What follows belongs to an exercise in optimizing a design on an open flow for small area, a short achievable clock period and few clock cycles per item; a production flow would make more cautious choices.
At most, simulation tests tie the RTL to the original design; equivalence was not proved.
Some runs may be left out. An edit can pass the tests and still lose a function that they never use.
Only the layout flow was run in run 3; the RTL was not checked for function there.
Power figures rest on the tool's default switching activity, not on a simulated workload.

==> design/flow/design.v <==
module fir (
    input  wire        ap_clk,
    input  wire        ap_rst,
    input  wire        ap_start,
    output wire        ap_done,
    output wire        ap_idle,
    output wire        ap_ready,
    output wire [31:0] y,
    output wire        y_ap_vld,
    output wire [3:0]  c_address0,
    output wire        c_ce0,
    input  wire [31:0] c_q0,
    input  wire [31:0] x
);
reg  [3:0]  cnt;       
reg  [3:0]  ph;        
reg  [3:0]  nvalid;    
reg         done_q;
reg         clr;       
reg  [31:0] ring [0:9];
reg  [31:0] c_reg;
reg  [15:0] bone, btwo, bneg;
reg  [31:0] acc_s, acc_c;
reg  [1:0]  acc_t;      
reg  [31:0] acc_e;      
wire ld_ring = (cnt >= 4'd1) && (cnt <= 4'd10);
assign ap_idle    = ~ap_start;
assign ap_done    = done_q;
assign ap_ready   = done_q;
assign y_ap_vld   = done_q;
assign y          = c_reg;
assign c_ce0      = ap_start;
assign c_address0 = (cnt == 4'd10) ? 4'd0 : ((ph == 4'd9) ? 4'd1 : ph + 4'd2);
always @(posedge ap_clk) begin
    if (ap_rst) begin
        cnt    <= 4'd0;
        done_q <= 1'b0;
        clr    <= 1'b0;
        ph     <= 4'd0;
        nvalid <= 4'd0;
    end else begin
        if (cnt == 4'd0)
            cnt <= {3'd0, ap_start};
        else if (cnt == 4'd14)
            cnt <= 4'd0;
        else
            cnt <= cnt + 4'd1;
        done_q <= (cnt == 4'd13);
        clr    <= (cnt == 4'd1);
        if (done_q) begin
            ph <= (ph >= 4'd8) ? ph - 4'd8 : ph + 4'd2;
            if (nvalid != 4'd10)
                nvalid <= nvalid + 4'd1;
        end else begin
            ph <= (ph == 4'd9) ? 4'd0 : ph + 4'd1;
        end
    end
end
integer r;
always @(posedge ap_clk) begin
    for (r = 0; r < 9; r = r + 1)
        ring[r] <= ring[r + 1];
    ring[9] <= (ld_ring && ph == 4'd9) ? x : ring[0];
end
wire [31:0] dsel = (cnt == 4'd11) ? x : ((ph < nvalid) ? ring[0] : 32'd0);
wire [32:0] dx   = {dsel, 1'b0};
integer g;
always @(posedge ap_clk) begin
    c_reg <= (cnt == 4'd13) ? (acc_s + acc_c + acc_e) ^ {^acc_t, 31'd0} : c_q0;    
    for (g = 0; g < 16; g = g + 1) begin
        bone[g] <= (dx[2*g+1] ^ dx[2*g]);
        btwo[g] <= ((dx[2*g+2] & ~dx[2*g+1] & ~dx[2*g]) | (~dx[2*g+2] & dx[2*g+1] & dx[2*g]));
        bneg[g] <= dx[2*g+2];
    end
end
wire [31:0] pp0 = ((c_reg[31:0] & {32{bone[0]}}) | ({c_reg[30:0], 1'b0} & {32{btwo[0]}})) ^ {32{bneg[0]}};
wire [29:0] pp1 = ((c_reg[29:0] & {30{bone[1]}}) | ({c_reg[28:0], 1'b0} & {30{btwo[1]}})) ^ {30{bneg[1]}};
wire [27:0] pp2 = ((c_reg[27:0] & {28{bone[2]}}) | ({c_reg[26:0], 1'b0} & {28{btwo[2]}})) ^ {28{bneg[2]}};
wire [25:0] pp3 = ((c_reg[25:0] & {26{bone[3]}}) | ({c_reg[24:0], 1'b0} & {26{btwo[3]}})) ^ {26{bneg[3]}};
wire [23:0] pp4 = ((c_reg[23:0] & {24{bone[4]}}) | ({c_reg[22:0], 1'b0} & {24{btwo[4]}})) ^ {24{bneg[4]}};
wire [21:0] pp5 = ((c_reg[21:0] & {22{bone[5]}}) | ({c_reg[20:0], 1'b0} & {22{btwo[5]}})) ^ {22{bneg[5]}};
wire [19:0] pp6 = ((c_reg[19:0] & {20{bone[6]}}) | ({c_reg[18:0], 1'b0} & {20{btwo[6]}})) ^ {20{bneg[6]}};
wire [17:0] pp7 = ((c_reg[17:0] & {18{bone[7]}}) | ({c_reg[16:0], 1'b0} & {18{btwo[7]}})) ^ {18{bneg[7]}};
wire [15:0] pp8 = ((c_reg[15:0] & {16{bone[8]}}) | ({c_reg[14:0], 1'b0} & {16{btwo[8]}})) ^ {16{bneg[8]}};
wire [13:0] pp9 = ((c_reg[13:0] & {14{bone[9]}}) | ({c_reg[12:0], 1'b0} & {14{btwo[9]}})) ^ {14{bneg[9]}};
wire [11:0] pp10 = ((c_reg[11:0] & {12{bone[10]}}) | ({c_reg[10:0], 1'b0} & {12{btwo[10]}})) ^ {12{bneg[10]}};
wire [9:0] pp11 = ((c_reg[9:0] & {10{bone[11]}}) | ({c_reg[8:0], 1'b0} & {10{btwo[11]}})) ^ {10{bneg[11]}};
wire [7:0] pp12 = ((c_reg[7:0] & {8{bone[12]}}) | ({c_reg[6:0], 1'b0} & {8{btwo[12]}})) ^ {8{bneg[12]}};
wire [5:0] pp13 = ((c_reg[5:0] & {6{bone[13]}}) | ({c_reg[4:0], 1'b0} & {6{btwo[13]}})) ^ {6{bneg[13]}};
wire [3:0] pp14 = ((c_reg[3:0] & {4{bone[14]}}) | ({c_reg[2:0], 1'b0} & {4{btwo[14]}})) ^ {4{bneg[14]}};
wire [1:0] pp15 = ((c_reg[1:0] & {2{bone[15]}}) | ({c_reg[0:0], 1'b0} & {2{btwo[15]}})) ^ {2{bneg[15]}};
wire [31:0] sm = acc_s & {32{~clr}};
wire [31:0] cm = acc_c & {32{~clr}};
wire [1:0]  tm = acc_t & {2{~clr}};
wire [31:0] em = acc_e & {32{~clr}};
wire s_1 = bneg[0] ^ sm[0] ^ cm[0];
wire c_2 = (bneg[0] & sm[0]) | (cm[0] & (bneg[0] ^ sm[0]));
wire s_3 = sm[1] ^ cm[1] ^ c_2;
wire c_4 = (sm[1] & cm[1]) | (c_2 & (sm[1] ^ cm[1]));
wire s_5 = bneg[1] ^ sm[2] ^ cm[2];
wire c_6 = (bneg[1] & sm[2]) | (cm[2] & (bneg[1] ^ sm[2]));
wire s_7 = pp0[2] ^ pp1[0] ^ s_5;
wire c_8 = (pp0[2] & pp1[0]) | (s_5 & (pp0[2] ^ pp1[0]));
wire s_9 = sm[3] ^ cm[3] ^ c_6;
wire c_10 = (sm[3] & cm[3]) | (c_6 & (sm[3] ^ cm[3]));
wire s_11 = pp0[3] ^ pp1[1] ^ c_8;
wire c_12 = (pp0[3] & pp1[1]) | (c_8 & (pp0[3] ^ pp1[1]));
wire s_13 = bneg[2] ^ sm[4] ^ cm[4];
wire c_14 = (bneg[2] & sm[4]) | (cm[4] & (bneg[2] ^ sm[4]));
wire s_15 = pp0[4] ^ pp1[2] ^ pp2[0];
wire c_16 = (pp0[4] & pp1[2]) | (pp2[0] & (pp0[4] ^ pp1[2]));
wire s_17 = s_13 ^ c_10 ^ s_15;
wire c_18 = (s_13 & c_10) | (s_15 & (s_13 ^ c_10));
wire s_19 = sm[5] ^ cm[5] ^ c_14;
wire c_20 = (sm[5] & cm[5]) | (c_14 & (sm[5] ^ cm[5]));
wire s_21 = pp0[5] ^ pp1[3] ^ pp2[1];
wire c_22 = (pp0[5] & pp1[3]) | (pp2[1] & (pp0[5] ^ pp1[3]));
wire s_23 = c_16 ^ s_19 ^ s_21;
wire c_24 = (c_16 & s_19) | (s_21 & (c_16 ^ s_19));
wire s_25 = bneg[3] ^ sm[6] ^ cm[6];
wire c_26 = (bneg[3] & sm[6]) | (cm[6] & (bneg[3] ^ sm[6]));
wire s_27 = pp0[6] ^ pp1[4] ^ pp2[2];
wire c_28 = (pp0[6] & pp1[4]) | (pp2[2] & (pp0[6] ^ pp1[4]));
wire s_29 = pp3[0] ^ s_25 ^ c_20;
wire c_30 = (pp3[0] & s_25) | (c_20 & (pp3[0] ^ s_25));
wire s_31 = c_22 ^ s_27 ^ s_29;
wire c_32 = (c_22 & s_27) | (s_29 & (c_22 ^ s_27));
wire s_33 = sm[7] ^ cm[7] ^ c_26;
wire c_34 = (sm[7] & cm[7]) | (c_26 & (sm[7] ^ cm[7]));
wire s_35 = pp0[7] ^ pp1[5] ^ pp2[3];
wire c_36 = (pp0[7] & pp1[5]) | (pp2[3] & (pp0[7] ^ pp1[5]));
wire s_37 = pp3[1] ^ c_28 ^ s_33;
wire c_38 = (pp3[1] & c_28) | (s_33 & (pp3[1] ^ c_28));
wire s_39 = s_35 ^ c_30 ^ s_37;
wire c_40 = (s_35 & c_30) | (s_37 & (s_35 ^ c_30));
wire s_41 = bneg[4] ^ sm[8] ^ cm[8];
wire c_42 = (bneg[4] & sm[8]) | (cm[8] & (bneg[4] ^ sm[8]));
wire s_43 = pp0[8] ^ pp1[6] ^ pp2[4];
wire c_44 = (pp0[8] & pp1[6]) | (pp2[4] & (pp0[8] ^ pp1[6]));
wire s_45 = pp3[2] ^ pp4[0] ^ s_41;
wire c_46 = (pp3[2] & pp4[0]) | (s_41 & (pp3[2] ^ pp4[0]));
wire s_47 = c_34 ^ c_36 ^ s_43;
wire c_48 = (c_34 & c_36) | (s_43 & (c_34 ^ c_36));
wire s_49 = s_45 ^ c_38 ^ s_47;
wire c_50 = (s_45 & c_38) | (s_47 & (s_45 ^ c_38));
wire s_51 = sm[9] ^ cm[9] ^ c_42;
wire c_52 = (sm[9] & cm[9]) | (c_42 & (sm[9] ^ cm[9]));
wire s_53 = pp0[9] ^ pp1[7] ^ pp2[5];
wire c_54 = (pp0[9] & pp1[7]) | (pp2[5] & (pp0[9] ^ pp1[7]));
wire s_55 = pp3[3] ^ pp4[1] ^ c_44;
wire c_56 = (pp3[3] & pp4[1]) | (c_44 & (pp3[3] ^ pp4[1]));
wire s_57 = c_46 ^ s_51 ^ s_53;
wire c_58 = (c_46 & s_51) | (s_53 & (c_46 ^ s_51));
wire s_59 = c_48 ^ s_55 ^ s_57;
wire c_60 = (c_48 & s_55) | (s_57 & (c_48 ^ s_55));
wire s_61 = bneg[5] ^ sm[10] ^ cm[10];
wire c_62 = (bneg[5] & sm[10]) | (cm[10] & (bneg[5] ^ sm[10]));
wire s_63 = pp0[10] ^ pp1[8] ^ pp2[6];
wire c_64 = (pp0[10] & pp1[8]) | (pp2[6] & (pp0[10] ^ pp1[8]));
wire s_65 = pp3[4] ^ pp4[2] ^ pp5[0];
wire c_66 = (pp3[4] & pp4[2]) | (pp5[0] & (pp3[4] ^ pp4[2]));
wire s_67 = s_61 ^ c_52 ^ c_54;
wire c_68 = (s_61 & c_52) | (c_54 & (s_61 ^ c_52));
wire s_69 = s_63 ^ s_65 ^ c_56;
wire c_70 = (s_63 & s_65) | (c_56 & (s_63 ^ s_65));
wire s_71 = c_58 ^ s_67 ^ s_69;
wire c_72 = (c_58 & s_67) | (s_69 & (c_58 ^ s_67));
wire s_73 = sm[11] ^ cm[11] ^ c_62;
wire c_74 = (sm[11] & cm[11]) | (c_62 & (sm[11] ^ cm[11]));
wire s_75 = pp0[11] ^ pp1[9] ^ pp2[7];
wire c_76 = (pp0[11] & pp1[9]) | (pp2[7] & (pp0[11] ^ pp1[9]));
wire s_77 = pp3[5] ^ pp4[3] ^ pp5[1];
wire c_78 = (pp3[5] & pp4[3]) | (pp5[1] & (pp3[5] ^ pp4[3]));
wire s_79 = c_64 ^ c_66 ^ s_73;
wire c_80 = (c_64 & c_66) | (s_73 & (c_64 ^ c_66));
wire s_81 = s_75 ^ s_77 ^ c_68;
wire c_82 = (s_75 & s_77) | (c_68 & (s_75 ^ s_77));
wire s_83 = s_79 ^ c_70 ^ s_81;
wire c_84 = (s_79 & c_70) | (s_81 & (s_79 ^ c_70));
wire s_85 = bneg[6] ^ sm[12] ^ cm[12];
wire c_86 = (bneg[6] & sm[12]) | (cm[12] & (bneg[6] ^ sm[12]));
wire s_87 = pp0[12] ^ pp1[10] ^ pp2[8];
wire c_88 = (pp0[12] & pp1[10]) | (pp2[8] & (pp0[12] ^ pp1[10]));
wire s_89 = pp3[6] ^ pp4[4] ^ pp5[2];
wire c_90 = (pp3[6] & pp4[4]) | (pp5[2] & (pp3[6] ^ pp4[4]));
wire s_91 = pp6[0] ^ s_85 ^ c_74;
wire c_92 = (pp6[0] & s_85) | (c_74 & (pp6[0] ^ s_85));
wire s_93 = c_76 ^ c_78 ^ s_87;
wire c_94 = (c_76 & c_78) | (s_87 & (c_76 ^ c_78));
wire s_95 = s_89 ^ c_80 ^ s_91;
wire c_96 = (s_89 & c_80) | (s_91 & (s_89 ^ c_80));
wire s_97 = s_93 ^ c_82 ^ s_95;
wire c_98 = (s_93 & c_82) | (s_95 & (s_93 ^ c_82));
wire s_99 = sm[13] ^ cm[13] ^ c_86;
wire c_100 = (sm[13] & cm[13]) | (c_86 & (sm[13] ^ cm[13]));
wire s_101 = pp0[13] ^ pp1[11] ^ pp2[9];
wire c_102 = (pp0[13] & pp1[11]) | (pp2[9] & (pp0[13] ^ pp1[11]));
wire s_103 = pp3[7] ^ pp4[5] ^ pp5[3];
wire c_104 = (pp3[7] & pp4[5]) | (pp5[3] & (pp3[7] ^ pp4[5]));
wire s_105 = pp6[1] ^ c_88 ^ c_90;
wire c_106 = (pp6[1] & c_88) | (c_90 & (pp6[1] ^ c_88));
wire s_107 = s_99 ^ s_101 ^ s_103;
wire c_108 = (s_99 & s_101) | (s_103 & (s_99 ^ s_101));
wire s_109 = c_92 ^ c_94 ^ s_105;
wire c_110 = (c_92 & c_94) | (s_105 & (c_92 ^ c_94));
wire s_111 = s_107 ^ c_96 ^ s_109;
wire c_112 = (s_107 & c_96) | (s_109 & (s_107 ^ c_96));
wire s_113 = bneg[7] ^ sm[14] ^ cm[14];
wire c_114 = (bneg[7] & sm[14]) | (cm[14] & (bneg[7] ^ sm[14]));
wire s_115 = pp0[14] ^ pp1[12] ^ pp2[10];
wire c_116 = (pp0[14] & pp1[12]) | (pp2[10] & (pp0[14] ^ pp1[12]));
wire s_117 = pp3[8] ^ pp4[6] ^ pp5[4];
wire c_118 = (pp3[8] & pp4[6]) | (pp5[4] & (pp3[8] ^ pp4[6]));
wire s_119 = pp6[2] ^ pp7[0] ^ s_113;
wire c_120 = (pp6[2] & pp7[0]) | (s_113 & (pp6[2] ^ pp7[0]));
wire s_121 = c_100 ^ c_102 ^ c_104;
wire c_122 = (c_100 & c_102) | (c_104 & (c_100 ^ c_102));
wire s_123 = s_115 ^ s_117 ^ s_119;
wire c_124 = (s_115 & s_117) | (s_119 & (s_115 ^ s_117));
wire s_125 = c_106 ^ c_108 ^ s_121;
wire c_126 = (c_106 & c_108) | (s_121 & (c_106 ^ c_108));
wire s_127 = s_123 ^ c_110 ^ s_125;
wire c_128 = (s_123 & c_110) | (s_125 & (s_123 ^ c_110));
wire s_129 = sm[15] ^ cm[15] ^ c_114;
wire c_130 = (sm[15] & cm[15]) | (c_114 & (sm[15] ^ cm[15]));
wire s_131 = pp0[15] ^ pp1[13] ^ pp2[11];
wire c_132 = (pp0[15] & pp1[13]) | (pp2[11] & (pp0[15] ^ pp1[13]));
wire s_133 = pp3[9] ^ pp4[7] ^ pp5[5];
wire c_134 = (pp3[9] & pp4[7]) | (pp5[5] & (pp3[9] ^ pp4[7]));
wire s_135 = pp6[3] ^ pp7[1] ^ c_116;
wire c_136 = (pp6[3] & pp7[1]) | (c_116 & (pp6[3] ^ pp7[1]));
wire s_137 = c_118 ^ c_120 ^ s_129;
wire c_138 = (c_118 & c_120) | (s_129 & (c_118 ^ c_120));
wire s_139 = s_131 ^ s_133 ^ c_122;
wire c_140 = (s_131 & s_133) | (c_122 & (s_131 ^ s_133));
wire s_141 = s_135 ^ c_124 ^ s_137;
wire c_142 = (s_135 & c_124) | (s_137 & (s_135 ^ c_124));
wire s_143 = c_126 ^ s_139 ^ s_141;
wire c_144 = (c_126 & s_139) | (s_141 & (c_126 ^ s_139));
wire s_145 = bneg[8] ^ sm[16] ^ cm[16];
wire c_146 = (bneg[8] & sm[16]) | (cm[16] & (bneg[8] ^ sm[16]));
wire s_147 = em[16] ^ pp0[16] ^ pp1[14];
wire c_148 = (em[16] & pp0[16]) | (pp1[14] & (em[16] ^ pp0[16]));
wire s_149 = pp2[12] ^ pp3[10] ^ pp4[8];
wire c_150 = (pp2[12] & pp3[10]) | (pp4[8] & (pp2[12] ^ pp3[10]));
wire s_151 = pp5[6] ^ pp6[4] ^ pp7[2];
wire c_152 = (pp5[6] & pp6[4]) | (pp7[2] & (pp5[6] ^ pp6[4]));
wire s_153 = pp8[0] ^ s_145 ^ c_130;
wire c_154 = (pp8[0] & s_145) | (c_130 & (pp8[0] ^ s_145));
wire s_155 = c_132 ^ c_134 ^ s_147;
wire c_156 = (c_132 & c_134) | (s_147 & (c_132 ^ c_134));
wire s_157 = s_149 ^ s_151 ^ c_136;
wire c_158 = (s_149 & s_151) | (c_136 & (s_149 ^ s_151));
wire s_159 = c_138 ^ s_153 ^ s_155;
wire c_160 = (c_138 & s_153) | (s_155 & (c_138 ^ s_153));
wire s_161 = c_140 ^ s_157 ^ c_142;
wire c_162 = (c_140 & s_157) | (c_142 & (c_140 ^ s_157));
wire s_163 = sm[17] ^ cm[17] ^ em[17];
wire c_164 = (sm[17] & cm[17]) | (em[17] & (sm[17] ^ cm[17]));
wire s_165 = c_146 ^ pp0[17] ^ pp1[15];
wire c_166 = (c_146 & pp0[17]) | (pp1[15] & (c_146 ^ pp0[17]));
wire s_167 = pp2[13] ^ pp3[11] ^ pp4[9];
wire c_168 = (pp2[13] & pp3[11]) | (pp4[9] & (pp2[13] ^ pp3[11]));
wire s_169 = pp5[7] ^ pp6[5] ^ pp7[3];
wire c_170 = (pp5[7] & pp6[5]) | (pp7[3] & (pp5[7] ^ pp6[5]));
wire s_171 = pp8[1] ^ s_163 ^ c_148;
wire c_172 = (pp8[1] & s_163) | (c_148 & (pp8[1] ^ s_163));
wire s_173 = c_150 ^ c_152 ^ s_165;
wire c_174 = (c_150 & c_152) | (s_165 & (c_150 ^ c_152));
wire s_175 = s_167 ^ s_169 ^ c_154;
wire c_176 = (s_167 & s_169) | (c_154 & (s_167 ^ s_169));
wire s_177 = c_156 ^ s_171 ^ s_173;
wire c_178 = (c_156 & s_171) | (s_173 & (c_156 ^ s_171));
wire s_179 = c_158 ^ s_175 ^ c_160;
wire c_180 = (c_158 & s_175) | (c_160 & (c_158 ^ s_175));
wire s_181 = bneg[9] ^ sm[18] ^ cm[18];
wire c_182 = (bneg[9] & sm[18]) | (cm[18] & (bneg[9] ^ sm[18]));
wire s_183 = em[18] ^ c_164 ^ pp0[18];
wire c_184 = (em[18] & c_164) | (pp0[18] & (em[18] ^ c_164));
wire s_185 = pp1[16] ^ pp2[14] ^ pp3[12];
wire c_186 = (pp1[16] & pp2[14]) | (pp3[12] & (pp1[16] ^ pp2[14]));
wire s_187 = pp4[10] ^ pp5[8] ^ pp6[6];
wire c_188 = (pp4[10] & pp5[8]) | (pp6[6] & (pp4[10] ^ pp5[8]));
wire s_189 = pp7[4] ^ pp8[2] ^ pp9[0];
wire c_190 = (pp7[4] & pp8[2]) | (pp9[0] & (pp7[4] ^ pp8[2]));
wire s_191 = s_181 ^ c_166 ^ c_168;
wire c_192 = (s_181 & c_166) | (c_168 & (s_181 ^ c_166));
wire s_193 = c_170 ^ s_183 ^ s_185;
wire c_194 = (c_170 & s_183) | (s_185 & (c_170 ^ s_183));
wire s_195 = s_187 ^ s_189 ^ c_172;
wire c_196 = (s_187 & s_189) | (c_172 & (s_187 ^ s_189));
wire s_197 = c_174 ^ s_191 ^ c_176;
wire c_198 = (c_174 & s_191) | (c_176 & (c_174 ^ s_191));
wire s_199 = s_193 ^ s_195 ^ c_178;
wire c_200 = (s_193 & s_195) | (c_178 & (s_193 ^ s_195));
wire s_201 = sm[19] ^ cm[19] ^ em[19];
wire c_202 = (sm[19] & cm[19]) | (em[19] & (sm[19] ^ cm[19]));
wire s_203 = c_182 ^ pp0[19] ^ pp1[17];
wire c_204 = (c_182 & pp0[19]) | (pp1[17] & (c_182 ^ pp0[19]));
wire s_205 = pp2[15] ^ pp3[13] ^ pp4[11];
wire c_206 = (pp2[15] & pp3[13]) | (pp4[11] & (pp2[15] ^ pp3[13]));
wire s_207 = pp5[9] ^ pp6[7] ^ pp7[5];
wire c_208 = (pp5[9] & pp6[7]) | (pp7[5] & (pp5[9] ^ pp6[7]));
wire s_209 = pp8[3] ^ pp9[1] ^ s_201;
wire c_210 = (pp8[3] & pp9[1]) | (s_201 & (pp8[3] ^ pp9[1]));
wire s_211 = c_184 ^ c_186 ^ c_188;
wire c_212 = (c_184 & c_186) | (c_188 & (c_184 ^ c_186));
wire s_213 = c_190 ^ s_203 ^ s_205;
wire c_214 = (c_190 & s_203) | (s_205 & (c_190 ^ s_203));
wire s_215 = s_207 ^ s_209 ^ c_192;
wire c_216 = (s_207 & s_209) | (c_192 & (s_207 ^ s_209));
wire s_217 = c_194 ^ s_211 ^ s_213;
wire c_218 = (c_194 & s_211) | (s_213 & (c_194 ^ s_211));
wire s_219 = c_196 ^ s_215 ^ c_198;
wire c_220 = (c_196 & s_215) | (c_198 & (c_196 ^ s_215));
wire s_221 = bneg[10] ^ sm[20] ^ cm[20];
wire c_222 = (bneg[10] & sm[20]) | (cm[20] & (bneg[10] ^ sm[20]));
wire s_223 = em[20] ^ c_202 ^ pp0[20];
wire c_224 = (em[20] & c_202) | (pp0[20] & (em[20] ^ c_202));
wire s_225 = pp1[18] ^ pp2[16] ^ pp3[14];
wire c_226 = (pp1[18] & pp2[16]) | (pp3[14] & (pp1[18] ^ pp2[16]));
wire s_227 = pp4[12] ^ pp5[10] ^ pp6[8];
wire c_228 = (pp4[12] & pp5[10]) | (pp6[8] & (pp4[12] ^ pp5[10]));
wire s_229 = pp7[6] ^ pp8[4] ^ pp9[2];
wire c_230 = (pp7[6] & pp8[4]) | (pp9[2] & (pp7[6] ^ pp8[4]));
wire s_231 = pp10[0] ^ s_221 ^ c_204;
wire c_232 = (pp10[0] & s_221) | (c_204 & (pp10[0] ^ s_221));
wire s_233 = c_206 ^ c_208 ^ c_210;
wire c_234 = (c_206 & c_208) | (c_210 & (c_206 ^ c_208));
wire s_235 = s_223 ^ s_225 ^ s_227;
wire c_236 = (s_223 & s_225) | (s_227 & (s_223 ^ s_225));
wire s_237 = s_229 ^ c_212 ^ c_214;
wire c_238 = (s_229 & c_212) | (c_214 & (s_229 ^ c_212));
wire s_239 = s_231 ^ s_233 ^ s_235;
wire c_240 = (s_231 & s_233) | (s_235 & (s_231 ^ s_233));
wire s_241 = c_216 ^ c_218 ^ s_237;
wire c_242 = (c_216 & c_218) | (s_237 & (c_216 ^ c_218));
wire s_243 = sm[21] ^ cm[21] ^ em[21];
wire c_244 = (sm[21] & cm[21]) | (em[21] & (sm[21] ^ cm[21]));
wire s_245 = c_222 ^ pp0[21] ^ pp1[19];
wire c_246 = (c_222 & pp0[21]) | (pp1[19] & (c_222 ^ pp0[21]));
wire s_247 = pp2[17] ^ pp3[15] ^ pp4[13];
wire c_248 = (pp2[17] & pp3[15]) | (pp4[13] & (pp2[17] ^ pp3[15]));
wire s_249 = pp5[11] ^ pp6[9] ^ pp7[7];
wire c_250 = (pp5[11] & pp6[9]) | (pp7[7] & (pp5[11] ^ pp6[9]));
wire s_251 = pp8[5] ^ pp9[3] ^ pp10[1];
wire c_252 = (pp8[5] & pp9[3]) | (pp10[1] & (pp8[5] ^ pp9[3]));
wire s_253 = s_243 ^ c_224 ^ c_226;
wire c_254 = (s_243 & c_224) | (c_226 & (s_243 ^ c_224));
wire s_255 = c_228 ^ c_230 ^ s_245;
wire c_256 = (c_228 & c_230) | (s_245 & (c_228 ^ c_230));
wire s_257 = s_247 ^ s_249 ^ s_251;
wire c_258 = (s_247 & s_249) | (s_251 & (s_247 ^ s_249));
wire s_259 = c_232 ^ c_234 ^ c_236;
wire c_260 = (c_232 & c_234) | (c_236 & (c_232 ^ c_234));
wire s_261 = s_253 ^ s_255 ^ s_257;
wire c_262 = (s_253 & s_255) | (s_257 & (s_253 ^ s_255));
wire s_263 = c_238 ^ c_240 ^ s_259;
wire c_264 = (c_238 & c_240) | (s_259 & (c_238 ^ c_240));
wire s_265 = bneg[11] ^ sm[22] ^ cm[22];
wire c_266 = (bneg[11] & sm[22]) | (cm[22] & (bneg[11] ^ sm[22]));
wire s_267 = em[22] ^ c_244 ^ pp0[22];
wire c_268 = (em[22] & c_244) | (pp0[22] & (em[22] ^ c_244));
wire s_269 = pp1[20] ^ pp2[18] ^ pp3[16];
wire c_270 = (pp1[20] & pp2[18]) | (pp3[16] & (pp1[20] ^ pp2[18]));
wire s_271 = pp4[14] ^ pp5[12] ^ pp6[10];
wire c_272 = (pp4[14] & pp5[12]) | (pp6[10] & (pp4[14] ^ pp5[12]));
wire s_273 = pp7[8] ^ pp8[6] ^ pp9[4];
wire c_274 = (pp7[8] & pp8[6]) | (pp9[4] & (pp7[8] ^ pp8[6]));
wire s_275 = pp10[2] ^ pp11[0] ^ s_265;
wire c_276 = (pp10[2] & pp11[0]) | (s_265 & (pp10[2] ^ pp11[0]));
wire s_277 = c_246 ^ c_248 ^ c_250;
wire c_278 = (c_246 & c_248) | (c_250 & (c_246 ^ c_248));
wire s_279 = c_252 ^ s_267 ^ s_269;
wire c_280 = (c_252 & s_267) | (s_269 & (c_252 ^ s_267));
wire s_281 = s_271 ^ s_273 ^ s_275;
wire c_282 = (s_271 & s_273) | (s_275 & (s_271 ^ s_273));
wire s_283 = c_254 ^ c_256 ^ c_258;
wire c_284 = (c_254 & c_256) | (c_258 & (c_254 ^ c_256));
wire s_285 = s_277 ^ s_279 ^ s_281;
wire c_286 = (s_277 & s_279) | (s_281 & (s_277 ^ s_279));
wire s_287 = c_260 ^ c_262 ^ s_283;
wire c_288 = (c_260 & c_262) | (s_283 & (c_260 ^ c_262));
wire s_289 = sm[23] ^ cm[23] ^ em[23];
wire c_290 = (sm[23] & cm[23]) | (em[23] & (sm[23] ^ cm[23]));
wire s_291 = c_266 ^ pp0[23] ^ pp1[21];
wire c_292 = (c_266 & pp0[23]) | (pp1[21] & (c_266 ^ pp0[23]));
wire s_293 = pp2[19] ^ pp3[17] ^ pp4[15];
wire c_294 = (pp2[19] & pp3[17]) | (pp4[15] & (pp2[19] ^ pp3[17]));
wire s_295 = pp5[13] ^ pp6[11] ^ pp7[9];
wire c_296 = (pp5[13] & pp6[11]) | (pp7[9] & (pp5[13] ^ pp6[11]));
wire s_297 = pp8[7] ^ pp9[5] ^ pp10[3];
wire c_298 = (pp8[7] & pp9[5]) | (pp10[3] & (pp8[7] ^ pp9[5]));
wire s_299 = pp11[1] ^ s_289 ^ c_268;
wire c_300 = (pp11[1] & s_289) | (c_268 & (pp11[1] ^ s_289));
wire s_301 = c_270 ^ c_272 ^ c_274;
wire c_302 = (c_270 & c_272) | (c_274 & (c_270 ^ c_272));
wire s_303 = c_276 ^ s_291 ^ s_293;
wire c_304 = (c_276 & s_291) | (s_293 & (c_276 ^ s_291));
wire s_305 = s_295 ^ s_297 ^ c_278;
wire c_306 = (s_295 & s_297) | (c_278 & (s_295 ^ s_297));
wire s_307 = c_280 ^ s_299 ^ s_301;
wire c_308 = (c_280 & s_299) | (s_301 & (c_280 ^ s_299));
wire s_309 = c_282 ^ s_303 ^ c_284;
wire c_310 = (c_282 & s_303) | (c_284 & (c_282 ^ s_303));
wire s_311 = s_305 ^ s_307 ^ c_286;
wire c_312 = (s_305 & s_307) | (c_286 & (s_305 ^ s_307));
wire s_313 = bneg[12] ^ sm[24] ^ cm[24];
wire c_314 = (bneg[12] & sm[24]) | (cm[24] & (bneg[12] ^ sm[24]));
wire s_315 = em[24] ^ c_290 ^ pp0[24];
wire c_316 = (em[24] & c_290) | (pp0[24] & (em[24] ^ c_290));
wire s_317 = pp1[22] ^ pp2[20] ^ pp3[18];
wire c_318 = (pp1[22] & pp2[20]) | (pp3[18] & (pp1[22] ^ pp2[20]));
wire s_319 = pp4[16] ^ pp5[14] ^ pp6[12];
wire c_320 = (pp4[16] & pp5[14]) | (pp6[12] & (pp4[16] ^ pp5[14]));
wire s_321 = pp7[10] ^ pp8[8] ^ pp9[6];
wire c_322 = (pp7[10] & pp8[8]) | (pp9[6] & (pp7[10] ^ pp8[8]));
wire s_323 = pp10[4] ^ pp11[2] ^ pp12[0];
wire c_324 = (pp10[4] & pp11[2]) | (pp12[0] & (pp10[4] ^ pp11[2]));
wire s_325 = s_313 ^ c_292 ^ c_294;
wire c_326 = (s_313 & c_292) | (c_294 & (s_313 ^ c_292));
wire s_327 = c_296 ^ c_298 ^ s_315;
wire c_328 = (c_296 & c_298) | (s_315 & (c_296 ^ c_298));
wire s_329 = s_317 ^ s_319 ^ s_321;
wire c_330 = (s_317 & s_319) | (s_321 & (s_317 ^ s_319));
wire s_331 = s_323 ^ c_300 ^ c_302;
wire c_332 = (s_323 & c_300) | (c_302 & (s_323 ^ c_300));
wire s_333 = c_304 ^ s_325 ^ s_327;
wire c_334 = (c_304 & s_325) | (s_327 & (c_304 ^ s_325));
wire s_335 = s_329 ^ c_306 ^ c_308;
wire c_336 = (s_329 & c_306) | (c_308 & (s_329 ^ c_306));
wire s_337 = s_331 ^ s_333 ^ c_310;
wire c_338 = (s_331 & s_333) | (c_310 & (s_331 ^ s_333));
wire s_339 = sm[25] ^ cm[25] ^ em[25];
wire c_340 = (sm[25] & cm[25]) | (em[25] & (sm[25] ^ cm[25]));
wire s_341 = c_314 ^ pp0[25] ^ pp1[23];
wire c_342 = (c_314 & pp0[25]) | (pp1[23] & (c_314 ^ pp0[25]));
wire s_343 = pp2[21] ^ pp3[19] ^ pp4[17];
wire c_344 = (pp2[21] & pp3[19]) | (pp4[17] & (pp2[21] ^ pp3[19]));
wire s_345 = pp5[15] ^ pp6[13] ^ pp7[11];
wire c_346 = (pp5[15] & pp6[13]) | (pp7[11] & (pp5[15] ^ pp6[13]));
wire s_347 = pp8[9] ^ pp9[7] ^ pp10[5];
wire c_348 = (pp8[9] & pp9[7]) | (pp10[5] & (pp8[9] ^ pp9[7]));
wire s_349 = pp11[3] ^ pp12[1] ^ s_339;
wire c_350 = (pp11[3] & pp12[1]) | (s_339 & (pp11[3] ^ pp12[1]));
wire s_351 = c_316 ^ c_318 ^ c_320;
wire c_352 = (c_316 & c_318) | (c_320 & (c_316 ^ c_318));
wire s_353 = c_322 ^ c_324 ^ s_341;
wire c_354 = (c_322 & c_324) | (s_341 & (c_322 ^ c_324));
wire s_355 = s_343 ^ s_345 ^ s_347;
wire c_356 = (s_343 & s_345) | (s_347 & (s_343 ^ s_345));
wire s_357 = s_349 ^ c_326 ^ c_328;
wire c_358 = (s_349 & c_326) | (c_328 & (s_349 ^ c_326));
wire s_359 = c_330 ^ s_351 ^ s_353;
wire c_360 = (c_330 & s_351) | (s_353 & (c_330 ^ s_351));
wire s_361 = s_355 ^ c_332 ^ c_334;
wire c_362 = (s_355 & c_332) | (c_334 & (s_355 ^ c_332));
wire s_363 = s_357 ^ s_359 ^ c_336;
wire c_364 = (s_357 & s_359) | (c_336 & (s_357 ^ s_359));
wire s_365 = bneg[13] ^ sm[26] ^ cm[26];
wire c_366 = (bneg[13] & sm[26]) | (cm[26] & (bneg[13] ^ sm[26]));
wire s_367 = em[26] ^ c_340 ^ pp0[26];
wire c_368 = (em[26] & c_340) | (pp0[26] & (em[26] ^ c_340));
wire s_369 = pp1[24] ^ pp2[22] ^ pp3[20];
wire c_370 = (pp1[24] & pp2[22]) | (pp3[20] & (pp1[24] ^ pp2[22]));
wire s_371 = pp4[18] ^ pp5[16] ^ pp6[14];
wire c_372 = (pp4[18] & pp5[16]) | (pp6[14] & (pp4[18] ^ pp5[16]));
wire s_373 = pp7[12] ^ pp8[10] ^ pp9[8];
wire c_374 = (pp7[12] & pp8[10]) | (pp9[8] & (pp7[12] ^ pp8[10]));
wire s_375 = pp10[6] ^ pp11[4] ^ pp12[2];
wire c_376 = (pp10[6] & pp11[4]) | (pp12[2] & (pp10[6] ^ pp11[4]));
wire s_377 = pp13[0] ^ s_365 ^ c_342;
wire c_378 = (pp13[0] & s_365) | (c_342 & (pp13[0] ^ s_365));
wire s_379 = c_344 ^ c_346 ^ c_348;
wire c_380 = (c_344 & c_346) | (c_348 & (c_344 ^ c_346));
wire s_381 = c_350 ^ s_367 ^ s_369;
wire c_382 = (c_350 & s_367) | (s_369 & (c_350 ^ s_367));
wire s_383 = s_371 ^ s_373 ^ s_375;
wire c_384 = (s_371 & s_373) | (s_375 & (s_371 ^ s_373));
wire s_385 = c_352 ^ c_354 ^ c_356;
wire c_386 = (c_352 & c_354) | (c_356 & (c_352 ^ c_354));
wire s_387 = s_377 ^ s_379 ^ s_381;
wire c_388 = (s_377 & s_379) | (s_381 & (s_377 ^ s_379));
wire s_389 = s_383 ^ c_358 ^ c_360;
wire c_390 = (s_383 & c_358) | (c_360 & (s_383 ^ c_358));
wire s_391 = s_385 ^ s_387 ^ c_362;
wire c_392 = (s_385 & s_387) | (c_362 & (s_385 ^ s_387));
wire s_393 = sm[27] ^ cm[27] ^ em[27];
wire c_394 = (sm[27] & cm[27]) | (em[27] & (sm[27] ^ cm[27]));
wire s_395 = c_366 ^ pp0[27] ^ pp1[25];
wire c_396 = (c_366 & pp0[27]) | (pp1[25] & (c_366 ^ pp0[27]));
wire s_397 = pp2[23] ^ pp3[21] ^ pp4[19];
wire c_398 = (pp2[23] & pp3[21]) | (pp4[19] & (pp2[23] ^ pp3[21]));
wire s_399 = pp5[17] ^ pp6[15] ^ pp7[13];
wire c_400 = (pp5[17] & pp6[15]) | (pp7[13] & (pp5[17] ^ pp6[15]));
wire s_401 = pp8[11] ^ pp9[9] ^ pp10[7];
wire c_402 = (pp8[11] & pp9[9]) | (pp10[7] & (pp8[11] ^ pp9[9]));
wire s_403 = pp11[5] ^ pp12[3] ^ pp13[1];
wire c_404 = (pp11[5] & pp12[3]) | (pp13[1] & (pp11[5] ^ pp12[3]));
wire s_405 = s_393 ^ c_368 ^ c_370;
wire c_406 = (s_393 & c_368) | (c_370 & (s_393 ^ c_368));
wire s_407 = c_372 ^ c_374 ^ c_376;
wire c_408 = (c_372 & c_374) | (c_376 & (c_372 ^ c_374));
wire s_409 = s_395 ^ s_397 ^ s_399;
wire c_410 = (s_395 & s_397) | (s_399 & (s_395 ^ s_397));
wire s_411 = s_401 ^ s_403 ^ c_378;
wire c_412 = (s_401 & s_403) | (c_378 & (s_401 ^ s_403));
wire s_413 = c_380 ^ c_382 ^ c_384;
wire c_414 = (c_380 & c_382) | (c_384 & (c_380 ^ c_382));
wire s_415 = s_405 ^ s_407 ^ s_409;
wire c_416 = (s_405 & s_407) | (s_409 & (s_405 ^ s_407));
wire s_417 = c_386 ^ s_411 ^ c_388;
wire c_418 = (c_386 & s_411) | (c_388 & (c_386 ^ s_411));
wire s_419 = s_413 ^ s_415 ^ c_390;
wire c_420 = (s_413 & s_415) | (c_390 & (s_413 ^ s_415));
wire s_421 = bneg[14] ^ sm[28] ^ cm[28];
wire c_422 = (bneg[14] & sm[28]) | (cm[28] & (bneg[14] ^ sm[28]));
wire s_423 = em[28] ^ c_394 ^ pp0[28];
wire c_424 = (em[28] & c_394) | (pp0[28] & (em[28] ^ c_394));
wire s_425 = pp1[26] ^ pp2[24] ^ pp3[22];
wire c_426 = (pp1[26] & pp2[24]) | (pp3[22] & (pp1[26] ^ pp2[24]));
wire s_427 = pp4[20] ^ pp5[18] ^ pp6[16];
wire c_428 = (pp4[20] & pp5[18]) | (pp6[16] & (pp4[20] ^ pp5[18]));
wire s_429 = pp7[14] ^ pp8[12] ^ pp9[10];
wire c_430 = (pp7[14] & pp8[12]) | (pp9[10] & (pp7[14] ^ pp8[12]));
wire s_431 = pp10[8] ^ pp11[6] ^ pp12[4];
wire c_432 = (pp10[8] & pp11[6]) | (pp12[4] & (pp10[8] ^ pp11[6]));
wire s_433 = pp13[2] ^ pp14[0] ^ s_421;
wire c_434 = (pp13[2] & pp14[0]) | (s_421 & (pp13[2] ^ pp14[0]));
wire s_435 = c_396 ^ c_398 ^ c_400;
wire c_436 = (c_396 & c_398) | (c_400 & (c_396 ^ c_398));
wire s_437 = c_402 ^ c_404 ^ s_423;
wire c_438 = (c_402 & c_404) | (s_423 & (c_402 ^ c_404));
wire s_439 = s_425 ^ s_427 ^ s_429;
wire c_440 = (s_425 & s_427) | (s_429 & (s_425 ^ s_427));
wire s_441 = s_431 ^ s_433 ^ c_406;
wire c_442 = (s_431 & s_433) | (c_406 & (s_431 ^ s_433));
wire s_443 = c_408 ^ c_410 ^ s_435;
wire c_444 = (c_408 & c_410) | (s_435 & (c_408 ^ c_410));
wire s_445 = s_437 ^ s_439 ^ c_412;
wire c_446 = (s_437 & s_439) | (c_412 & (s_437 ^ s_439));
wire s_447 = c_414 ^ s_441 ^ c_416;
wire c_448 = (c_414 & s_441) | (c_416 & (c_414 ^ s_441));
wire s_449 = s_443 ^ s_445 ^ c_418;
wire c_450 = (s_443 & s_445) | (c_418 & (s_443 ^ s_445));
wire s_451 = sm[29] ^ cm[29] ^ em[29];
wire c_452 = (sm[29] & cm[29]) | (em[29] & (sm[29] ^ cm[29]));
wire s_453 = c_422 ^ pp0[29] ^ pp1[27];
wire c_454 = (c_422 & pp0[29]) | (pp1[27] & (c_422 ^ pp0[29]));
wire s_455 = pp2[25] ^ pp3[23] ^ pp4[21];
wire c_456 = (pp2[25] & pp3[23]) | (pp4[21] & (pp2[25] ^ pp3[23]));
wire s_457 = pp5[19] ^ pp6[17] ^ pp7[15];
wire c_458 = (pp5[19] & pp6[17]) | (pp7[15] & (pp5[19] ^ pp6[17]));
wire s_459 = pp8[13] ^ pp9[11] ^ pp10[9];
wire c_460 = (pp8[13] & pp9[11]) | (pp10[9] & (pp8[13] ^ pp9[11]));
wire s_461 = pp11[7] ^ pp12[5] ^ pp13[3];
wire c_462 = (pp11[7] & pp12[5]) | (pp13[3] & (pp11[7] ^ pp12[5]));
wire s_463 = pp14[1] ^ s_451 ^ c_424;
wire c_464 = (pp14[1] & s_451) | (c_424 & (pp14[1] ^ s_451));
wire s_465 = c_426 ^ c_428 ^ c_430;
wire c_466 = (c_426 & c_428) | (c_430 & (c_426 ^ c_428));
wire s_467 = c_432 ^ c_434 ^ s_453;
wire c_468 = (c_432 & c_434) | (s_453 & (c_432 ^ c_434));
wire s_469 = s_455 ^ s_457 ^ s_459;
wire c_470 = (s_455 & s_457) | (s_459 & (s_455 ^ s_457));
wire s_471 = s_461 ^ c_436 ^ c_438;
wire c_472 = (s_461 & c_436) | (c_438 & (s_461 ^ c_436));
wire s_473 = c_440 ^ s_463 ^ s_465;
wire c_474 = (c_440 & s_463) | (s_465 & (c_440 ^ s_463));
wire s_475 = s_467 ^ s_469 ^ c_442;
wire c_476 = (s_467 & s_469) | (c_442 & (s_467 ^ s_469));
wire s_477 = c_444 ^ s_471 ^ s_473;
wire c_478 = (c_444 & s_471) | (s_473 & (c_444 ^ s_471));
wire s_479 = c_446 ^ s_475 ^ c_448;
wire c_480 = (c_446 & s_475) | (c_448 & (c_446 ^ s_475));
wire s_481 = bneg[15] ^ sm[30] ^ cm[30];
wire c_482 = (bneg[15] & sm[30]) | (cm[30] & (bneg[15] ^ sm[30]));
wire s_483 = em[30] ^ c_452 ^ pp0[30];
wire c_484 = (em[30] & c_452) | (pp0[30] & (em[30] ^ c_452));
wire s_485 = pp1[28] ^ pp2[26] ^ pp3[24];
wire c_486 = (pp1[28] & pp2[26]) | (pp3[24] & (pp1[28] ^ pp2[26]));
wire s_487 = pp4[22] ^ pp5[20] ^ pp6[18];
wire c_488 = (pp4[22] & pp5[20]) | (pp6[18] & (pp4[22] ^ pp5[20]));
wire s_489 = pp7[16] ^ pp8[14] ^ pp9[12];
wire c_490 = (pp7[16] & pp8[14]) | (pp9[12] & (pp7[16] ^ pp8[14]));
wire s_491 = pp10[10] ^ pp11[8] ^ pp12[6];
wire c_492 = (pp10[10] & pp11[8]) | (pp12[6] & (pp10[10] ^ pp11[8]));
wire s_493 = pp13[4] ^ pp14[2] ^ pp15[0];
wire c_494 = (pp13[4] & pp14[2]) | (pp15[0] & (pp13[4] ^ pp14[2]));
wire s_495 = s_481 ^ c_454 ^ c_456;
wire c_496 = (s_481 & c_454) | (c_456 & (s_481 ^ c_454));
wire s_497 = c_458 ^ c_460 ^ c_462;
wire c_498 = (c_458 & c_460) | (c_462 & (c_458 ^ c_460));
wire s_499 = s_483 ^ s_485 ^ s_487;
wire c_500 = (s_483 & s_485) | (s_487 & (s_483 ^ s_485));
wire s_501 = s_489 ^ s_491 ^ s_493;
wire c_502 = (s_489 & s_491) | (s_493 & (s_489 ^ s_491));
wire s_503 = c_464 ^ c_466 ^ c_468;
wire c_504 = (c_464 & c_466) | (c_468 & (c_464 ^ c_466));
wire s_505 = c_470 ^ s_495 ^ s_497;
wire c_506 = (c_470 & s_495) | (s_497 & (c_470 ^ s_495));
wire s_507 = s_499 ^ s_501 ^ c_472;
wire c_508 = (s_499 & s_501) | (c_472 & (s_499 ^ s_501));
wire s_509 = c_474 ^ s_503 ^ s_505;
wire c_510 = (c_474 & s_503) | (s_505 & (c_474 ^ s_503));
wire s_511 = c_476 ^ c_478 ^ s_507;
wire c_512 = (c_476 & c_478) | (s_507 & (c_476 ^ c_478));
wire s_513 = sm[31] ^ cm[31];
wire s_514 = tm[0] ^ tm[1];
wire s_515 = s_513 ^ s_514;
wire s_516 = s_515 ^ c_482;
wire s_517 = pp0[31] ^ pp1[29];
wire s_518 = pp2[27] ^ pp3[25];
wire s_519 = pp4[23] ^ pp5[21];
wire s_520 = pp6[19] ^ pp7[17];
wire s_521 = pp8[15] ^ pp9[13];
wire s_522 = pp10[11] ^ pp11[9];
wire s_523 = pp12[7] ^ pp13[5];
wire s_524 = pp14[3] ^ pp15[1];
wire s_525 = s_516 ^ s_517;
wire s_526 = s_518 ^ s_519;
wire s_527 = s_520 ^ s_521;
wire s_528 = s_522 ^ s_523;
wire s_529 = s_524 ^ s_525;
wire s_530 = s_526 ^ s_527;
wire s_531 = s_528 ^ c_484;
wire s_532 = c_486 ^ c_488;
wire s_533 = c_490 ^ c_492;
wire s_534 = c_494 ^ s_529;
wire s_535 = s_530 ^ s_531;
wire s_536 = s_532 ^ s_533;
wire s_537 = s_534 ^ s_535;
wire s_538 = s_536 ^ c_496;
wire s_539 = c_498 ^ s_537;
wire s_540 = c_500 ^ c_502;
wire s_541 = s_538 ^ s_539;
wire s_542 = s_540 ^ s_541;
wire s_543 = c_504 ^ c_506;
wire s_544 = s_542 ^ s_543;
wire [31:0] nxt_s = {s_544, s_509, s_477, s_447, s_417, s_389, s_361, s_335, c_288, s_285, s_261, s_239, s_217, s_197, s_177, s_159, c_128, c_112, c_98, c_84, c_72, c_60, c_50, c_40, c_32, c_24, c_18, c_12, s_9, c_4, pp0[1], pp0[0]};
wire [31:0] nxt_c = {c_508, c_480, c_450, c_420, c_392, c_364, c_338, c_312, s_309, c_264, c_242, c_220, c_200, c_180, c_162, c_144, s_143, s_127, s_111, s_97, s_83, s_71, s_59, s_49, s_39, s_31, s_23, s_17, s_11, s_7, s_3, s_1};
wire [1:0]  nxt_t = {c_512, c_510};
wire [31:0] nxt_e = {1'b0, s_511, s_479, s_449, s_419, s_391, s_363, s_337, s_311, s_287, s_263, s_241, s_219, s_199, s_179, s_161, 1'b0, 1'b0, 1'b0, 1'b0, 1'b0, 1'b0, 1'b0, 1'b0, 1'b0, 1'b0, 1'b0, 1'b0, 1'b0, 1'b0, 1'b0, 1'b0};
always @(posedge ap_clk) begin
    acc_s <= nxt_s;
    acc_c <= nxt_c;
    acc_t <= nxt_t;
    acc_e <= nxt_e;
end
endmodule
==> design/flow/flow/run.sh <==
#!/bin/bash
# Standard ORFS layout, with two changes:
#  1. after the standard synthesis, flow/polarity.py re-chooses the polarity of the full adders
#     and XOR gates to drop inverters (same function, same registers);
#  2. ports are buffered with buf_2 instead of the flow's default buffer.
set -euo pipefail
W=$(pwd)
R=$W/orfs/results/$FLOW_PLATFORM/fir/base
bash standard.sh "$R/1_2_yosys.v" > synth.log 2>&1
cp "$R/1_2_yosys.v" "$W/1_2_yosys_standard.v"
python3 flow/polarity.py "$W/1_2_yosys_standard.v" "$R/1_2_yosys.v" > polarity.log 2>&1
export BUFFER_PORTS_ARGS="-buffer_cell sky130_fd_sc_hd__buf_2"
bash standard.sh > layout.log 2>&1
==> design/flow/flow/polarity.py <==
#!/usr/bin/env python3
"""Re-choose the polarity of full adders and XOR gates in a mapped sky130 netlist so that
fewer inverters are needed.  A full adder is self-dual (inverting all three inputs inverts
both outputs) and an XOR/XNOR gate absorbs an inversion on any pin by swapping xor2<->xnor2,
so inverters next to them can often be removed.  The function of the netlist is unchanged.

usage: polarity.py IN.v OUT.v
"""
import re, sys, collections

src = open(sys.argv[1]).read()

# --- parse the single flat module ------------------------------------------------------
inst_re = re.compile(r'^\s*(sky130_fd_sc_hd__\w+)\s+(\S+)\s*\((.*?)\);\s*$', re.S | re.M)
pin_re = re.compile(r'\.(\w+)\(\s*([^()]*?)\s*\)')
OUTS = {'X', 'Y', 'Q', 'Q_N', 'SUM', 'COUT', 'HI', 'LO'}

insts = []
for m in inst_re.finditer(src):
    typ, name, body = m.group(1), m.group(2), m.group(3)
    pins = [(p, n) for p, n in pin_re.findall(body)]
    insts.append({'type': typ, 'name': name, 'pins': pins, 'span': m.span()})

def base(t):
    return re.sub(r'^sky130_fd_sc_hd__', '', t)

def kind(t):
    b = base(t)
    if re.match(r'(clk)?inv_\d+$', b): return 'inv'
    if re.match(r'fa_\d+$', b): return 'fa'
    if re.match(r'xor2_\d+$', b): return 'xor'
    if re.match(r'xnor2_\d+$', b): return 'xnor'
    return 'other'

driver = {}
loads = collections.defaultdict(list)   # net -> [(inst idx, pin)]
for i, c in enumerate(insts):
    c['kind'] = kind(c['type'])
    for p, n in c['pins']:
        if p in OUTS:
            driver[n] = (i, p)
        else:
            loads[n].append((i, p))

port_nets = set()
for m in re.finditer(r'^\s*(input|output|inout)\s+(\[[^\]]*\]\s*)?([^;]+);', src, re.M):
    for n in m.group(3).split(','):
        port_nets.add(n.strip())
def is_port(n):
    b = re.sub(r'\[\d+\]$', '', n.strip())
    return n in port_nets or b in port_nets

# --- logical signals: collapse inverters that touch an FA or XOR ---------------------------
# an inverter is collapsible when its input net is not a port and its output net is not a port
# and the output feeds only cells (no port)
def flexible(i):
    return insts[i]['kind'] in ('fa', 'xor', 'xnor')

coll = set()
for i, c in enumerate(insts):
    if c['kind'] != 'inv':
        continue
    a = dict(c['pins'])['A']; y = dict(c['pins'])['Y']
    if is_port(a) or is_port(y) or a not in driver:
        continue
    d = driver[a][0]
    touches = flexible(d) or any(flexible(j) for j, _ in loads[y])
    if touches and all(insts[j]['kind'] != 'inv' for j, _ in loads[y]):
        coll.add(i)

# root(net) -> (root net, parity)
inv_of = {}
for i in coll:
    pd = dict(insts[i]['pins']); inv_of[pd['Y']] = pd['A']
def root(n):
    par = 0
    while n in inv_of:
        n = inv_of[n]; par ^= 1
    return n, par

# signal = root net; consumers: (inst, pin, extra parity)
sig_cons = collections.defaultdict(list)
for i, c in enumerate(insts):
    if i in coll:
        continue
    for p, n in c['pins']:
        if p in OUTS:
            continue
        r, par = root(n)
        sig_cons[r].append((i, p, par))

# variables: FA flip f[i]; XOR output flip q[i]
var = {i: 0 for i, c in enumerate(insts) if c['kind'] in ('fa', 'xor', 'xnor') and i not in coll}

def drv_pol(sig):
    if sig in driver:
        i, p = driver[sig]
        if i in var:
            return var[i]
    return 0

def req(i, par):
    """polarity (relative to the signal) that consumer i needs on a pin fed with parity par"""
    k = insts[i]['kind']
    if k == 'fa':
        return var[i] ^ par
    if k in ('xor', 'xnor'):
        return None            # takes either
    return par

def sig_cost(sig):
    d = drv_pol(sig)
    need_other = False
    for i, p, par in sig_cons.get(sig, []):
        r = req(i, par)
        if r is not None and r != d:
            need_other = True
    # a port driven with the wrong polarity also needs an inverter
    return 1 if need_other else 0

# signals touched by each variable
touch = collections.defaultdict(set)
for i in var:
    for p, n in insts[i]['pins']:
        if p in OUTS:
            touch[i].add(n)
        elif insts[i]['kind'] == 'fa':
            touch[i].add(root(n)[0])
fixed_out = set()
for n in driver:
    if is_port(n):
        fixed_out.add(n)

def can_flip(i):
    for p, n in insts[i]['pins']:
        if p in OUTS and (is_port(n) or n in fixed_out):
            return False
    return True

before = sum(sig_cost(s) for s in set(sig_cons) | set(driver))
improved = True
rounds = 0
while improved and rounds < 50:
    improved = False; rounds += 1
    for i in var:
        if not can_flip(i):
            continue
        sigs = touch[i]
        c0 = sum(sig_cost(s) for s in sigs)
        var[i] ^= 1
        c1 = sum(sig_cost(s) for s in sigs)
        if c1 < c0:
            improved = True
        else:
            var[i] ^= 1
after = sum(sig_cost(s) for s in set(sig_cons) | set(driver))

# --- rewrite ------------------------------------------------------------------------------
# physical net of signal s with polarity d = drv_pol(s) is the root net itself (driver output).
# the opposite polarity is a new inverter output net.
inv_net = {}
new_cells = []
cnt = [0]
def other(sig):
    if sig not in inv_net:
        cnt[0] += 1
        nn = f'_pol{cnt[0]}_'
        inv_net[sig] = nn
        sp = ' ' if sig.startswith(chr(92)) else ''
        new_cells.append(f'  sky130_fd_sc_hd__inv_1 _polinv{cnt[0]}_ (\n    .A({sig}{sp}),\n    .Y({nn})\n  );\n')
    return inv_net[sig]

new_type = {}
new_pins = {}
for i, c in enumerate(insts):
    if i in coll:
        continue
    k = c['kind']
    pins = []
    parity = 0
    for p, n in c['pins']:
        if p in OUTS:
            pins.append((p, n)); continue
        sig, par = root(n)
        d = drv_pol(sig)
        r = req(i, par)
        if r is None:          # XOR consumer: take the driver's polarity
            r = d
            parity ^= d ^ par  # received value = wanted ^ (d ^ par)
        pins.append((p, sig if r == d else other(sig)))
    new_pins[i] = pins
    if k in ('xor', 'xnor'):
        inv = parity ^ var[i] ^ (1 if k == 'xnor' else 0)
        t = c['type']
        size = re.search(r'_(\d+)$', t).group(1)
        new_type[i] = f'sky130_fd_sc_hd__{"xnor2" if inv else "xor2"}_{size}'
        outp = 'Y' if inv else 'X'     # xnor2 drives Y, xor2 drives X
        new_pins[i] = [((outp if p in OUTS else p), n) for p, n in new_pins[i]]

# nets that lost their driver (collapsed inverter outputs) are simply left unused
out = []
last = 0
for i, c in enumerate(insts):
    s, e = c['span']
    out.append(src[last:s])
    last = e
    if i in coll:
        continue
    t = new_type.get(i, c['type'])
    body = ',\n'.join(f'    .{p}({n}{" " if n.startswith(chr(92)) else ""})' for p, n in new_pins[i])
    out.append(f'  {t} {c["name"]} (\n{body}\n  );')
tail = src[last:]
em = tail.rfind('endmodule')
out.append(tail[:em])
# declare new nets
decl = ''.join(f'  wire {inv_net[s]};\n' for s in inv_net)
out.append(decl + ''.join(new_cells) + tail[em:])
txt = ''.join(out)
open(sys.argv[2], 'w').write(txt)
ninv_before = sum(1 for c in insts if c['kind'] == 'inv')
sys.stderr.write(f'polarity: {len(coll)} inverters collapsed, {len(new_cells)} added '
                 f'(cost {before} -> {after}), {ninv_before} inverters before\n')
==> design/flow/standard.sh <==
#!/bin/bash
# synth_recipe.tcl (not shown) runs the flow's synth.tcl, then flattens the netlist and writes it again
# the make line also repeats each setting of config.mk as NAME=value (left out here)
make -C /OpenROAD-flow-scripts/flow DESIGN_CONFIG=/design/flow/config.mk WORK_HOME=/design/flow/orfs CLKGATE_MAP_FILE= SYNTH_SCRIPT=/design/flow/synth_recipe.tcl "${@:-finish}"
==> design/flow/config.mk <==
export PLATFORM = sky130hd
export DESIGN_NAME = fir
export DESIGN_NICKNAME = fir
export VERILOG_FILES = /design/flow/design.v
export SDC_FILE = /design/flow/constraint.sdc
export NUM_CORES = 4
export LEC_CHECK = 0
export CAP_MARGIN = 5
export CORE_MARGIN = 2
export CORE_UTILIZATION = 70
export CTS_BUF_LIST = sky130_fd_sc_hd__clkbuf_8
export CTS_CLUSTER_DIAMETER = 60
export CTS_CLUSTER_SIZE = 16
export PLACE_DENSITY = 0.78
export SETUP_SLACK_MARGIN = 4.87
export SLEW_MARGIN = 5
export TNS_END_PERCENT = 30
==> design/flow/constraint.sdc <==
create_clock -name core_clock -period 8.5 [get_ports {ap_clk}]
set_input_delay 1.7000 -clock core_clock [delete_from_list [all_inputs] [get_ports {ap_clk}]]
set_output_delay 1.7000 -clock core_clock [all_outputs]
set_load 0.01 [all_outputs]
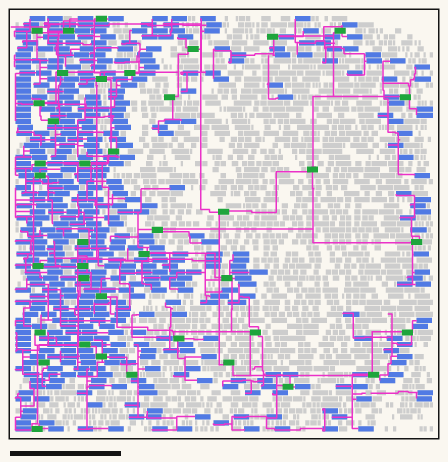
*Clock wires, drivers and flops, run 1*
The bar under the picture is 50 um long.
[clock wires] magenta | length: 4950 um
[flip-flops] blue | count: 495
[clock-net drivers] green | count: 40
flops lie: spread over the die
clock share of power: 26.7%
clock latency on the worst-skew pair: 0.65 ns
Setup Skew: 0.0535 ns
Power Clock: 0.00123 W

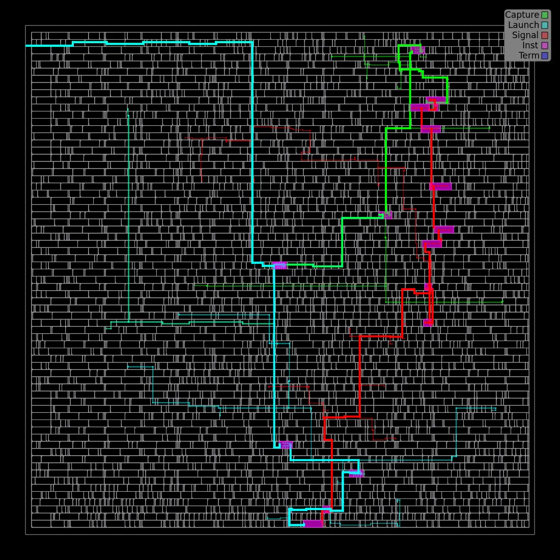
*Critical path on the layout, run 1*
final worst slack: 4.78 ns
Setup TNS Final: 0 ns

==> metrics.md, run 1 <==
| Metric | Value |
|---|---|
| Initial Utilization | 70.6% |
| Clock buffer depth | 3 |
| Die width | just under 200 um |
| Mean post-synth cell area | roughly 11 um^2 |
| Cell leakage power | 10.3 nW |
| Drt via density | 6.10 |
| Startpoint types | flip-flop |
| CP max FO | 25 |
| Drc violations | 0 |
| Final Hold Viols | 0 |
| Routed WL | between 60000 and 70000 um |
| Worst-margin pin slew | 0.764 ns |
| Arr. time, crit path | 4.27 ns |
| Largest Register | ring |
| Max cap viols | 0 |
| Row count | 69 |
| Remaining antenna violation count after routing | 0 |
| HPWL after detailed placement | 43000 um |
| VDD IR-drop max | 0.263 mV |
| CTS tree | built |
| Grt ovf | 0 |
| Final worst path period share | between 40% and 50% |
| # setup viols final | 0 |
| Synthesized cell area | 0.0250 mm^2 |
| Clock slew at reported path FFs | 0.10 ns |
| Syn nets | 2585 |
| Placed Cells | 2634 |
| Worst setup EP type | flip-flop |
| Sw Share | between 20 and 30% |
| Die Y | ~190 um |
| Via Count | about 17k |
| Worst hold slack | 0.293 ns |
| DR pass1 iterations | 9 |
| Power per Cell Area | ~170 mW/mm^2 |
| First-pass GRT wire length | 94900 um |
| RSZ-0062 raised after global routing | true |
| FF-to-FF Start | c_reg[7]$_DFF_P_ |
| Flop pwr share | 54.8% |
| HP Class | flip-flop to flip-flop |
| Area of the multi-input gates | 0.0141 mm^2 |
| TritonCTS Buffers | 40 |
| Die ar. | 0.0372 mm^2 |
| H-tree depth | 2 |
| Fin nets | 2639 |
| Fmax | 269 MHz |
| Clk sinks | 495 |
| Final Max Slew Viols | 0 |
| GPL Wtd Cong | 0.892 |
| # fillers | between 2k and 2.5k |
| Worst r2r path cells | 9 |
| Cell-internal power | approximately 0.0033 W |
| Area Overhead vs Synth | 8.32% |
| Yosys Warn Count | 2 |
| Core ar. | 0.0354 mm^2 |
| Sequential Area | about 0.01 mm^2 |
| Syn Inst Count | approximately 2.2k |
| Overall Global Routing Usage | about 34% |
| Drt wl/cell | 22.5 um |
| # IOs | 108 |
| Logic pwr share | ~19% |
| Reg2reg end | acc_e[24]$_DFF_P_ |
| Post-Place Setup Slack | between 4 and 5 ns |
| Relative slew margins | around half |
| Hold Startpoint | ring[8][1]$_DFF_P_ |
| Vias in the first global route | 17.3k |
| Final min period | 3.72 ns |
| CTS root buf | clkbuf_8 |
| CP startpoint | c_reg[7]$_DFF_P_ |
| Outcome | finished clean |
| Initial antenna violation count | 3 |
| Share of layout cells above drive strength 1 | 15.2% |
| Initial DRC Count | approximately 1.6k |
| Largest net degree at the start of global routing | between 60 and 70 |
| Port Buffers | 107 |
| # hold bufs at CTS | 0 |
| Setup crit end | acc_e[24]$_DFF_P_ |
| Most frequent cells in the layout | dfxtp_1 (461), a22oi_1 (270), fa_1 (247) |
| Net load switching power | roughly 0.0013 W |
| Critical Path RT | around 9.1 ns |
| Util after Layout | between 70 and 80% |
| Reg2reg setup slack | about 4.8 ns |
| Max reg flops | 320 |
| WS Path Type | flip-flop to flip-flop |
Testbench counts for the RTL of run 1, summed over its fixed seeds: cycles 24,000, items 1,600.
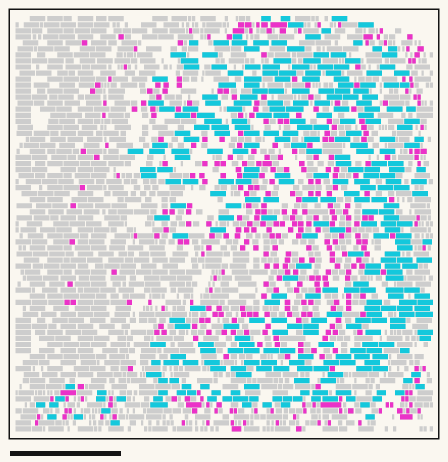
*Gate-type map, run 1*
The bar under the picture is 50 um long.
[fa/ha/maj cells] cyan | cells: 329 | most used: fa_1
[aoi and oai cells] magenta | cells: 390 | most used: a22oi_1
leading cell type in the layout, fill and taps excluded: dfxtp_1
multi-input gate share of the layout cell area: 51.9%
fin cells: 2721

## run 1: critical path, stage by stage (launching register included)
cell and delay (ns):
dfxtp_1 0.33, buf_4 0.35, a22oi_1 0.20, xnor2_1 0.33, fa_1 0.48, fa_1 0.45, fa_2 0.43, fa_1 0.46
fa_1 0.54, inv_1 0.04
## run 1: routing by layer
metal  vias to the layer above  part of all wire (%)  wire (um)  global-route usage (%)
li1                       7305                     -          -                       -
met5                         -                 0.047         29                       0
met3                       243                   8.2       5020                    7.04
met1                      8163                    40      24200                    44.0
met4                         6                   5.6       3410                    17.7
met2                       871                    47      28600                    53.8
## run 1: cell type report
type,count,share of cell area (%)
diodes,2,0.0185
flip-flops and latches,495,36.8
multi-input cells,1380,51.9
clock buffers,41,2.08
inverters,157,2.23
well taps,461,2.13
repair buffers,167,4.23
clock inverters,16,0.481
repair inverters,2,0.0554
## run 1: timing repair
action | in CTS | in global routing
gates cloned | 3 | 3
setup buffers | 13 | 9
setup endpoints to repair | 40 | 35
gates resized for setup | 65 | 38
pin swaps | 2 | 14
## run 1: power groups by stage
stage                     sequential (W)  clock (W)  combinational, W
after global placement           0.00257          0          0.000769
after global routing             0.00254    0.00133          0.000961
after floorplan                  0.00254          0          0.000592
final                            0.00252    0.00123          0.000853
after detailed placement         0.00257          0          0.000804
after CTS                        0.00252    0.00126          0.000829
## run 1: how the worst min path moves through the flow
stage	cells past startpoint	slack [ns]	to
floorplan	0	0.31	ring[0][0]$_DFF_P_
global placement	0	0.31	ring[0][0]$_DFF_P_
detailed placement	0	0.31	ring[1][14]$_DFF_P_
CTS	0	0.31	ring[0][11]$_DFF_P_
global route	0	0.31	ring[0][11]$_DFF_P_
finish	0	0.29	ring[7][1]$_DFF_P_
## run 1: metrics by stage
| step | total power [W] | area [um^2] |
|---|---|---|
| finish | 0.00460 | 27100 |
| global route | 0.00483 | 27100 |
| CTS | 0.00461 | 26800 |
| detailed placement | 0.00337 | 25800 |
| global placement | 0.00334 | 25800 |
| floorplan | 0.00313 | 25100 |
==> inputs of run 2 (changes only) <==
--- a/design/flow/config.mk
+++ b/design/flow/config.mk
@@ -11,6 +11,6 @@
 export CTS_BUF_LIST = sky130_fd_sc_hd__clkbuf_8
-export CTS_CLUSTER_DIAMETER = 60
-export CTS_CLUSTER_SIZE = 16
+export CTS_CLUSTER_DIAMETER = 70
+export CTS_CLUSTER_SIZE = 22
 export PLACE_DENSITY = 0.78
-export SETUP_SLACK_MARGIN = 4.87
+export SETUP_SLACK_MARGIN = 4.8
 export SLEW_MARGIN = 5
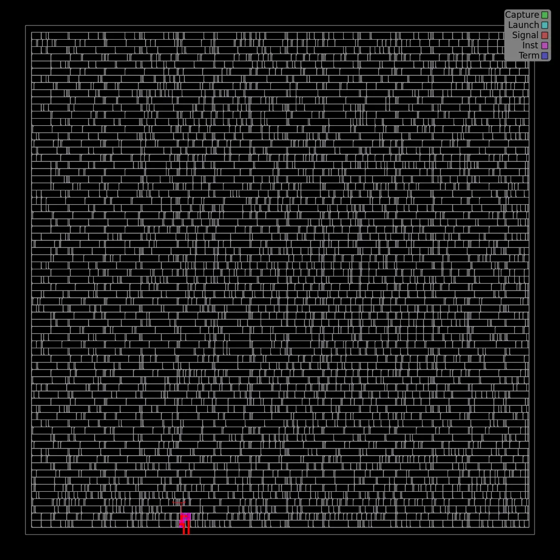
*Critical path on the layout, run 2*
Final min period: 3.66 ns
Util after Layout: 75.7%
fin cells: 2691

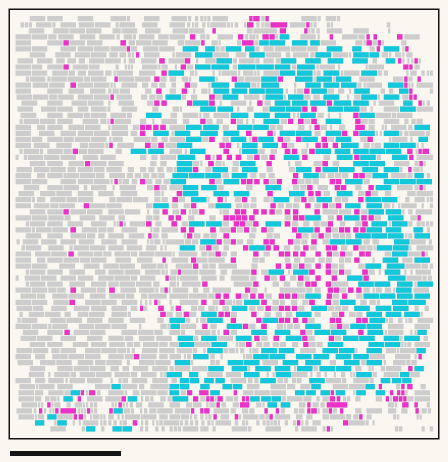
*Gate-type map, run 2*
The bar under the picture is 50 um long.
[fa/ha/maj cells] cyan | cells: 329 | most used: fa_1
[aoi and oai cells] magenta | cells: 390 | most used: a22oi_1

==> run 2 against run 1 <==
Still clean. Via count shrank 2.3%. Final area decreased by 1.1%. Sequential power barely moved. Synthesized area did not move. Sequential cell count unchanged. Wire length is 3.4% lower. Critical path type is now primary input to output port. Largest cell class unchanged.
==> metrics.md, run 2 <==
| Metric | Value |
|---|---|
| # fillers | 2416 (+3.1%) |
| Synthesized cell area | 0.0250 mm^2 (unchanged) |
| Clk sinks | 495 (unchanged) |
| Power per Cell Area | 170 mW/mm^2 (+0.19%) |
| TritonCTS Buffers | 34 (-15%) |
| Net load switching power | 0.00133 W (-0.85%) |
| Grt ovf | 0 (unchanged) |
| GPL Wtd Cong | 0.908 (+1.8%) |
| Initial Utilization | 70.6% (unchanged) |
| Syn nets | 2585 (unchanged) |
| First-pass GRT wire length | 93700 um (-1.2%) |
| Sw Share | 29.3% (about the same) |
| VDD IR-drop max | 0.259 mV (-1.6%) |
| Largest net degree at the start of global routing | 62 (unchanged) |
| Fin nets | 2612 (-1.0%) |
| Die Y | 193 um (unchanged) |
| Via Count | 16.2k (-2.3%) |
| Initial antenna violation count | 1 (-2) |
| Final worst path period share | 43.1% (-0.66 points) |
| Clock share of power | 26.7% (about the same) |
| CTS tree | built |
| Cell-internal power | 0.00323 W (-0.92%) |
| Max reg flops | 320 (unchanged) |
| DR pass1 iterations | 9 (unchanged) |
| Drt via density | 6.02 (-1.2%) |
| Overall Global Routing Usage | 33.0% (-0.75 points) |
| Most frequent cells in the layout | dfxtp_1 (458), a22oi_1 (270), fa_1 (253) |
| Endpoint, Worst Hold | ring[0][10]$_DFF_P_ |
| Die width | 193 um (unchanged) |
| Worst-margin pin slew | 0.660 ns (-0.104 ns) |
| Reg2reg setup slack | 4.84 ns (+0.06 ns) |
| Met2 wire length | 27600 um (-3.4%) |
| # hold bufs at CTS | 0 (unchanged) |
| # setup viols final | 0 (unchanged) |
| Cell leakage power | 10.2 nW (-1.3%) |
| Clock buffer depth | 3 (unchanged) |
| Clock slew at reported path FFs | 0.12 ns (+0.02 ns) |
| Die ar. | 0.0372 mm^2 (unchanged) |
| Outcome | finished clean |
| Share of layout cells above drive strength 1 | 13.9% (-1.3 points) |
| # IOs | 108 (unchanged) |
| Critical Path RT | 6.80 ns (-2.25 ns) |
| Met3 WL | 4290 um (-15%) |
| Mean post-synth cell area | 11.4 um^2 (unchanged) |
| FF-to-FF Start | clr$_SDFF_PP0_ |
| Remaining antenna violation count after routing | 0 (unchanged) |
| Reg2reg end | acc_e[27]$_DFF_P_ |
| Routed WL | 59200 um (-3.4%) |
| Vias in the first global route | 17.1k (-1.2%) |
| CP startpoint | ap_start |
| Placed Cells | 2628 (-0.23%) |
| Top routing layer used | met4 |
| Drc violations | 0 (unchanged) |
| Largest Register | ring |
| Clock latency on the worst-skew pair | 0.61 ns (-0.04 ns) |
| CTS root buf | clkbuf_8 |
| Arr. time, crit path | 1.96 ns (-2.31 ns) |
| Hold Startpoint | ring[1][10]$_DFF_P_ |
| CP max FO | 3 (-88%) |
| Setup Skew | 0.0451 ns (-0.00835 ns) |
| Yosys Warn Count | 2 (unchanged) |
| Met1 wire length | 24100 um (-0.61%) |
| Drt wl/cell | 22.0 um (-2.3%) |
| Relative slew margins | 56.0% (+6.9 points) |
| HPWL after detailed placement | 41900 um (-2.6%) |
| Setup TNS Final | 0 ns (unchanged) |
| Area Overhead vs Synth | 7.15% |
| Flop pwr share | 55.2% (+0.4 points) |
| Port Buffers | 107 (unchanged) |
| WHS Path Cells | 0 (unchanged) |
| Logic pwr share | 18.1% (-0.4 points) |
| HP Class | flip-flop to flip-flop |
| Max cap viols | 0 (unchanged) |
| Leading cell type in the layout, fill and taps excluded | dfxtp_1 |
| Worst setup EP type | output port |
| Startpoint types | primary input |
| RSZ-0062 raised after global routing | true |
| Final Hold Viols | 0 (unchanged) |
| Initial DRC Count | 1472 (-9.0%) |
| Fmax | 273 MHz (+1.5%) |
| Syn Inst Count | 2189 (unchanged) |
| Final Max Slew Viols | 0 (unchanged) |
| H-tree depth | 2 (unchanged) |
| WS Path Type | primary input to output port |
| Worst r2r path cells | 9 (unchanged) |
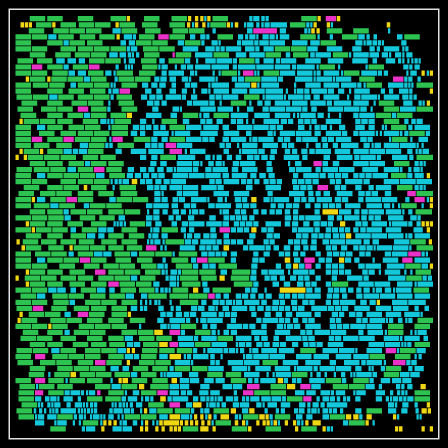
*Placement by cell class, run 2*
[registers] green | cells: 495 | share of their area: 38%
[remaining logic cells] cyan | cells: 1539 | share of their area: 56%
[clock drivers and dummy loads] magenta | cells: 49 | share of their area: 2.5%
[remaining buffers and delay cells] yellow | cells: 146 | share of their area: 3.5%
Non-Filler Cell Area, Final: 0.0268 mm^2
Core ar.: 0.0354 mm^2
row count: 69

==> run 2: critical path: stages <==
cell	delay [ns]
buf_2	0.11
inv_1	0.04
buf_2	0.11
==> run 2: per-layer routing <==
layer  up-vias  track usage [%]
met5         -                0
met4         0             16.3
met3       207             5.41
met2       747             53.2
met1      8004             43.9
li1       7253                -
==> run 2: area by class of cell <==
cell class / instances / area (um^2) / area share, %
clock buffer: 35 / 482 / 1.80
antenna: 1 / 2.50 / 0.00934
timing repair buffer: 146 / 918 / 3.43
multi-input combinational: 1380 / 14000 / 52.3
sequential: 495 / 9990 / 37.3
clock inverter: 14 / 178 / 0.663
timing repair inverter: 2 / 15.0 / 0.0561
tap: 461 / 577 / 2.15
inverter: 157 / 604 / 2.26
==> run 2: worst max-delay path by stage <==
stage	slack, ns	to
after floorplan	4.69	acc_e[24]$_DFF_P_
after global placement	4.32	acc_e[28]$_DFF_P_
after detailed placement	4.30	acc_e[28]$_DFF_P_
after CTS	4.76	acc_e[19]$_DFF_P_
after global routing	4.67	c_reg[28]$_DFF_P_
final	4.84	ap_idle
==> run 2: timing repair <==
action | in CTS | in global routing
gates cloned | 3 | 0
setup buffers | 9 | 1
setup endpoints to repair | 49 | 26
pin swaps | 3 | 9
resized for setup | 62 | 34
==> run 2: stage by stage <==
step	setup slack (ns)	power [W]	hold WS (ns)	area, um^2	utilization (%)
after floorplan	4.69	0.00313	0.310	25000	-
after global placement	4.32	0.00334	0.310	25700	72.7
after detailed placement	4.30	0.00337	0.312	25700	72.7
after CTS	4.76	0.00458	0.327	26700	75.3
after global routing	4.67	0.00479	0.327	26800	75.7
final	4.84	0.00456	0.309	26800	75.7
==> run 2: power groups by stage <==
stage	clock, W	sequential (W)	combinational [W]
after floorplan	0	0.00254	0.000591
after global placement	0	0.00256	0.000777
after detailed placement	0	0.00257	0.000801
after CTS	0.00124	0.00252	0.000823
after global routing	0.00132	0.00253	0.000936
final	0.00122	0.00252	0.000827
==> run 3: too many edits to list; what changed since run 2 <==
design/flow/design.v: 650 -> 648 lines; modules unchanged: 0
  fir: edited, 650 -> 648 lines
==> design/flow/config.mk (replaced) <==
export PLATFORM = sky130hd
export DESIGN_NAME = fir
export DESIGN_NICKNAME = fir
export VERILOG_FILES = /design/flow/design.v
export SDC_FILE = /design/flow/constraint.sdc
export NUM_CORES = 4
export LEC_CHECK = 0
export CAP_MARGIN = 20
export CORE_MARGIN = 2
export CORE_UTILIZATION = 60
export CTS_BUF_LIST = sky130_fd_sc_hd__clkbuf_8
export CTS_CLUSTER_DIAMETER = 60
export CTS_CLUSTER_SIZE = 16
export PLACE_DENSITY = 0.7
export SETUP_SLACK_MARGIN = 4.7
export SLEW_MARGIN = 20
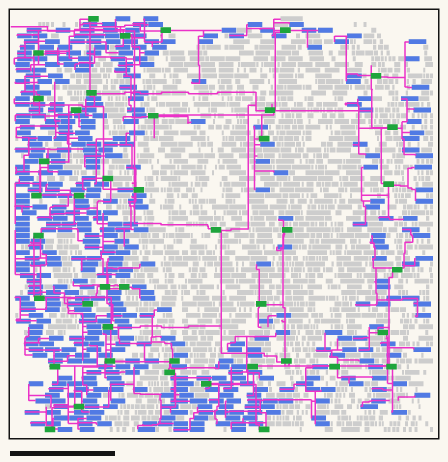
*Clock wires, drivers and flops, run 3*
The bar under the picture is 50 um long.
[clock-net drivers] green | count: 42
[clock wires] magenta | length: 5170 um
[flip-flops] blue | count: 478
routed clock nets: 43
flops lie: spread over the die
Setup Skew: 0.0409 ns
clock share of power: 26.5%

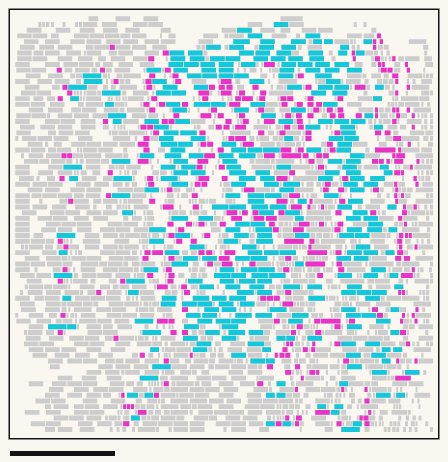
*Gate-type map, run 3*
The bar under the picture is 50 um long.
[fa/ha/maj cells] cyan | cells: 329 | most used: fa_1
[aoi and oai cells] magenta | cells: 343 | most used: a221oi_1

==> run 3 against run 2 <==
Sequential power decreased by 4%. Sequential cell count decreased by 17. Global-route usage decreased by 0.38 points. Fmax decreased by 45%. Final area increased by 5.1%. Critical path type is now flip-flop to flip-flop. Critical endpoint is now dp2[15]$_DFF_P_.
==> metrics.md, run 3 <==
| Metric | Value |
|---|---|
| Critical Path RT | 9.03 ns (+2.23 ns) |
| Logic pwr share | 23.7% (+5.6 points) |
| Largest net degree at the start of global routing | 57 (-8.1%) |
| Final worst path period share | 78.3% (+35 points) |
| First-pass GRT wire length | 103000 um (+10%) |
| Syn Inst Count | 2240 (+2.3%) |
| Die Y | 204 um (+5.8%) |
| Syn nets | 2636 (+2.0%) |
| Hold Startpoint | ring[7][25]$_DFF_P_ |
| Fin nets | 2730 (+4.5%) |
| Initial DRC Count | 2513 (+71%) |
| Remaining antenna violation count after routing | 0 (unchanged) |
| Final Max Slew Viols | 0 (unchanged) |
| Max reg flops | 320 (unchanged) |
| Final worst slack | 1.85 ns (-2.99 ns) |
| Arr. time, crit path | 7.18 ns (+5.22 ns) |
| # setup viols final | 0 (unchanged) |
| Sw Share | 31.3% (+2.0 points) |
| Relative slew margins | 34.4% (-22 points) |
| HPWL after detailed placement | 42100 um (+0.44%) |
| Initial Utilization | 60.6% (-10 points) |
| Crit-path max cell delay | 0.39 ns (+0.28 ns) |
| Largest Register | ring |
| Startpoint types | flip-flop |
| Initial antenna violation count | 1 (unchanged) |
| TritonCTS Buffers | 42 (+24%) |
| Area Overhead vs Synth | 17.1% |
| Drt via density | 6.36 (+5.7%) |
| DR pass1 iterations | 10 (+1) |
| Cell family with most CP delay | adder cells |
| H-tree depth | 2 (unchanged) |
| Overall Global Routing Usage | 32.7% (-0.38 points) |
| Clock buffer depth | 3 (unchanged) |
| Cell-internal power | 0.00332 W (+3.0%) |
| Port Buffers | 107 (unchanged) |
| VDD IR-drop max | 0.189 mV (-27%) |
| Most frequent cells in the layout | dfxtp_1 (425), nor2_1 (299), fa_1 (212) |
| Cell leakage power | 10.2 nW (+0.37%) |
| Outcome | finished clean |
| Crit-path slowest cell | dfxtp_4 |
| Via Count | 18.3k (+13%) |
| Final Hold Viols | 0 (unchanged) |
| Flop pwr share | 49.8% (-5.4 points) |
| Worst r2r path cells | 39 (+30) |
| Yosys Warn Count | 2 (unchanged) |
| CTS root buf | clkbuf_8 |
| Clk sinks | 478 (-3.4%) |
| WHS Path Cells | 0 (unchanged) |
| Final min period | 6.65 ns (+2.99 ns) |
| Max cap viols | 0 (unchanged) |
| Die width | 204 um (+5.8%) |
| Worst path depth | 39 (+36) |
| HP Class | flip-flop to flip-flop |
| Drc violations | 0 (unchanged) |
| Post-Place Setup Slack | 1.41 ns (-2.89 ns) |
| Row count | 73 (+5.8%) |
| RSZ-0062 raised after global routing | true |
| Clock slew at reported path FFs | 0.10 ns (-0.02 ns) |
| Critical Path Most Common Cell | ha_4 |
| Clock latency on the worst-skew pair | 0.65 ns (+0.04 ns) |
| # IOs | 108 (unchanged) |
| Routed WL | 71300 um (+20%) |
| Share of layout cells above drive strength 1 | 26.4% (+13 points) |
| Core ar. | 0.0396 mm^2 (+12%) |
| Reg2reg setup slack | 1.85 ns (-2.99 ns) |
| Mean post-synth cell area | 10.7 um^2 (-6.1%) |
| Worst setup EP type | flip-flop |
| GPL Wtd Cong | 0.900 (-0.91%) |
| WS Path Type | flip-flop to flip-flop |
| CP max FO | 7 (+4) |
| Worst-margin pin slew | 0.981 ns (+0.320 ns) |
| Vias in the first global route | 18.2k (+6.6%) |
| Grt ovf | 0 (unchanged) |
| Fmax | 150 MHz (-45%) |
| Endpoint, Worst Hold | ring[6][25]$_DFF_P_ |
| Leading cell type in the layout, fill and taps excluded | dfxtp_1 |
| Crit path buffers/inverters | 1 (-2) |
| Reg2reg end | dp2[15]$_DFF_P_ |
| Die ar. | 0.0417 mm^2 (+12%) |
| Drt wl/cell | 24.8 um (+13%) |
| CTS tree | built |
| Setup TNS Final | 0 ns (unchanged) |
| Net load switching power | 0.00152 W (+14%) |
| Power per Cell Area | 172 mW/mm^2 (+1.0%) |
| FF-to-FF Start | ph[1]$_SDFFE_PP0P_ |
| Synthesized cell area | 0.0240 mm^2 (-3.9%) |
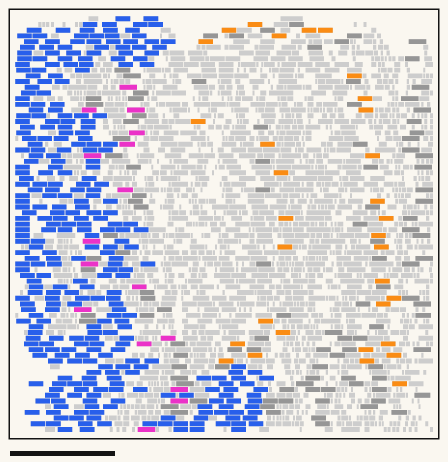
*Where the registers sit, run 3*
The bar under the picture is 50 um long.
[`ring`] blue | sequential cells: 320
[`dmn`] magenta | sequential cells: 16
[`accn_c`] orange | sequential cells: 32
not colored: 110
Util after Layout: 71.0%
Power Sequential: 0.00241 W

run 3: final cells by class:
cell class | count | area, um^2
clock buffers | 42 | 578
well taps | 525 | 657
flip-flops and latches | 478 | 9730
inverters | 128 | 488
repair buffers | 247 | 2450
clock inverters | 16 | 173
fillers | 2854 | 11500
multi-input cells | 1437 | 14100
diodes | 2 | 5.00
run 3: routing by layer:
layer	GRT usage [%]	vias to the layer above	routed length, um
li1	-	7872	-
met1	43.3	8803	27200
met2	50.8	1270	30500
met3	9.02	351	9170
met4	13.5	2	4330
met5	0	-	11
run 3: how the worst max path moves through the flow:
stage | from | end | slack [ns]
global route | nvalid[1]$_SDFFE_PP0P_ | dp2[15]$_DFF_P_ | 1.61
global placement | x[0] | dp2[15]$_DFF_P_ | 1.54
detailed placement | x[0] | dp2[15]$_DFF_P_ | 1.41
finish | ph[1]$_SDFFE_PP0P_ | dp2[15]$_DFF_P_ | 1.85
CTS | nvalid[1]$_SDFFE_PP0P_ | dp2[15]$_DFF_P_ | 1.91
floorplan | x[0] | dp2[15]$_DFF_P_ | 1.90
run 3: repair_timing:
item | 4_1_cts | 5_1_grt
setup endpoints to repair | 63 | 57
gates cloned | 9 | 10
gates resized for setup | 138 | 130
buffers inserted | 22 | 62
hold buffers | 0 | 0
pin swaps | 34 | 43
run 3: power groups by stage:
stage	logic [W]	registers, W	clock network (W)
after floorplan	0.000813	0.00243	0
after global placement	0.00101	0.00246	0
after detailed placement	0.00104	0.00246	0
after CTS	0.00109	0.00241	0.00131
after global routing	0.00126	0.00242	0.00140
final	0.00115	0.00241	0.00128
run 3: stage by stage:
stage / area [um^2] / hold WS (ns) / cells / total power [W] / utilization, %
finish: 28100 / 0.314 / 2875 / 0.00484 / 71.0
CTS: 26900 / 0.320 / 2801 / 0.00481 / 67.9
detailed placement: 25300 / 0.312 / 2712 / 0.00350 / 63.7
floorplan: 25000 / 0.310 / 2240 / 0.00324 / -
global placement: 25300 / 0.310 / 2712 / 0.00347 / 63.7
global route: 28100 / 0.329 / 2873 / 0.00508 / 71.0
==> inputs of run 4 (changes only) <==
--- a/design/flow/design.v
+++ b/design/flow/design.v
@@ -23,2 +23,3 @@
 reg  [31:0] accn_s, accn_c;   
+reg  [1:0]  accn_t;           
 wire busy_rd = (cnt <= 4'd10);
@@ -64,11 +65,47 @@
 wire [31:0] dsel = (cnt == 4'd11) ? x : ((ph < nvalid) ? ring[0] : 32'd0);
-wire [16:0] k;
-assign k[0] = 1'b0;
-genvar gi;
-generate for (gi = 0; gi < 16; gi = gi + 1) begin : rec
-    assign k[gi + 1] = dsel[2*gi+1] & (dsel[2*gi] | k[gi]);
-end endgenerate
+wire [15:0] kg0, kp0;
+assign kg0[0] = dsel[1] & dsel[0];
+assign kg0[1] = dsel[3] & dsel[2];
+assign kg0[2] = dsel[5] & dsel[4];
+assign kg0[3] = dsel[7] & dsel[6];
+assign kg0[4] = dsel[9] & dsel[8];
+assign kg0[5] = dsel[11] & dsel[10];
+assign kg0[6] = dsel[13] & dsel[12];
+assign kg0[7] = dsel[15] & dsel[14];
+assign kg0[8] = dsel[17] & dsel[16];
+assign kg0[9] = dsel[19] & dsel[18];
+assign kg0[10] = dsel[21] & dsel[20];
+assign kg0[11] = dsel[23] & dsel[22];
+assign kg0[12] = dsel[25] & dsel[24];
+assign kg0[13] = dsel[27] & dsel[26];
+assign kg0[14] = dsel[29] & dsel[28];
+assign kg0[15] = dsel[31] & dsel[30];
+assign kp0[0] = dsel[1];
+assign kp0[1] = dsel[3];
+assign kp0[2] = dsel[5];
+assign kp0[3] = dsel[7];
+assign kp0[4] = dsel[9];
+assign kp0[5] = dsel[11];
+assign kp0[6] = dsel[13];
+assign kp0[7] = dsel[15];
+assign kp0[8] = dsel[17];
+assign kp0[9] = dsel[19];
+assign kp0[10] = dsel[21];
+assign kp0[11] = dsel[23];
+assign kp0[12] = dsel[25];
+assign kp0[13] = dsel[27];
+assign kp0[14] = dsel[29];
+assign kp0[15] = dsel[31];
+wire [15:0] kg1 = kg0 | (kp0 & {kg0[14:0], 1'b0});
+wire [15:0] kp1 = kp0 & {kp0[14:0], 1'b0};
+wire [15:0] kg2 = kg1 | (kp1 & {kg1[13:0], 2'b0});
+wire [15:0] kp2 = kp1 & {kp1[13:0], 2'b0};
+wire [15:0] kg3 = kg2 | (kp2 & {kg2[11:0], 4'b0});
+wire [15:0] kp3 = kp2 & {kp2[11:0], 4'b0};
+wire [15:0] kg4 = kg3 | (kp3 & {kg3[7:0], 8'b0});
+wire [15:0] kp4 = kp3 & {kp3[7:0], 8'b0};
+wire [16:0] k = {kg4, 1'b0};
 integer g;
 always @(posedge ap_clk) begin
-    c_reg <= (cnt == 4'd13) ? ~(accn_s + accn_c + 32'd1) : c_q0;    
+    c_reg <= (cnt == 4'd13) ? ~(accn_s + accn_c + 32'd1) ^ {^accn_t, 31'd0} : c_q0;    
     for (g = 0; g < 16; g = g + 1) begin
@@ -97,2 +134,3 @@
 wire [31:0] cn = accn_c | {32{clr}};
+wire [1:0]  tn = accn_t | {2{clr}};
 wire s_1 = dmn[0] ^ sn[0] ^ cn[0];
@@ -127,4 +165,4 @@
 wire c_30 = (ppn3[0] & s_25) | (c_20 & (ppn3[0] ^ s_25));
-wire s_31 = s_27 ^ c_22 ^ s_29;
-wire c_32 = (s_27 & c_22) | (s_29 & (s_27 ^ c_22));
+wire s_31 = c_22 ^ s_27 ^ s_29;
+wire c_32 = (c_22 & s_27) | (s_29 & (c_22 ^ s_27));
 wire s_33 = sn[7] ^ cn[7] ^ ppn0[7];
@@ -189,6 +227,6 @@
 wire c_92 = (ppn6[0] & s_85) | (c_74 & (ppn6[0] ^ s_85));
-wire s_93 = c_76 ^ s_87 ^ s_89;
-wire c_94 = (c_76 & s_87) | (s_89 & (c_76 ^ s_87));
-wire s_95 = c_78 ^ c_80 ^ s_91;
-wire c_96 = (c_78 & c_80) | (s_91 & (c_78 ^ c_80));
+wire s_93 = c_76 ^ c_78 ^ s_87;
+wire c_94 = (c_76 & c_78) | (s_87 & (c_76 ^ c_78));
+wire s_95 = s_89 ^ c_80 ^ s_91;
+wire c_96 = (s_89 & c_80) | (s_91 & (s_89 ^ c_80));
 wire s_97 = s_93 ^ c_82 ^ s_95;
@@ -287,6 +325,6 @@
 wire c_190 = (ppn9[0] & s_181) | (c_164 & (ppn9[0] ^ s_181));
-wire s_191 = c_166 ^ c_168 ^ s_183;
-wire c_192 = (c_166 & c_168) | (s_183 & (c_166 ^ c_168));
-wire s_193 = s_185 ^ s_187 ^ c_170;
-wire c_194 = (s_185 & s_187) | (c_170 & (s_185 ^ s_187));
+wire s_191 = c_166 ^ c_168 ^ c_170;
+wire c_192 = (c_166 & c_168) | (c_170 & (c_166 ^ c_168));
+wire s_193 = s_183 ^ s_185 ^ s_187;
+wire c_194 = (s_183 & s_185) | (s_187 & (s_183 ^ s_185));
 wire s_195 = c_172 ^ c_174 ^ s_189;
@@ -311,6 +349,6 @@
 wire c_214 = (s_205 & s_207) | (c_190 & (s_205 ^ s_207));
-wire s_215 = c_192 ^ s_209 ^ s_211;
-wire c_216 = (c_192 & s_209) | (s_211 & (c_192 ^ s_209));
-wire s_217 = c_194 ^ c_196 ^ s_213;
-wire c_218 = (c_194 & c_196) | (s_213 & (c_194 ^ c_196));
+wire s_215 = c_192 ^ c_194 ^ s_209;
+wire c_216 = (c_192 & c_194) | (s_209 & (c_192 ^ c_194));
+wire s_217 = s_211 ^ c_196 ^ s_213;
+wire c_218 = (s_211 & c_196) | (s_213 & (s_211 ^ c_196));
 wire s_219 = s_215 ^ c_198 ^ s_217;
@@ -335,4 +373,4 @@
 wire c_238 = (c_212 & s_231) | (s_233 & (c_212 ^ s_231));
-wire s_239 = c_214 ^ s_235 ^ c_216;
-wire c_240 = (c_214 & s_235) | (c_216 & (c_214 ^ s_235));
+wire s_239 = c_214 ^ c_216 ^ s_235;
+wire c_240 = (c_214 & c_216) | (s_235 & (c_214 ^ c_216));
 wire s_241 = s_237 ^ c_218 ^ s_239;
@@ -423,14 +461,14 @@
 wire c_326 = (c_292 & c_294) | (c_296 & (c_292 ^ c_294));
-wire s_327 = s_315 ^ s_317 ^ s_319;
-wire c_328 = (s_315 & s_317) | (s_319 & (s_315 ^ s_317));
-wire s_329 = s_321 ^ c_298 ^ c_300;
-wire c_330 = (s_321 & c_298) | (c_300 & (s_321 ^ c_298));
+wire s_327 = c_298 ^ s_315 ^ s_317;
+wire c_328 = (c_298 & s_315) | (s_317 & (c_298 ^ s_315));
+wire s_329 = s_319 ^ s_321 ^ c_300;
+wire c_330 = (s_319 & s_321) | (c_300 & (s_319 ^ s_321));
 wire s_331 = c_302 ^ s_323 ^ s_325;
 wire c_332 = (c_302 & s_323) | (s_325 & (c_302 ^ s_323));
-wire s_333 = s_327 ^ c_304 ^ c_306;
-wire c_334 = (s_327 & c_304) | (c_306 & (s_327 ^ c_304));
+wire s_333 = c_304 ^ s_327 ^ c_306;
+wire c_334 = (c_304 & s_327) | (c_306 & (c_304 ^ s_327));
 wire s_335 = s_329 ^ s_331 ^ c_308;
 wire c_336 = (s_329 & s_331) | (c_308 & (s_329 ^ s_331));
-wire s_337 = s_333 ^ c_310 ^ s_335;
-wire c_338 = (s_333 & c_310) | (s_335 & (s_333 ^ c_310));
+wire s_337 = c_310 ^ s_333 ^ s_335;
+wire c_338 = (c_310 & s_333) | (s_335 & (c_310 ^ s_333));
 wire s_339 = sn[25] ^ cn[25] ^ ppn0[25];
@@ -539,4 +577,4 @@
 wire c_442 = (c_406 & c_408) | (s_433 & (c_406 ^ c_408));
-wire s_443 = s_435 ^ s_437 ^ c_410;
-wire c_444 = (s_435 & s_437) | (c_410 & (s_435 ^ s_437));
+wire s_443 = s_435 ^ c_410 ^ s_437;
+wire c_444 = (s_435 & c_410) | (s_437 & (s_435 ^ c_410));
 wire s_445 = c_412 ^ s_439 ^ c_414;
@@ -571,6 +609,6 @@
 wire c_474 = (s_465 & s_467) | (c_440 & (s_465 ^ s_467));
-wire s_475 = c_442 ^ s_469 ^ s_471;
-wire c_476 = (c_442 & s_469) | (s_471 & (c_442 ^ s_469));
-wire s_477 = c_444 ^ s_473 ^ c_446;
-wire c_478 = (c_444 & s_473) | (c_446 & (c_444 ^ s_473));
+wire s_475 = c_442 ^ s_469 ^ c_444;
+wire c_476 = (c_442 & s_469) | (c_444 & (c_442 ^ s_469));
+wire s_477 = s_471 ^ s_473 ^ c_446;
+wire c_478 = (s_471 & s_473) | (c_446 & (s_471 ^ s_473));
 wire s_479 = s_475 ^ c_448 ^ s_477;
@@ -593,8 +631,8 @@
 wire c_496 = (c_454 & c_456) | (c_458 & (c_454 ^ c_456));
-wire s_497 = c_460 ^ s_483 ^ s_485;
-wire c_498 = (c_460 & s_483) | (s_485 & (c_460 ^ s_483));
-wire s_499 = s_487 ^ s_489 ^ s_491;
-wire c_500 = (s_487 & s_489) | (s_491 & (s_487 ^ s_489));
-wire s_501 = c_462 ^ c_464 ^ c_466;
-wire c_502 = (c_462 & c_464) | (c_466 & (c_462 ^ c_464));
+wire s_497 = c_460 ^ c_462 ^ s_483;
+wire c_498 = (c_460 & c_462) | (s_483 & (c_460 ^ c_462));
+wire s_499 = s_485 ^ s_487 ^ s_489;
+wire c_500 = (s_485 & s_487) | (s_489 & (s_485 ^ s_487));
+wire s_501 = s_491 ^ c_464 ^ c_466;
+wire c_502 = (s_491 & c_464) | (c_466 & (s_491 ^ c_464));
 wire s_503 = c_468 ^ s_493 ^ s_495;
@@ -610,35 +648,36 @@
 wire s_513 = ~(sn[31] ^ cn[31]);
-wire s_514 = ~(s_513 ^ ppn0[31]);
-wire s_515 = ~(ppn1[29] ^ ppn2[27]);
-wire s_516 = ~(ppn3[25] ^ ppn4[23]);
-wire s_517 = ~(ppn5[21] ^ ppn6[19]);
-wire s_518 = ~(ppn7[17] ^ ppn8[15]);
-wire s_519 = ~(ppn9[13] ^ ppn10[11]);
-wire s_520 = ~(ppn11[9] ^ ppn12[7]);
-wire s_521 = ~(ppn13[5] ^ ppn14[3]);
-wire s_522 = ~(ppn15[1] ^ c_482);
-wire s_523 = ~(s_514 ^ s_515);
-wire s_524 = ~(s_516 ^ s_517);
-wire s_525 = ~(s_518 ^ s_519);
-wire s_526 = ~(s_520 ^ s_521);
-wire s_527 = ~(s_522 ^ s_523);
-wire s_528 = ~(s_524 ^ s_525);
-wire s_529 = ~(s_526 ^ c_484);
-wire s_530 = ~(c_486 ^ c_488);
-wire s_531 = ~(c_490 ^ c_492);
-wire s_532 = ~(s_527 ^ s_528);
-wire s_533 = ~(s_529 ^ s_530);
-wire s_534 = ~(s_531 ^ s_532);
-wire s_535 = ~(s_533 ^ c_494);
-wire s_536 = ~(c_496 ^ c_498);
-wire s_537 = ~(c_500 ^ s_534);
-wire s_538 = ~(s_535 ^ s_536);
-wire s_539 = ~(s_537 ^ s_538);
-wire s_540 = ~(c_502 ^ c_504);
+wire s_514 = ~(tn[0] ^ tn[1]);
+wire s_515 = ~(s_513 ^ s_514);
+wire s_516 = ~(s_515 ^ ppn0[31]);
+wire s_517 = ~(ppn1[29] ^ ppn2[27]);
+wire s_518 = ~(ppn3[25] ^ ppn4[23]);
+wire s_519 = ~(ppn5[21] ^ ppn6[19]);
+wire s_520 = ~(ppn7[17] ^ ppn8[15]);
+wire s_521 = ~(ppn9[13] ^ ppn10[11]);
+wire s_522 = ~(ppn11[9] ^ ppn12[7]);
+wire s_523 = ~(ppn13[5] ^ ppn14[3]);
+wire s_524 = ~(ppn15[1] ^ c_482);
+wire s_525 = ~(s_516 ^ s_517);
+wire s_526 = ~(s_518 ^ s_519);
+wire s_527 = ~(s_520 ^ s_521);
+wire s_528 = ~(s_522 ^ s_523);
+wire s_529 = ~(s_524 ^ s_525);
+wire s_530 = ~(s_526 ^ s_527);
+wire s_531 = ~(s_528 ^ c_484);
+wire s_532 = ~(c_486 ^ c_488);
+wire s_533 = ~(c_490 ^ c_492);
+wire s_534 = ~(s_529 ^ s_530);
+wire s_535 = ~(s_531 ^ s_532);
+wire s_536 = ~(s_533 ^ s_534);
+wire s_537 = ~(s_535 ^ c_494);
+wire s_538 = ~(c_496 ^ s_536);
+wire s_539 = ~(c_498 ^ c_500);
+wire s_540 = ~(s_537 ^ s_538);
 wire s_541 = ~(s_539 ^ s_540);
-wire s_542 = ~(c_506 ^ s_541);
-wire s_543 = ~(c_508 ^ s_542);
-wire s_544 = ~(s_543 ^ c_510);
+wire s_542 = ~(c_502 ^ c_504);
+wire s_543 = ~(s_541 ^ s_542);
+wire s_544 = ~(c_506 ^ s_543);
 wire [31:0] nxt_sn = {s_544, c_480, c_450, c_420, c_392, c_364, c_338, c_312, c_288, c_264, c_242, c_220, c_200, c_180, c_162, c_144, c_128, c_112, c_98, c_84, c_72, c_60, c_50, c_40, c_32, c_24, c_18, c_12, c_8, c_4, c_2, ppn0[0]};
-wire [31:0] nxt_cn = {c_512, s_511, s_479, s_449, s_419, s_391, s_363, s_337, s_311, s_287, s_263, s_241, s_219, s_199, s_179, s_161, s_143, s_127, s_111, s_97, s_83, s_71, s_59, s_49, s_39, s_31, s_23, s_17, s_11, s_7, s_3, s_1};
+wire [31:0] nxt_cn = {c_508, s_511, s_479, s_449, s_419, s_391, s_363, s_337, s_311, s_287, s_263, s_241, s_219, s_199, s_179, s_161, s_143, s_127, s_111, s_97, s_83, s_71, s_59, s_49, s_39, s_31, s_23, s_17, s_11, s_7, s_3, s_1};
+wire [1:0]  nxt_tn = {c_512, c_510};
 always @(posedge ap_clk) begin
@@ -646,2 +685,3 @@
     accn_c <= nxt_cn;
+    accn_t <= nxt_tn;
 end
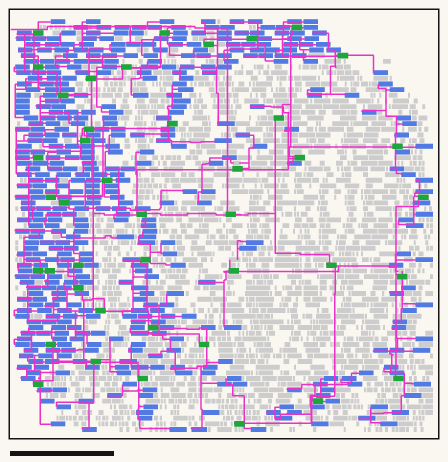
*Clock wires, drivers and flops, run 4*
The bar under the picture is 50 um long.
[clock wires] magenta | length: 5230 um
[clock-net drivers] green | count: 42
[flip-flops] blue | count: 480
flops lie: spread over the die
routed clock nets: 43

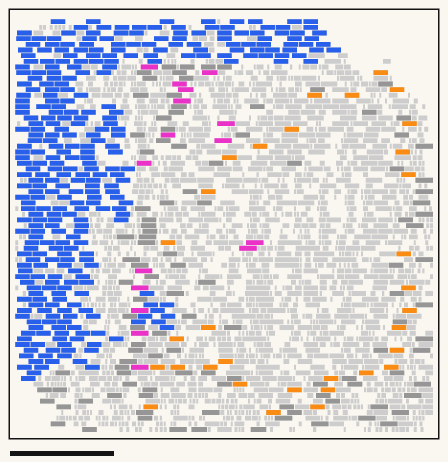
*Where the registers sit, run 4*
The bar under the picture is 50 um long.
[`ring`] blue | sequential cells: 320
[`dmn`] magenta | sequential cells: 16
[`accn_c`] orange | sequential cells: 32
not colored: 112

==> run 4 against run 3 <==
Sequential cell count up 2. Worst hold slack worse by 0.0052 ns. Final area down 2.1%. Synthesized cell count up 1.8%. Highest routed layer unchanged.
==> metrics.md, run 4 <==
| Metric | Value |
|---|---|
| Outcome | finished clean |
| Final Max Slew Viols | 0 (unchanged) |
| Port Buffers | 107 (unchanged) |
| Fmax | 261 MHz (+73%) |
| Cell leakage power | 11.3 nW (+10%) |
| Clock slew at reported path FFs | 0.10 ns (about the same) |
| FF-to-FF Start | c_reg[18]$_DFF_P_ |
| # IOs | 108 (unchanged) |
| Die Y | 206 um (+0.69%) |
| Endpoint, Worst Hold | ring[4][31]$_DFF_P_ |
| Syn nets | 2677 (+1.6%) |
| Initial antenna violation count | 6 (+5) |
| Post-Place Setup Slack | 4.21 ns (+2.80 ns) |
| Via Count | 18.2k (-0.60%) |
| WS Path Type | flip-flop to flip-flop |
| Syn Inst Count | 2281 (+1.8%) |
| Top routing layer used | met5 |
| Yosys Warn Count | 2 (unchanged) |
| Placed Cells | 2748 (+1.3%) |
| HPWL after detailed placement | 44000 um (+4.6%) |
| Clock buffer depth | 3 (unchanged) |
| Fin nets | 2734 (+0.15%) |
| Share of layout cells above drive strength 1 | 21.5% (-4.9 points) |
| Vias in the first global route | 18.1k (-0.98%) |
| RSZ-0062 raised after global routing | true |
| Drt via density | 6.31 (-0.84%) |
| Grt ovf | 0 (unchanged) |
| Critical Path RT | 9.03 ns (about the same) |
| Sequential Area | 0.00978 mm^2 (+0.51%) |
| Routed WL | 71500 um (+0.35%) |
| Core ar. | 0.0399 mm^2 (+0.69%) |
| Max reg flops | 320 (unchanged) |
| First-pass GRT wire length | 107000 um (+3.8%) |
| Setup TNS Final | 0 ns (unchanged) |
| H-tree depth | 2 (unchanged) |
| TritonCTS Buffers | 42 (unchanged) |
| Logic pwr share | 22.9% (-0.8 points) |
| Area after DPL | 0.0251 mm^2 (-0.63%) |
| Power per Cell Area | 175 mW/mm^2 (+1.8%) |
| Met3 WL | 8460 um (-7.8%) |
| Drc violations | 0 (unchanged) |
| Max cap viols | 0 (unchanged) |
| Die width | 206 um (+0.69%) |
| WHS Path Cells | 0 (unchanged) |
| Worst-margin pin slew | 1.06 ns (+0.0777 ns) |
| # hold bufs at CTS | 0 (unchanged) |
| CP max FO | 12 (+5) |
| CTS tree | built |
| Area of the multi-input gates | 0.0136 mm^2 (-3.4%) |
| Leading cell type in the layout, fill and taps excluded | dfxtp_1 |
| CTS root buf | clkbuf_8 |
| Setup Skew | 0.0483 ns (+0.00736 ns) |
| Reg2reg setup slack | 4.66 ns (+2.82 ns) |
| Most frequent cells in the layout | dfxtp_1 (425), nor2_1 (327), fa_1 (198) |
| Clk sinks | 480 (+0.42%) |
| Met2 wire length | 31600 um (+3.5%) |
| Worst r2r path cells | 11 (-72%) |
| Row count | 73 (unchanged) |
| Clock share of power | 27.1% (+0.6 points) |
| Largest Register | ring |
| Non-Filler Cell Area, Final | 0.0276 mm^2 (-2.1%) |
| VDD IR-drop max | 0.242 mV (+28%) |
| Reg2reg end | accn_c[29]$_DFF_P_ |
| Sw Share | 31.4% (+0.065 points) |
| Cell-internal power | 0.00331 W (-0.42%) |
| Overall Global Routing Usage | 34.1% (+1.4 points) |
| Mean post-synth cell area | 10.7 um^2 (-0.42%) |
| DR pass1 iterations | 6 (-4) |
| Hold Startpoint | ring[5][31]$_DFF_P_ |
| Final Hold Viols | 0 (unchanged) |
| Final Power | 0.00482 W (-0.32%) |
| Arr. time, crit path | 4.37 ns (-2.81 ns) |
| Startpoint types | flip-flop |
| Net load switching power | 0.00151 W (-0.12%) |
| Initial DRC Count | 2485 (-1.1%) |
| Synthesized cell area | 0.0244 mm^2 (+1.4%) |
| Initial Utilization | 61.0% (+0.43 points) |
| Largest net degree at the start of global routing | 47 (-18%) |
| Drt wl/cell | 24.8 um (+0.10%) |
| Die ar. | 0.0422 mm^2 (+1.4%) |
| Remaining antenna violation count after routing | 0 (unchanged) |
| # setup viols final | 0 (unchanged) |
| HP Class | flip-flop to flip-flop |
| # fillers | 2973 (+4.2%) |
| Flop pwr share | 50.0% (+0.2 points) |
| Clock latency on the worst-skew pair | 0.67 ns (+0.02 ns) |
| Met1 wire length | 26600 um (-2.3%) |
| Worst setup EP type | flip-flop |
| Final worst path period share | 45.1% (-33 points) |
| Relative slew margins | 29.0% (-5.4 points) |
| GPL Wtd Cong | 0.914 (+1.5%) |
| Area Overhead vs Synth | 13.1% |
Testbench counts for the RTL of run 4, summed over its fixed seeds: cycles 24,000, items 1,600.
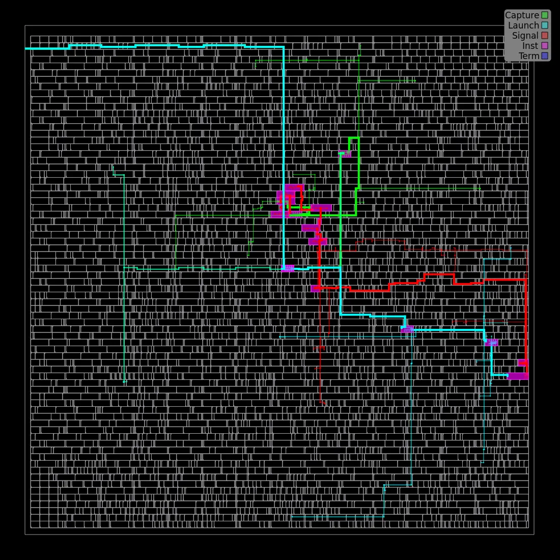
*Critical path on the layout, run 4*
fin cells: 2882
Final min period: 3.84 ns
final worst slack: 4.66 ns
Util after Layout: 69.0%

-- run 4: critical path: stages (launching register included) --
cell and delay, ns:
dfxtp_4 0.42, buf_6 0.19, a221o_1 0.33, fa_1 0.49, inv_1 0.05, fa_1 0.52
inv_1 0.05, fa_2 0.36, fa_2 0.34, inv_2 0.06, fa_1 0.42, fa_1 0.44
-- run 4: area by class of cell --
type                       instances  share of cell area (%)
sequential                       480                    35.5
tap                              525                    2.38
multi-input combinational       1439                    49.3
clock inverter                    16                   0.604
inverter                         170                    2.32
antenna                            3                  0.0272
clock buffer                      44                    2.20
timing repair buffer             205                    7.69
-- run 4: worst max-delay path by stage --
stage / from / end / slack [ns] / cells after the start
after floorplan: c_reg[15]$_DFF_P_ / accn_c[29]$_DFF_P_ / 4.68 / 13
after global placement: dp2[3]$_DFF_P_ / accn_c[27]$_DFF_P_ / 4.21 / 8
after detailed placement: dmn[6]$_DFF_P_ / accn_c[29]$_DFF_P_ / 4.21 / 11
after CTS: c_reg[14]$_DFF_P_ / accn_c[29]$_DFF_P_ / 4.63 / 11
after global routing: c_reg[15]$_DFF_P_ / accn_c[29]$_DFF_P_ / 4.57 / 12
final: c_reg[18]$_DFF_P_ / accn_c[29]$_DFF_P_ / 4.66 / 11
-- run 4: timing repair --
action,4_1_cts,5_1_grt
pin swaps,34,57
setup buffers,41,13
setup endpoints to repair,31,27
gates cloned,15,2
gates resized for setup,159,42
-- run 4: power groups by stage --
stage | Combinational (W) | Clock (W) | Sequential [W]
2_1_floorplan | 0.000761 | 0 | 0.00243
3_3_place_gp | 0.000951 | 0 | 0.00248
5_1_grt | 0.00122 | 0.00142 | 0.00242
3_5_place_dp | 0.000972 | 0 | 0.00248
4_1_cts | 0.00107 | 0.00134 | 0.00241
6_report | 0.00111 | 0.00131 | 0.00241
-- run 4: per-layer routing --
metal	GRT usage, %	vias to the layer above
met3	10.2	352
met4	18.3	6
met1	43.4	8797
met5	0	-
met2	52.3	1165
li1	-	7868
-- run 4: through the flow --
step | util (%) | hold slack, ns
after floorplan | - | 0.310
after CTS | 68.3 | 0.315
after global routing | 69.0 | 0.326
after global placement | 62.9 | 0.310
final | 69.0 | 0.309
after detailed placement | 62.9 | 0.312

==> layout pictures side by side <==
Placement by cell class.
shot_01.png
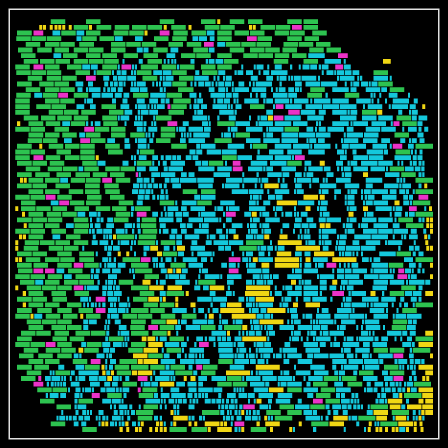
shot_02.png
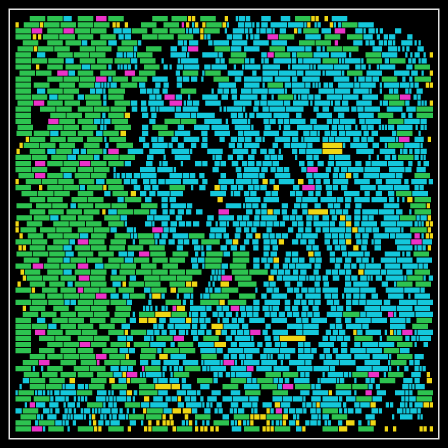
shot_03.png
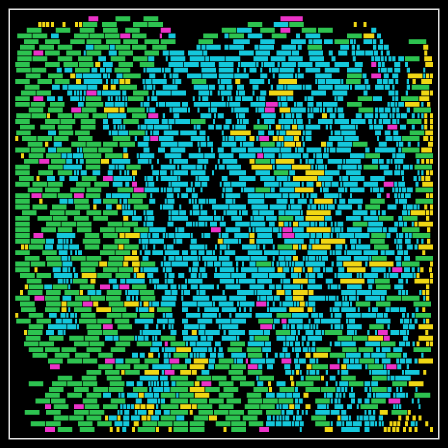
shot_02.png -> run 1
shot_03.png -> run 3
shot_01.png -> run 4

[afterwards: timing with drivers on the ports]
No port has a modelled driver above. Below, the same layouts with a new extraction and two added sets of constraints.
Step 1 sets driving cells, clkbuf_16 on the clock port and buf_2 on the other inputs (assumed; they add their load-dependent delay and slew).
Step 2 also shifts input and output timing later by t, the mid clock arrival at the registers, as if the neighbouring blocks saw the same clock.
a / b / c = ideal / step 1 / step 2; a / b = the first two.
run | t, ns | slack for setup (ns) | worst setup path at the end | worst slew at a driven data input, ns | cell pins on the clock port's net
run 1 | 0.674 | 4.781 / 4.781 / 4.781 | register to register | 0.08 | 1
run 2 | 0.639 | 4.837 / 4.818 / 4.818 | input to output | 0.07 | 1
run 3 | 0.688 | 1.845 / 1.845 / 1.403 | input to register | 0.05 | 1
run 4 | 0.699 | 4.662 / 4.662 / 4.566 | input to register | 0.07 | 1
After both steps setup and hold are still met in every run listed. For run 3, which loses most, drivers alone change the setup slack by 0.000 ns; drivers and shift together by -0.442 ns.
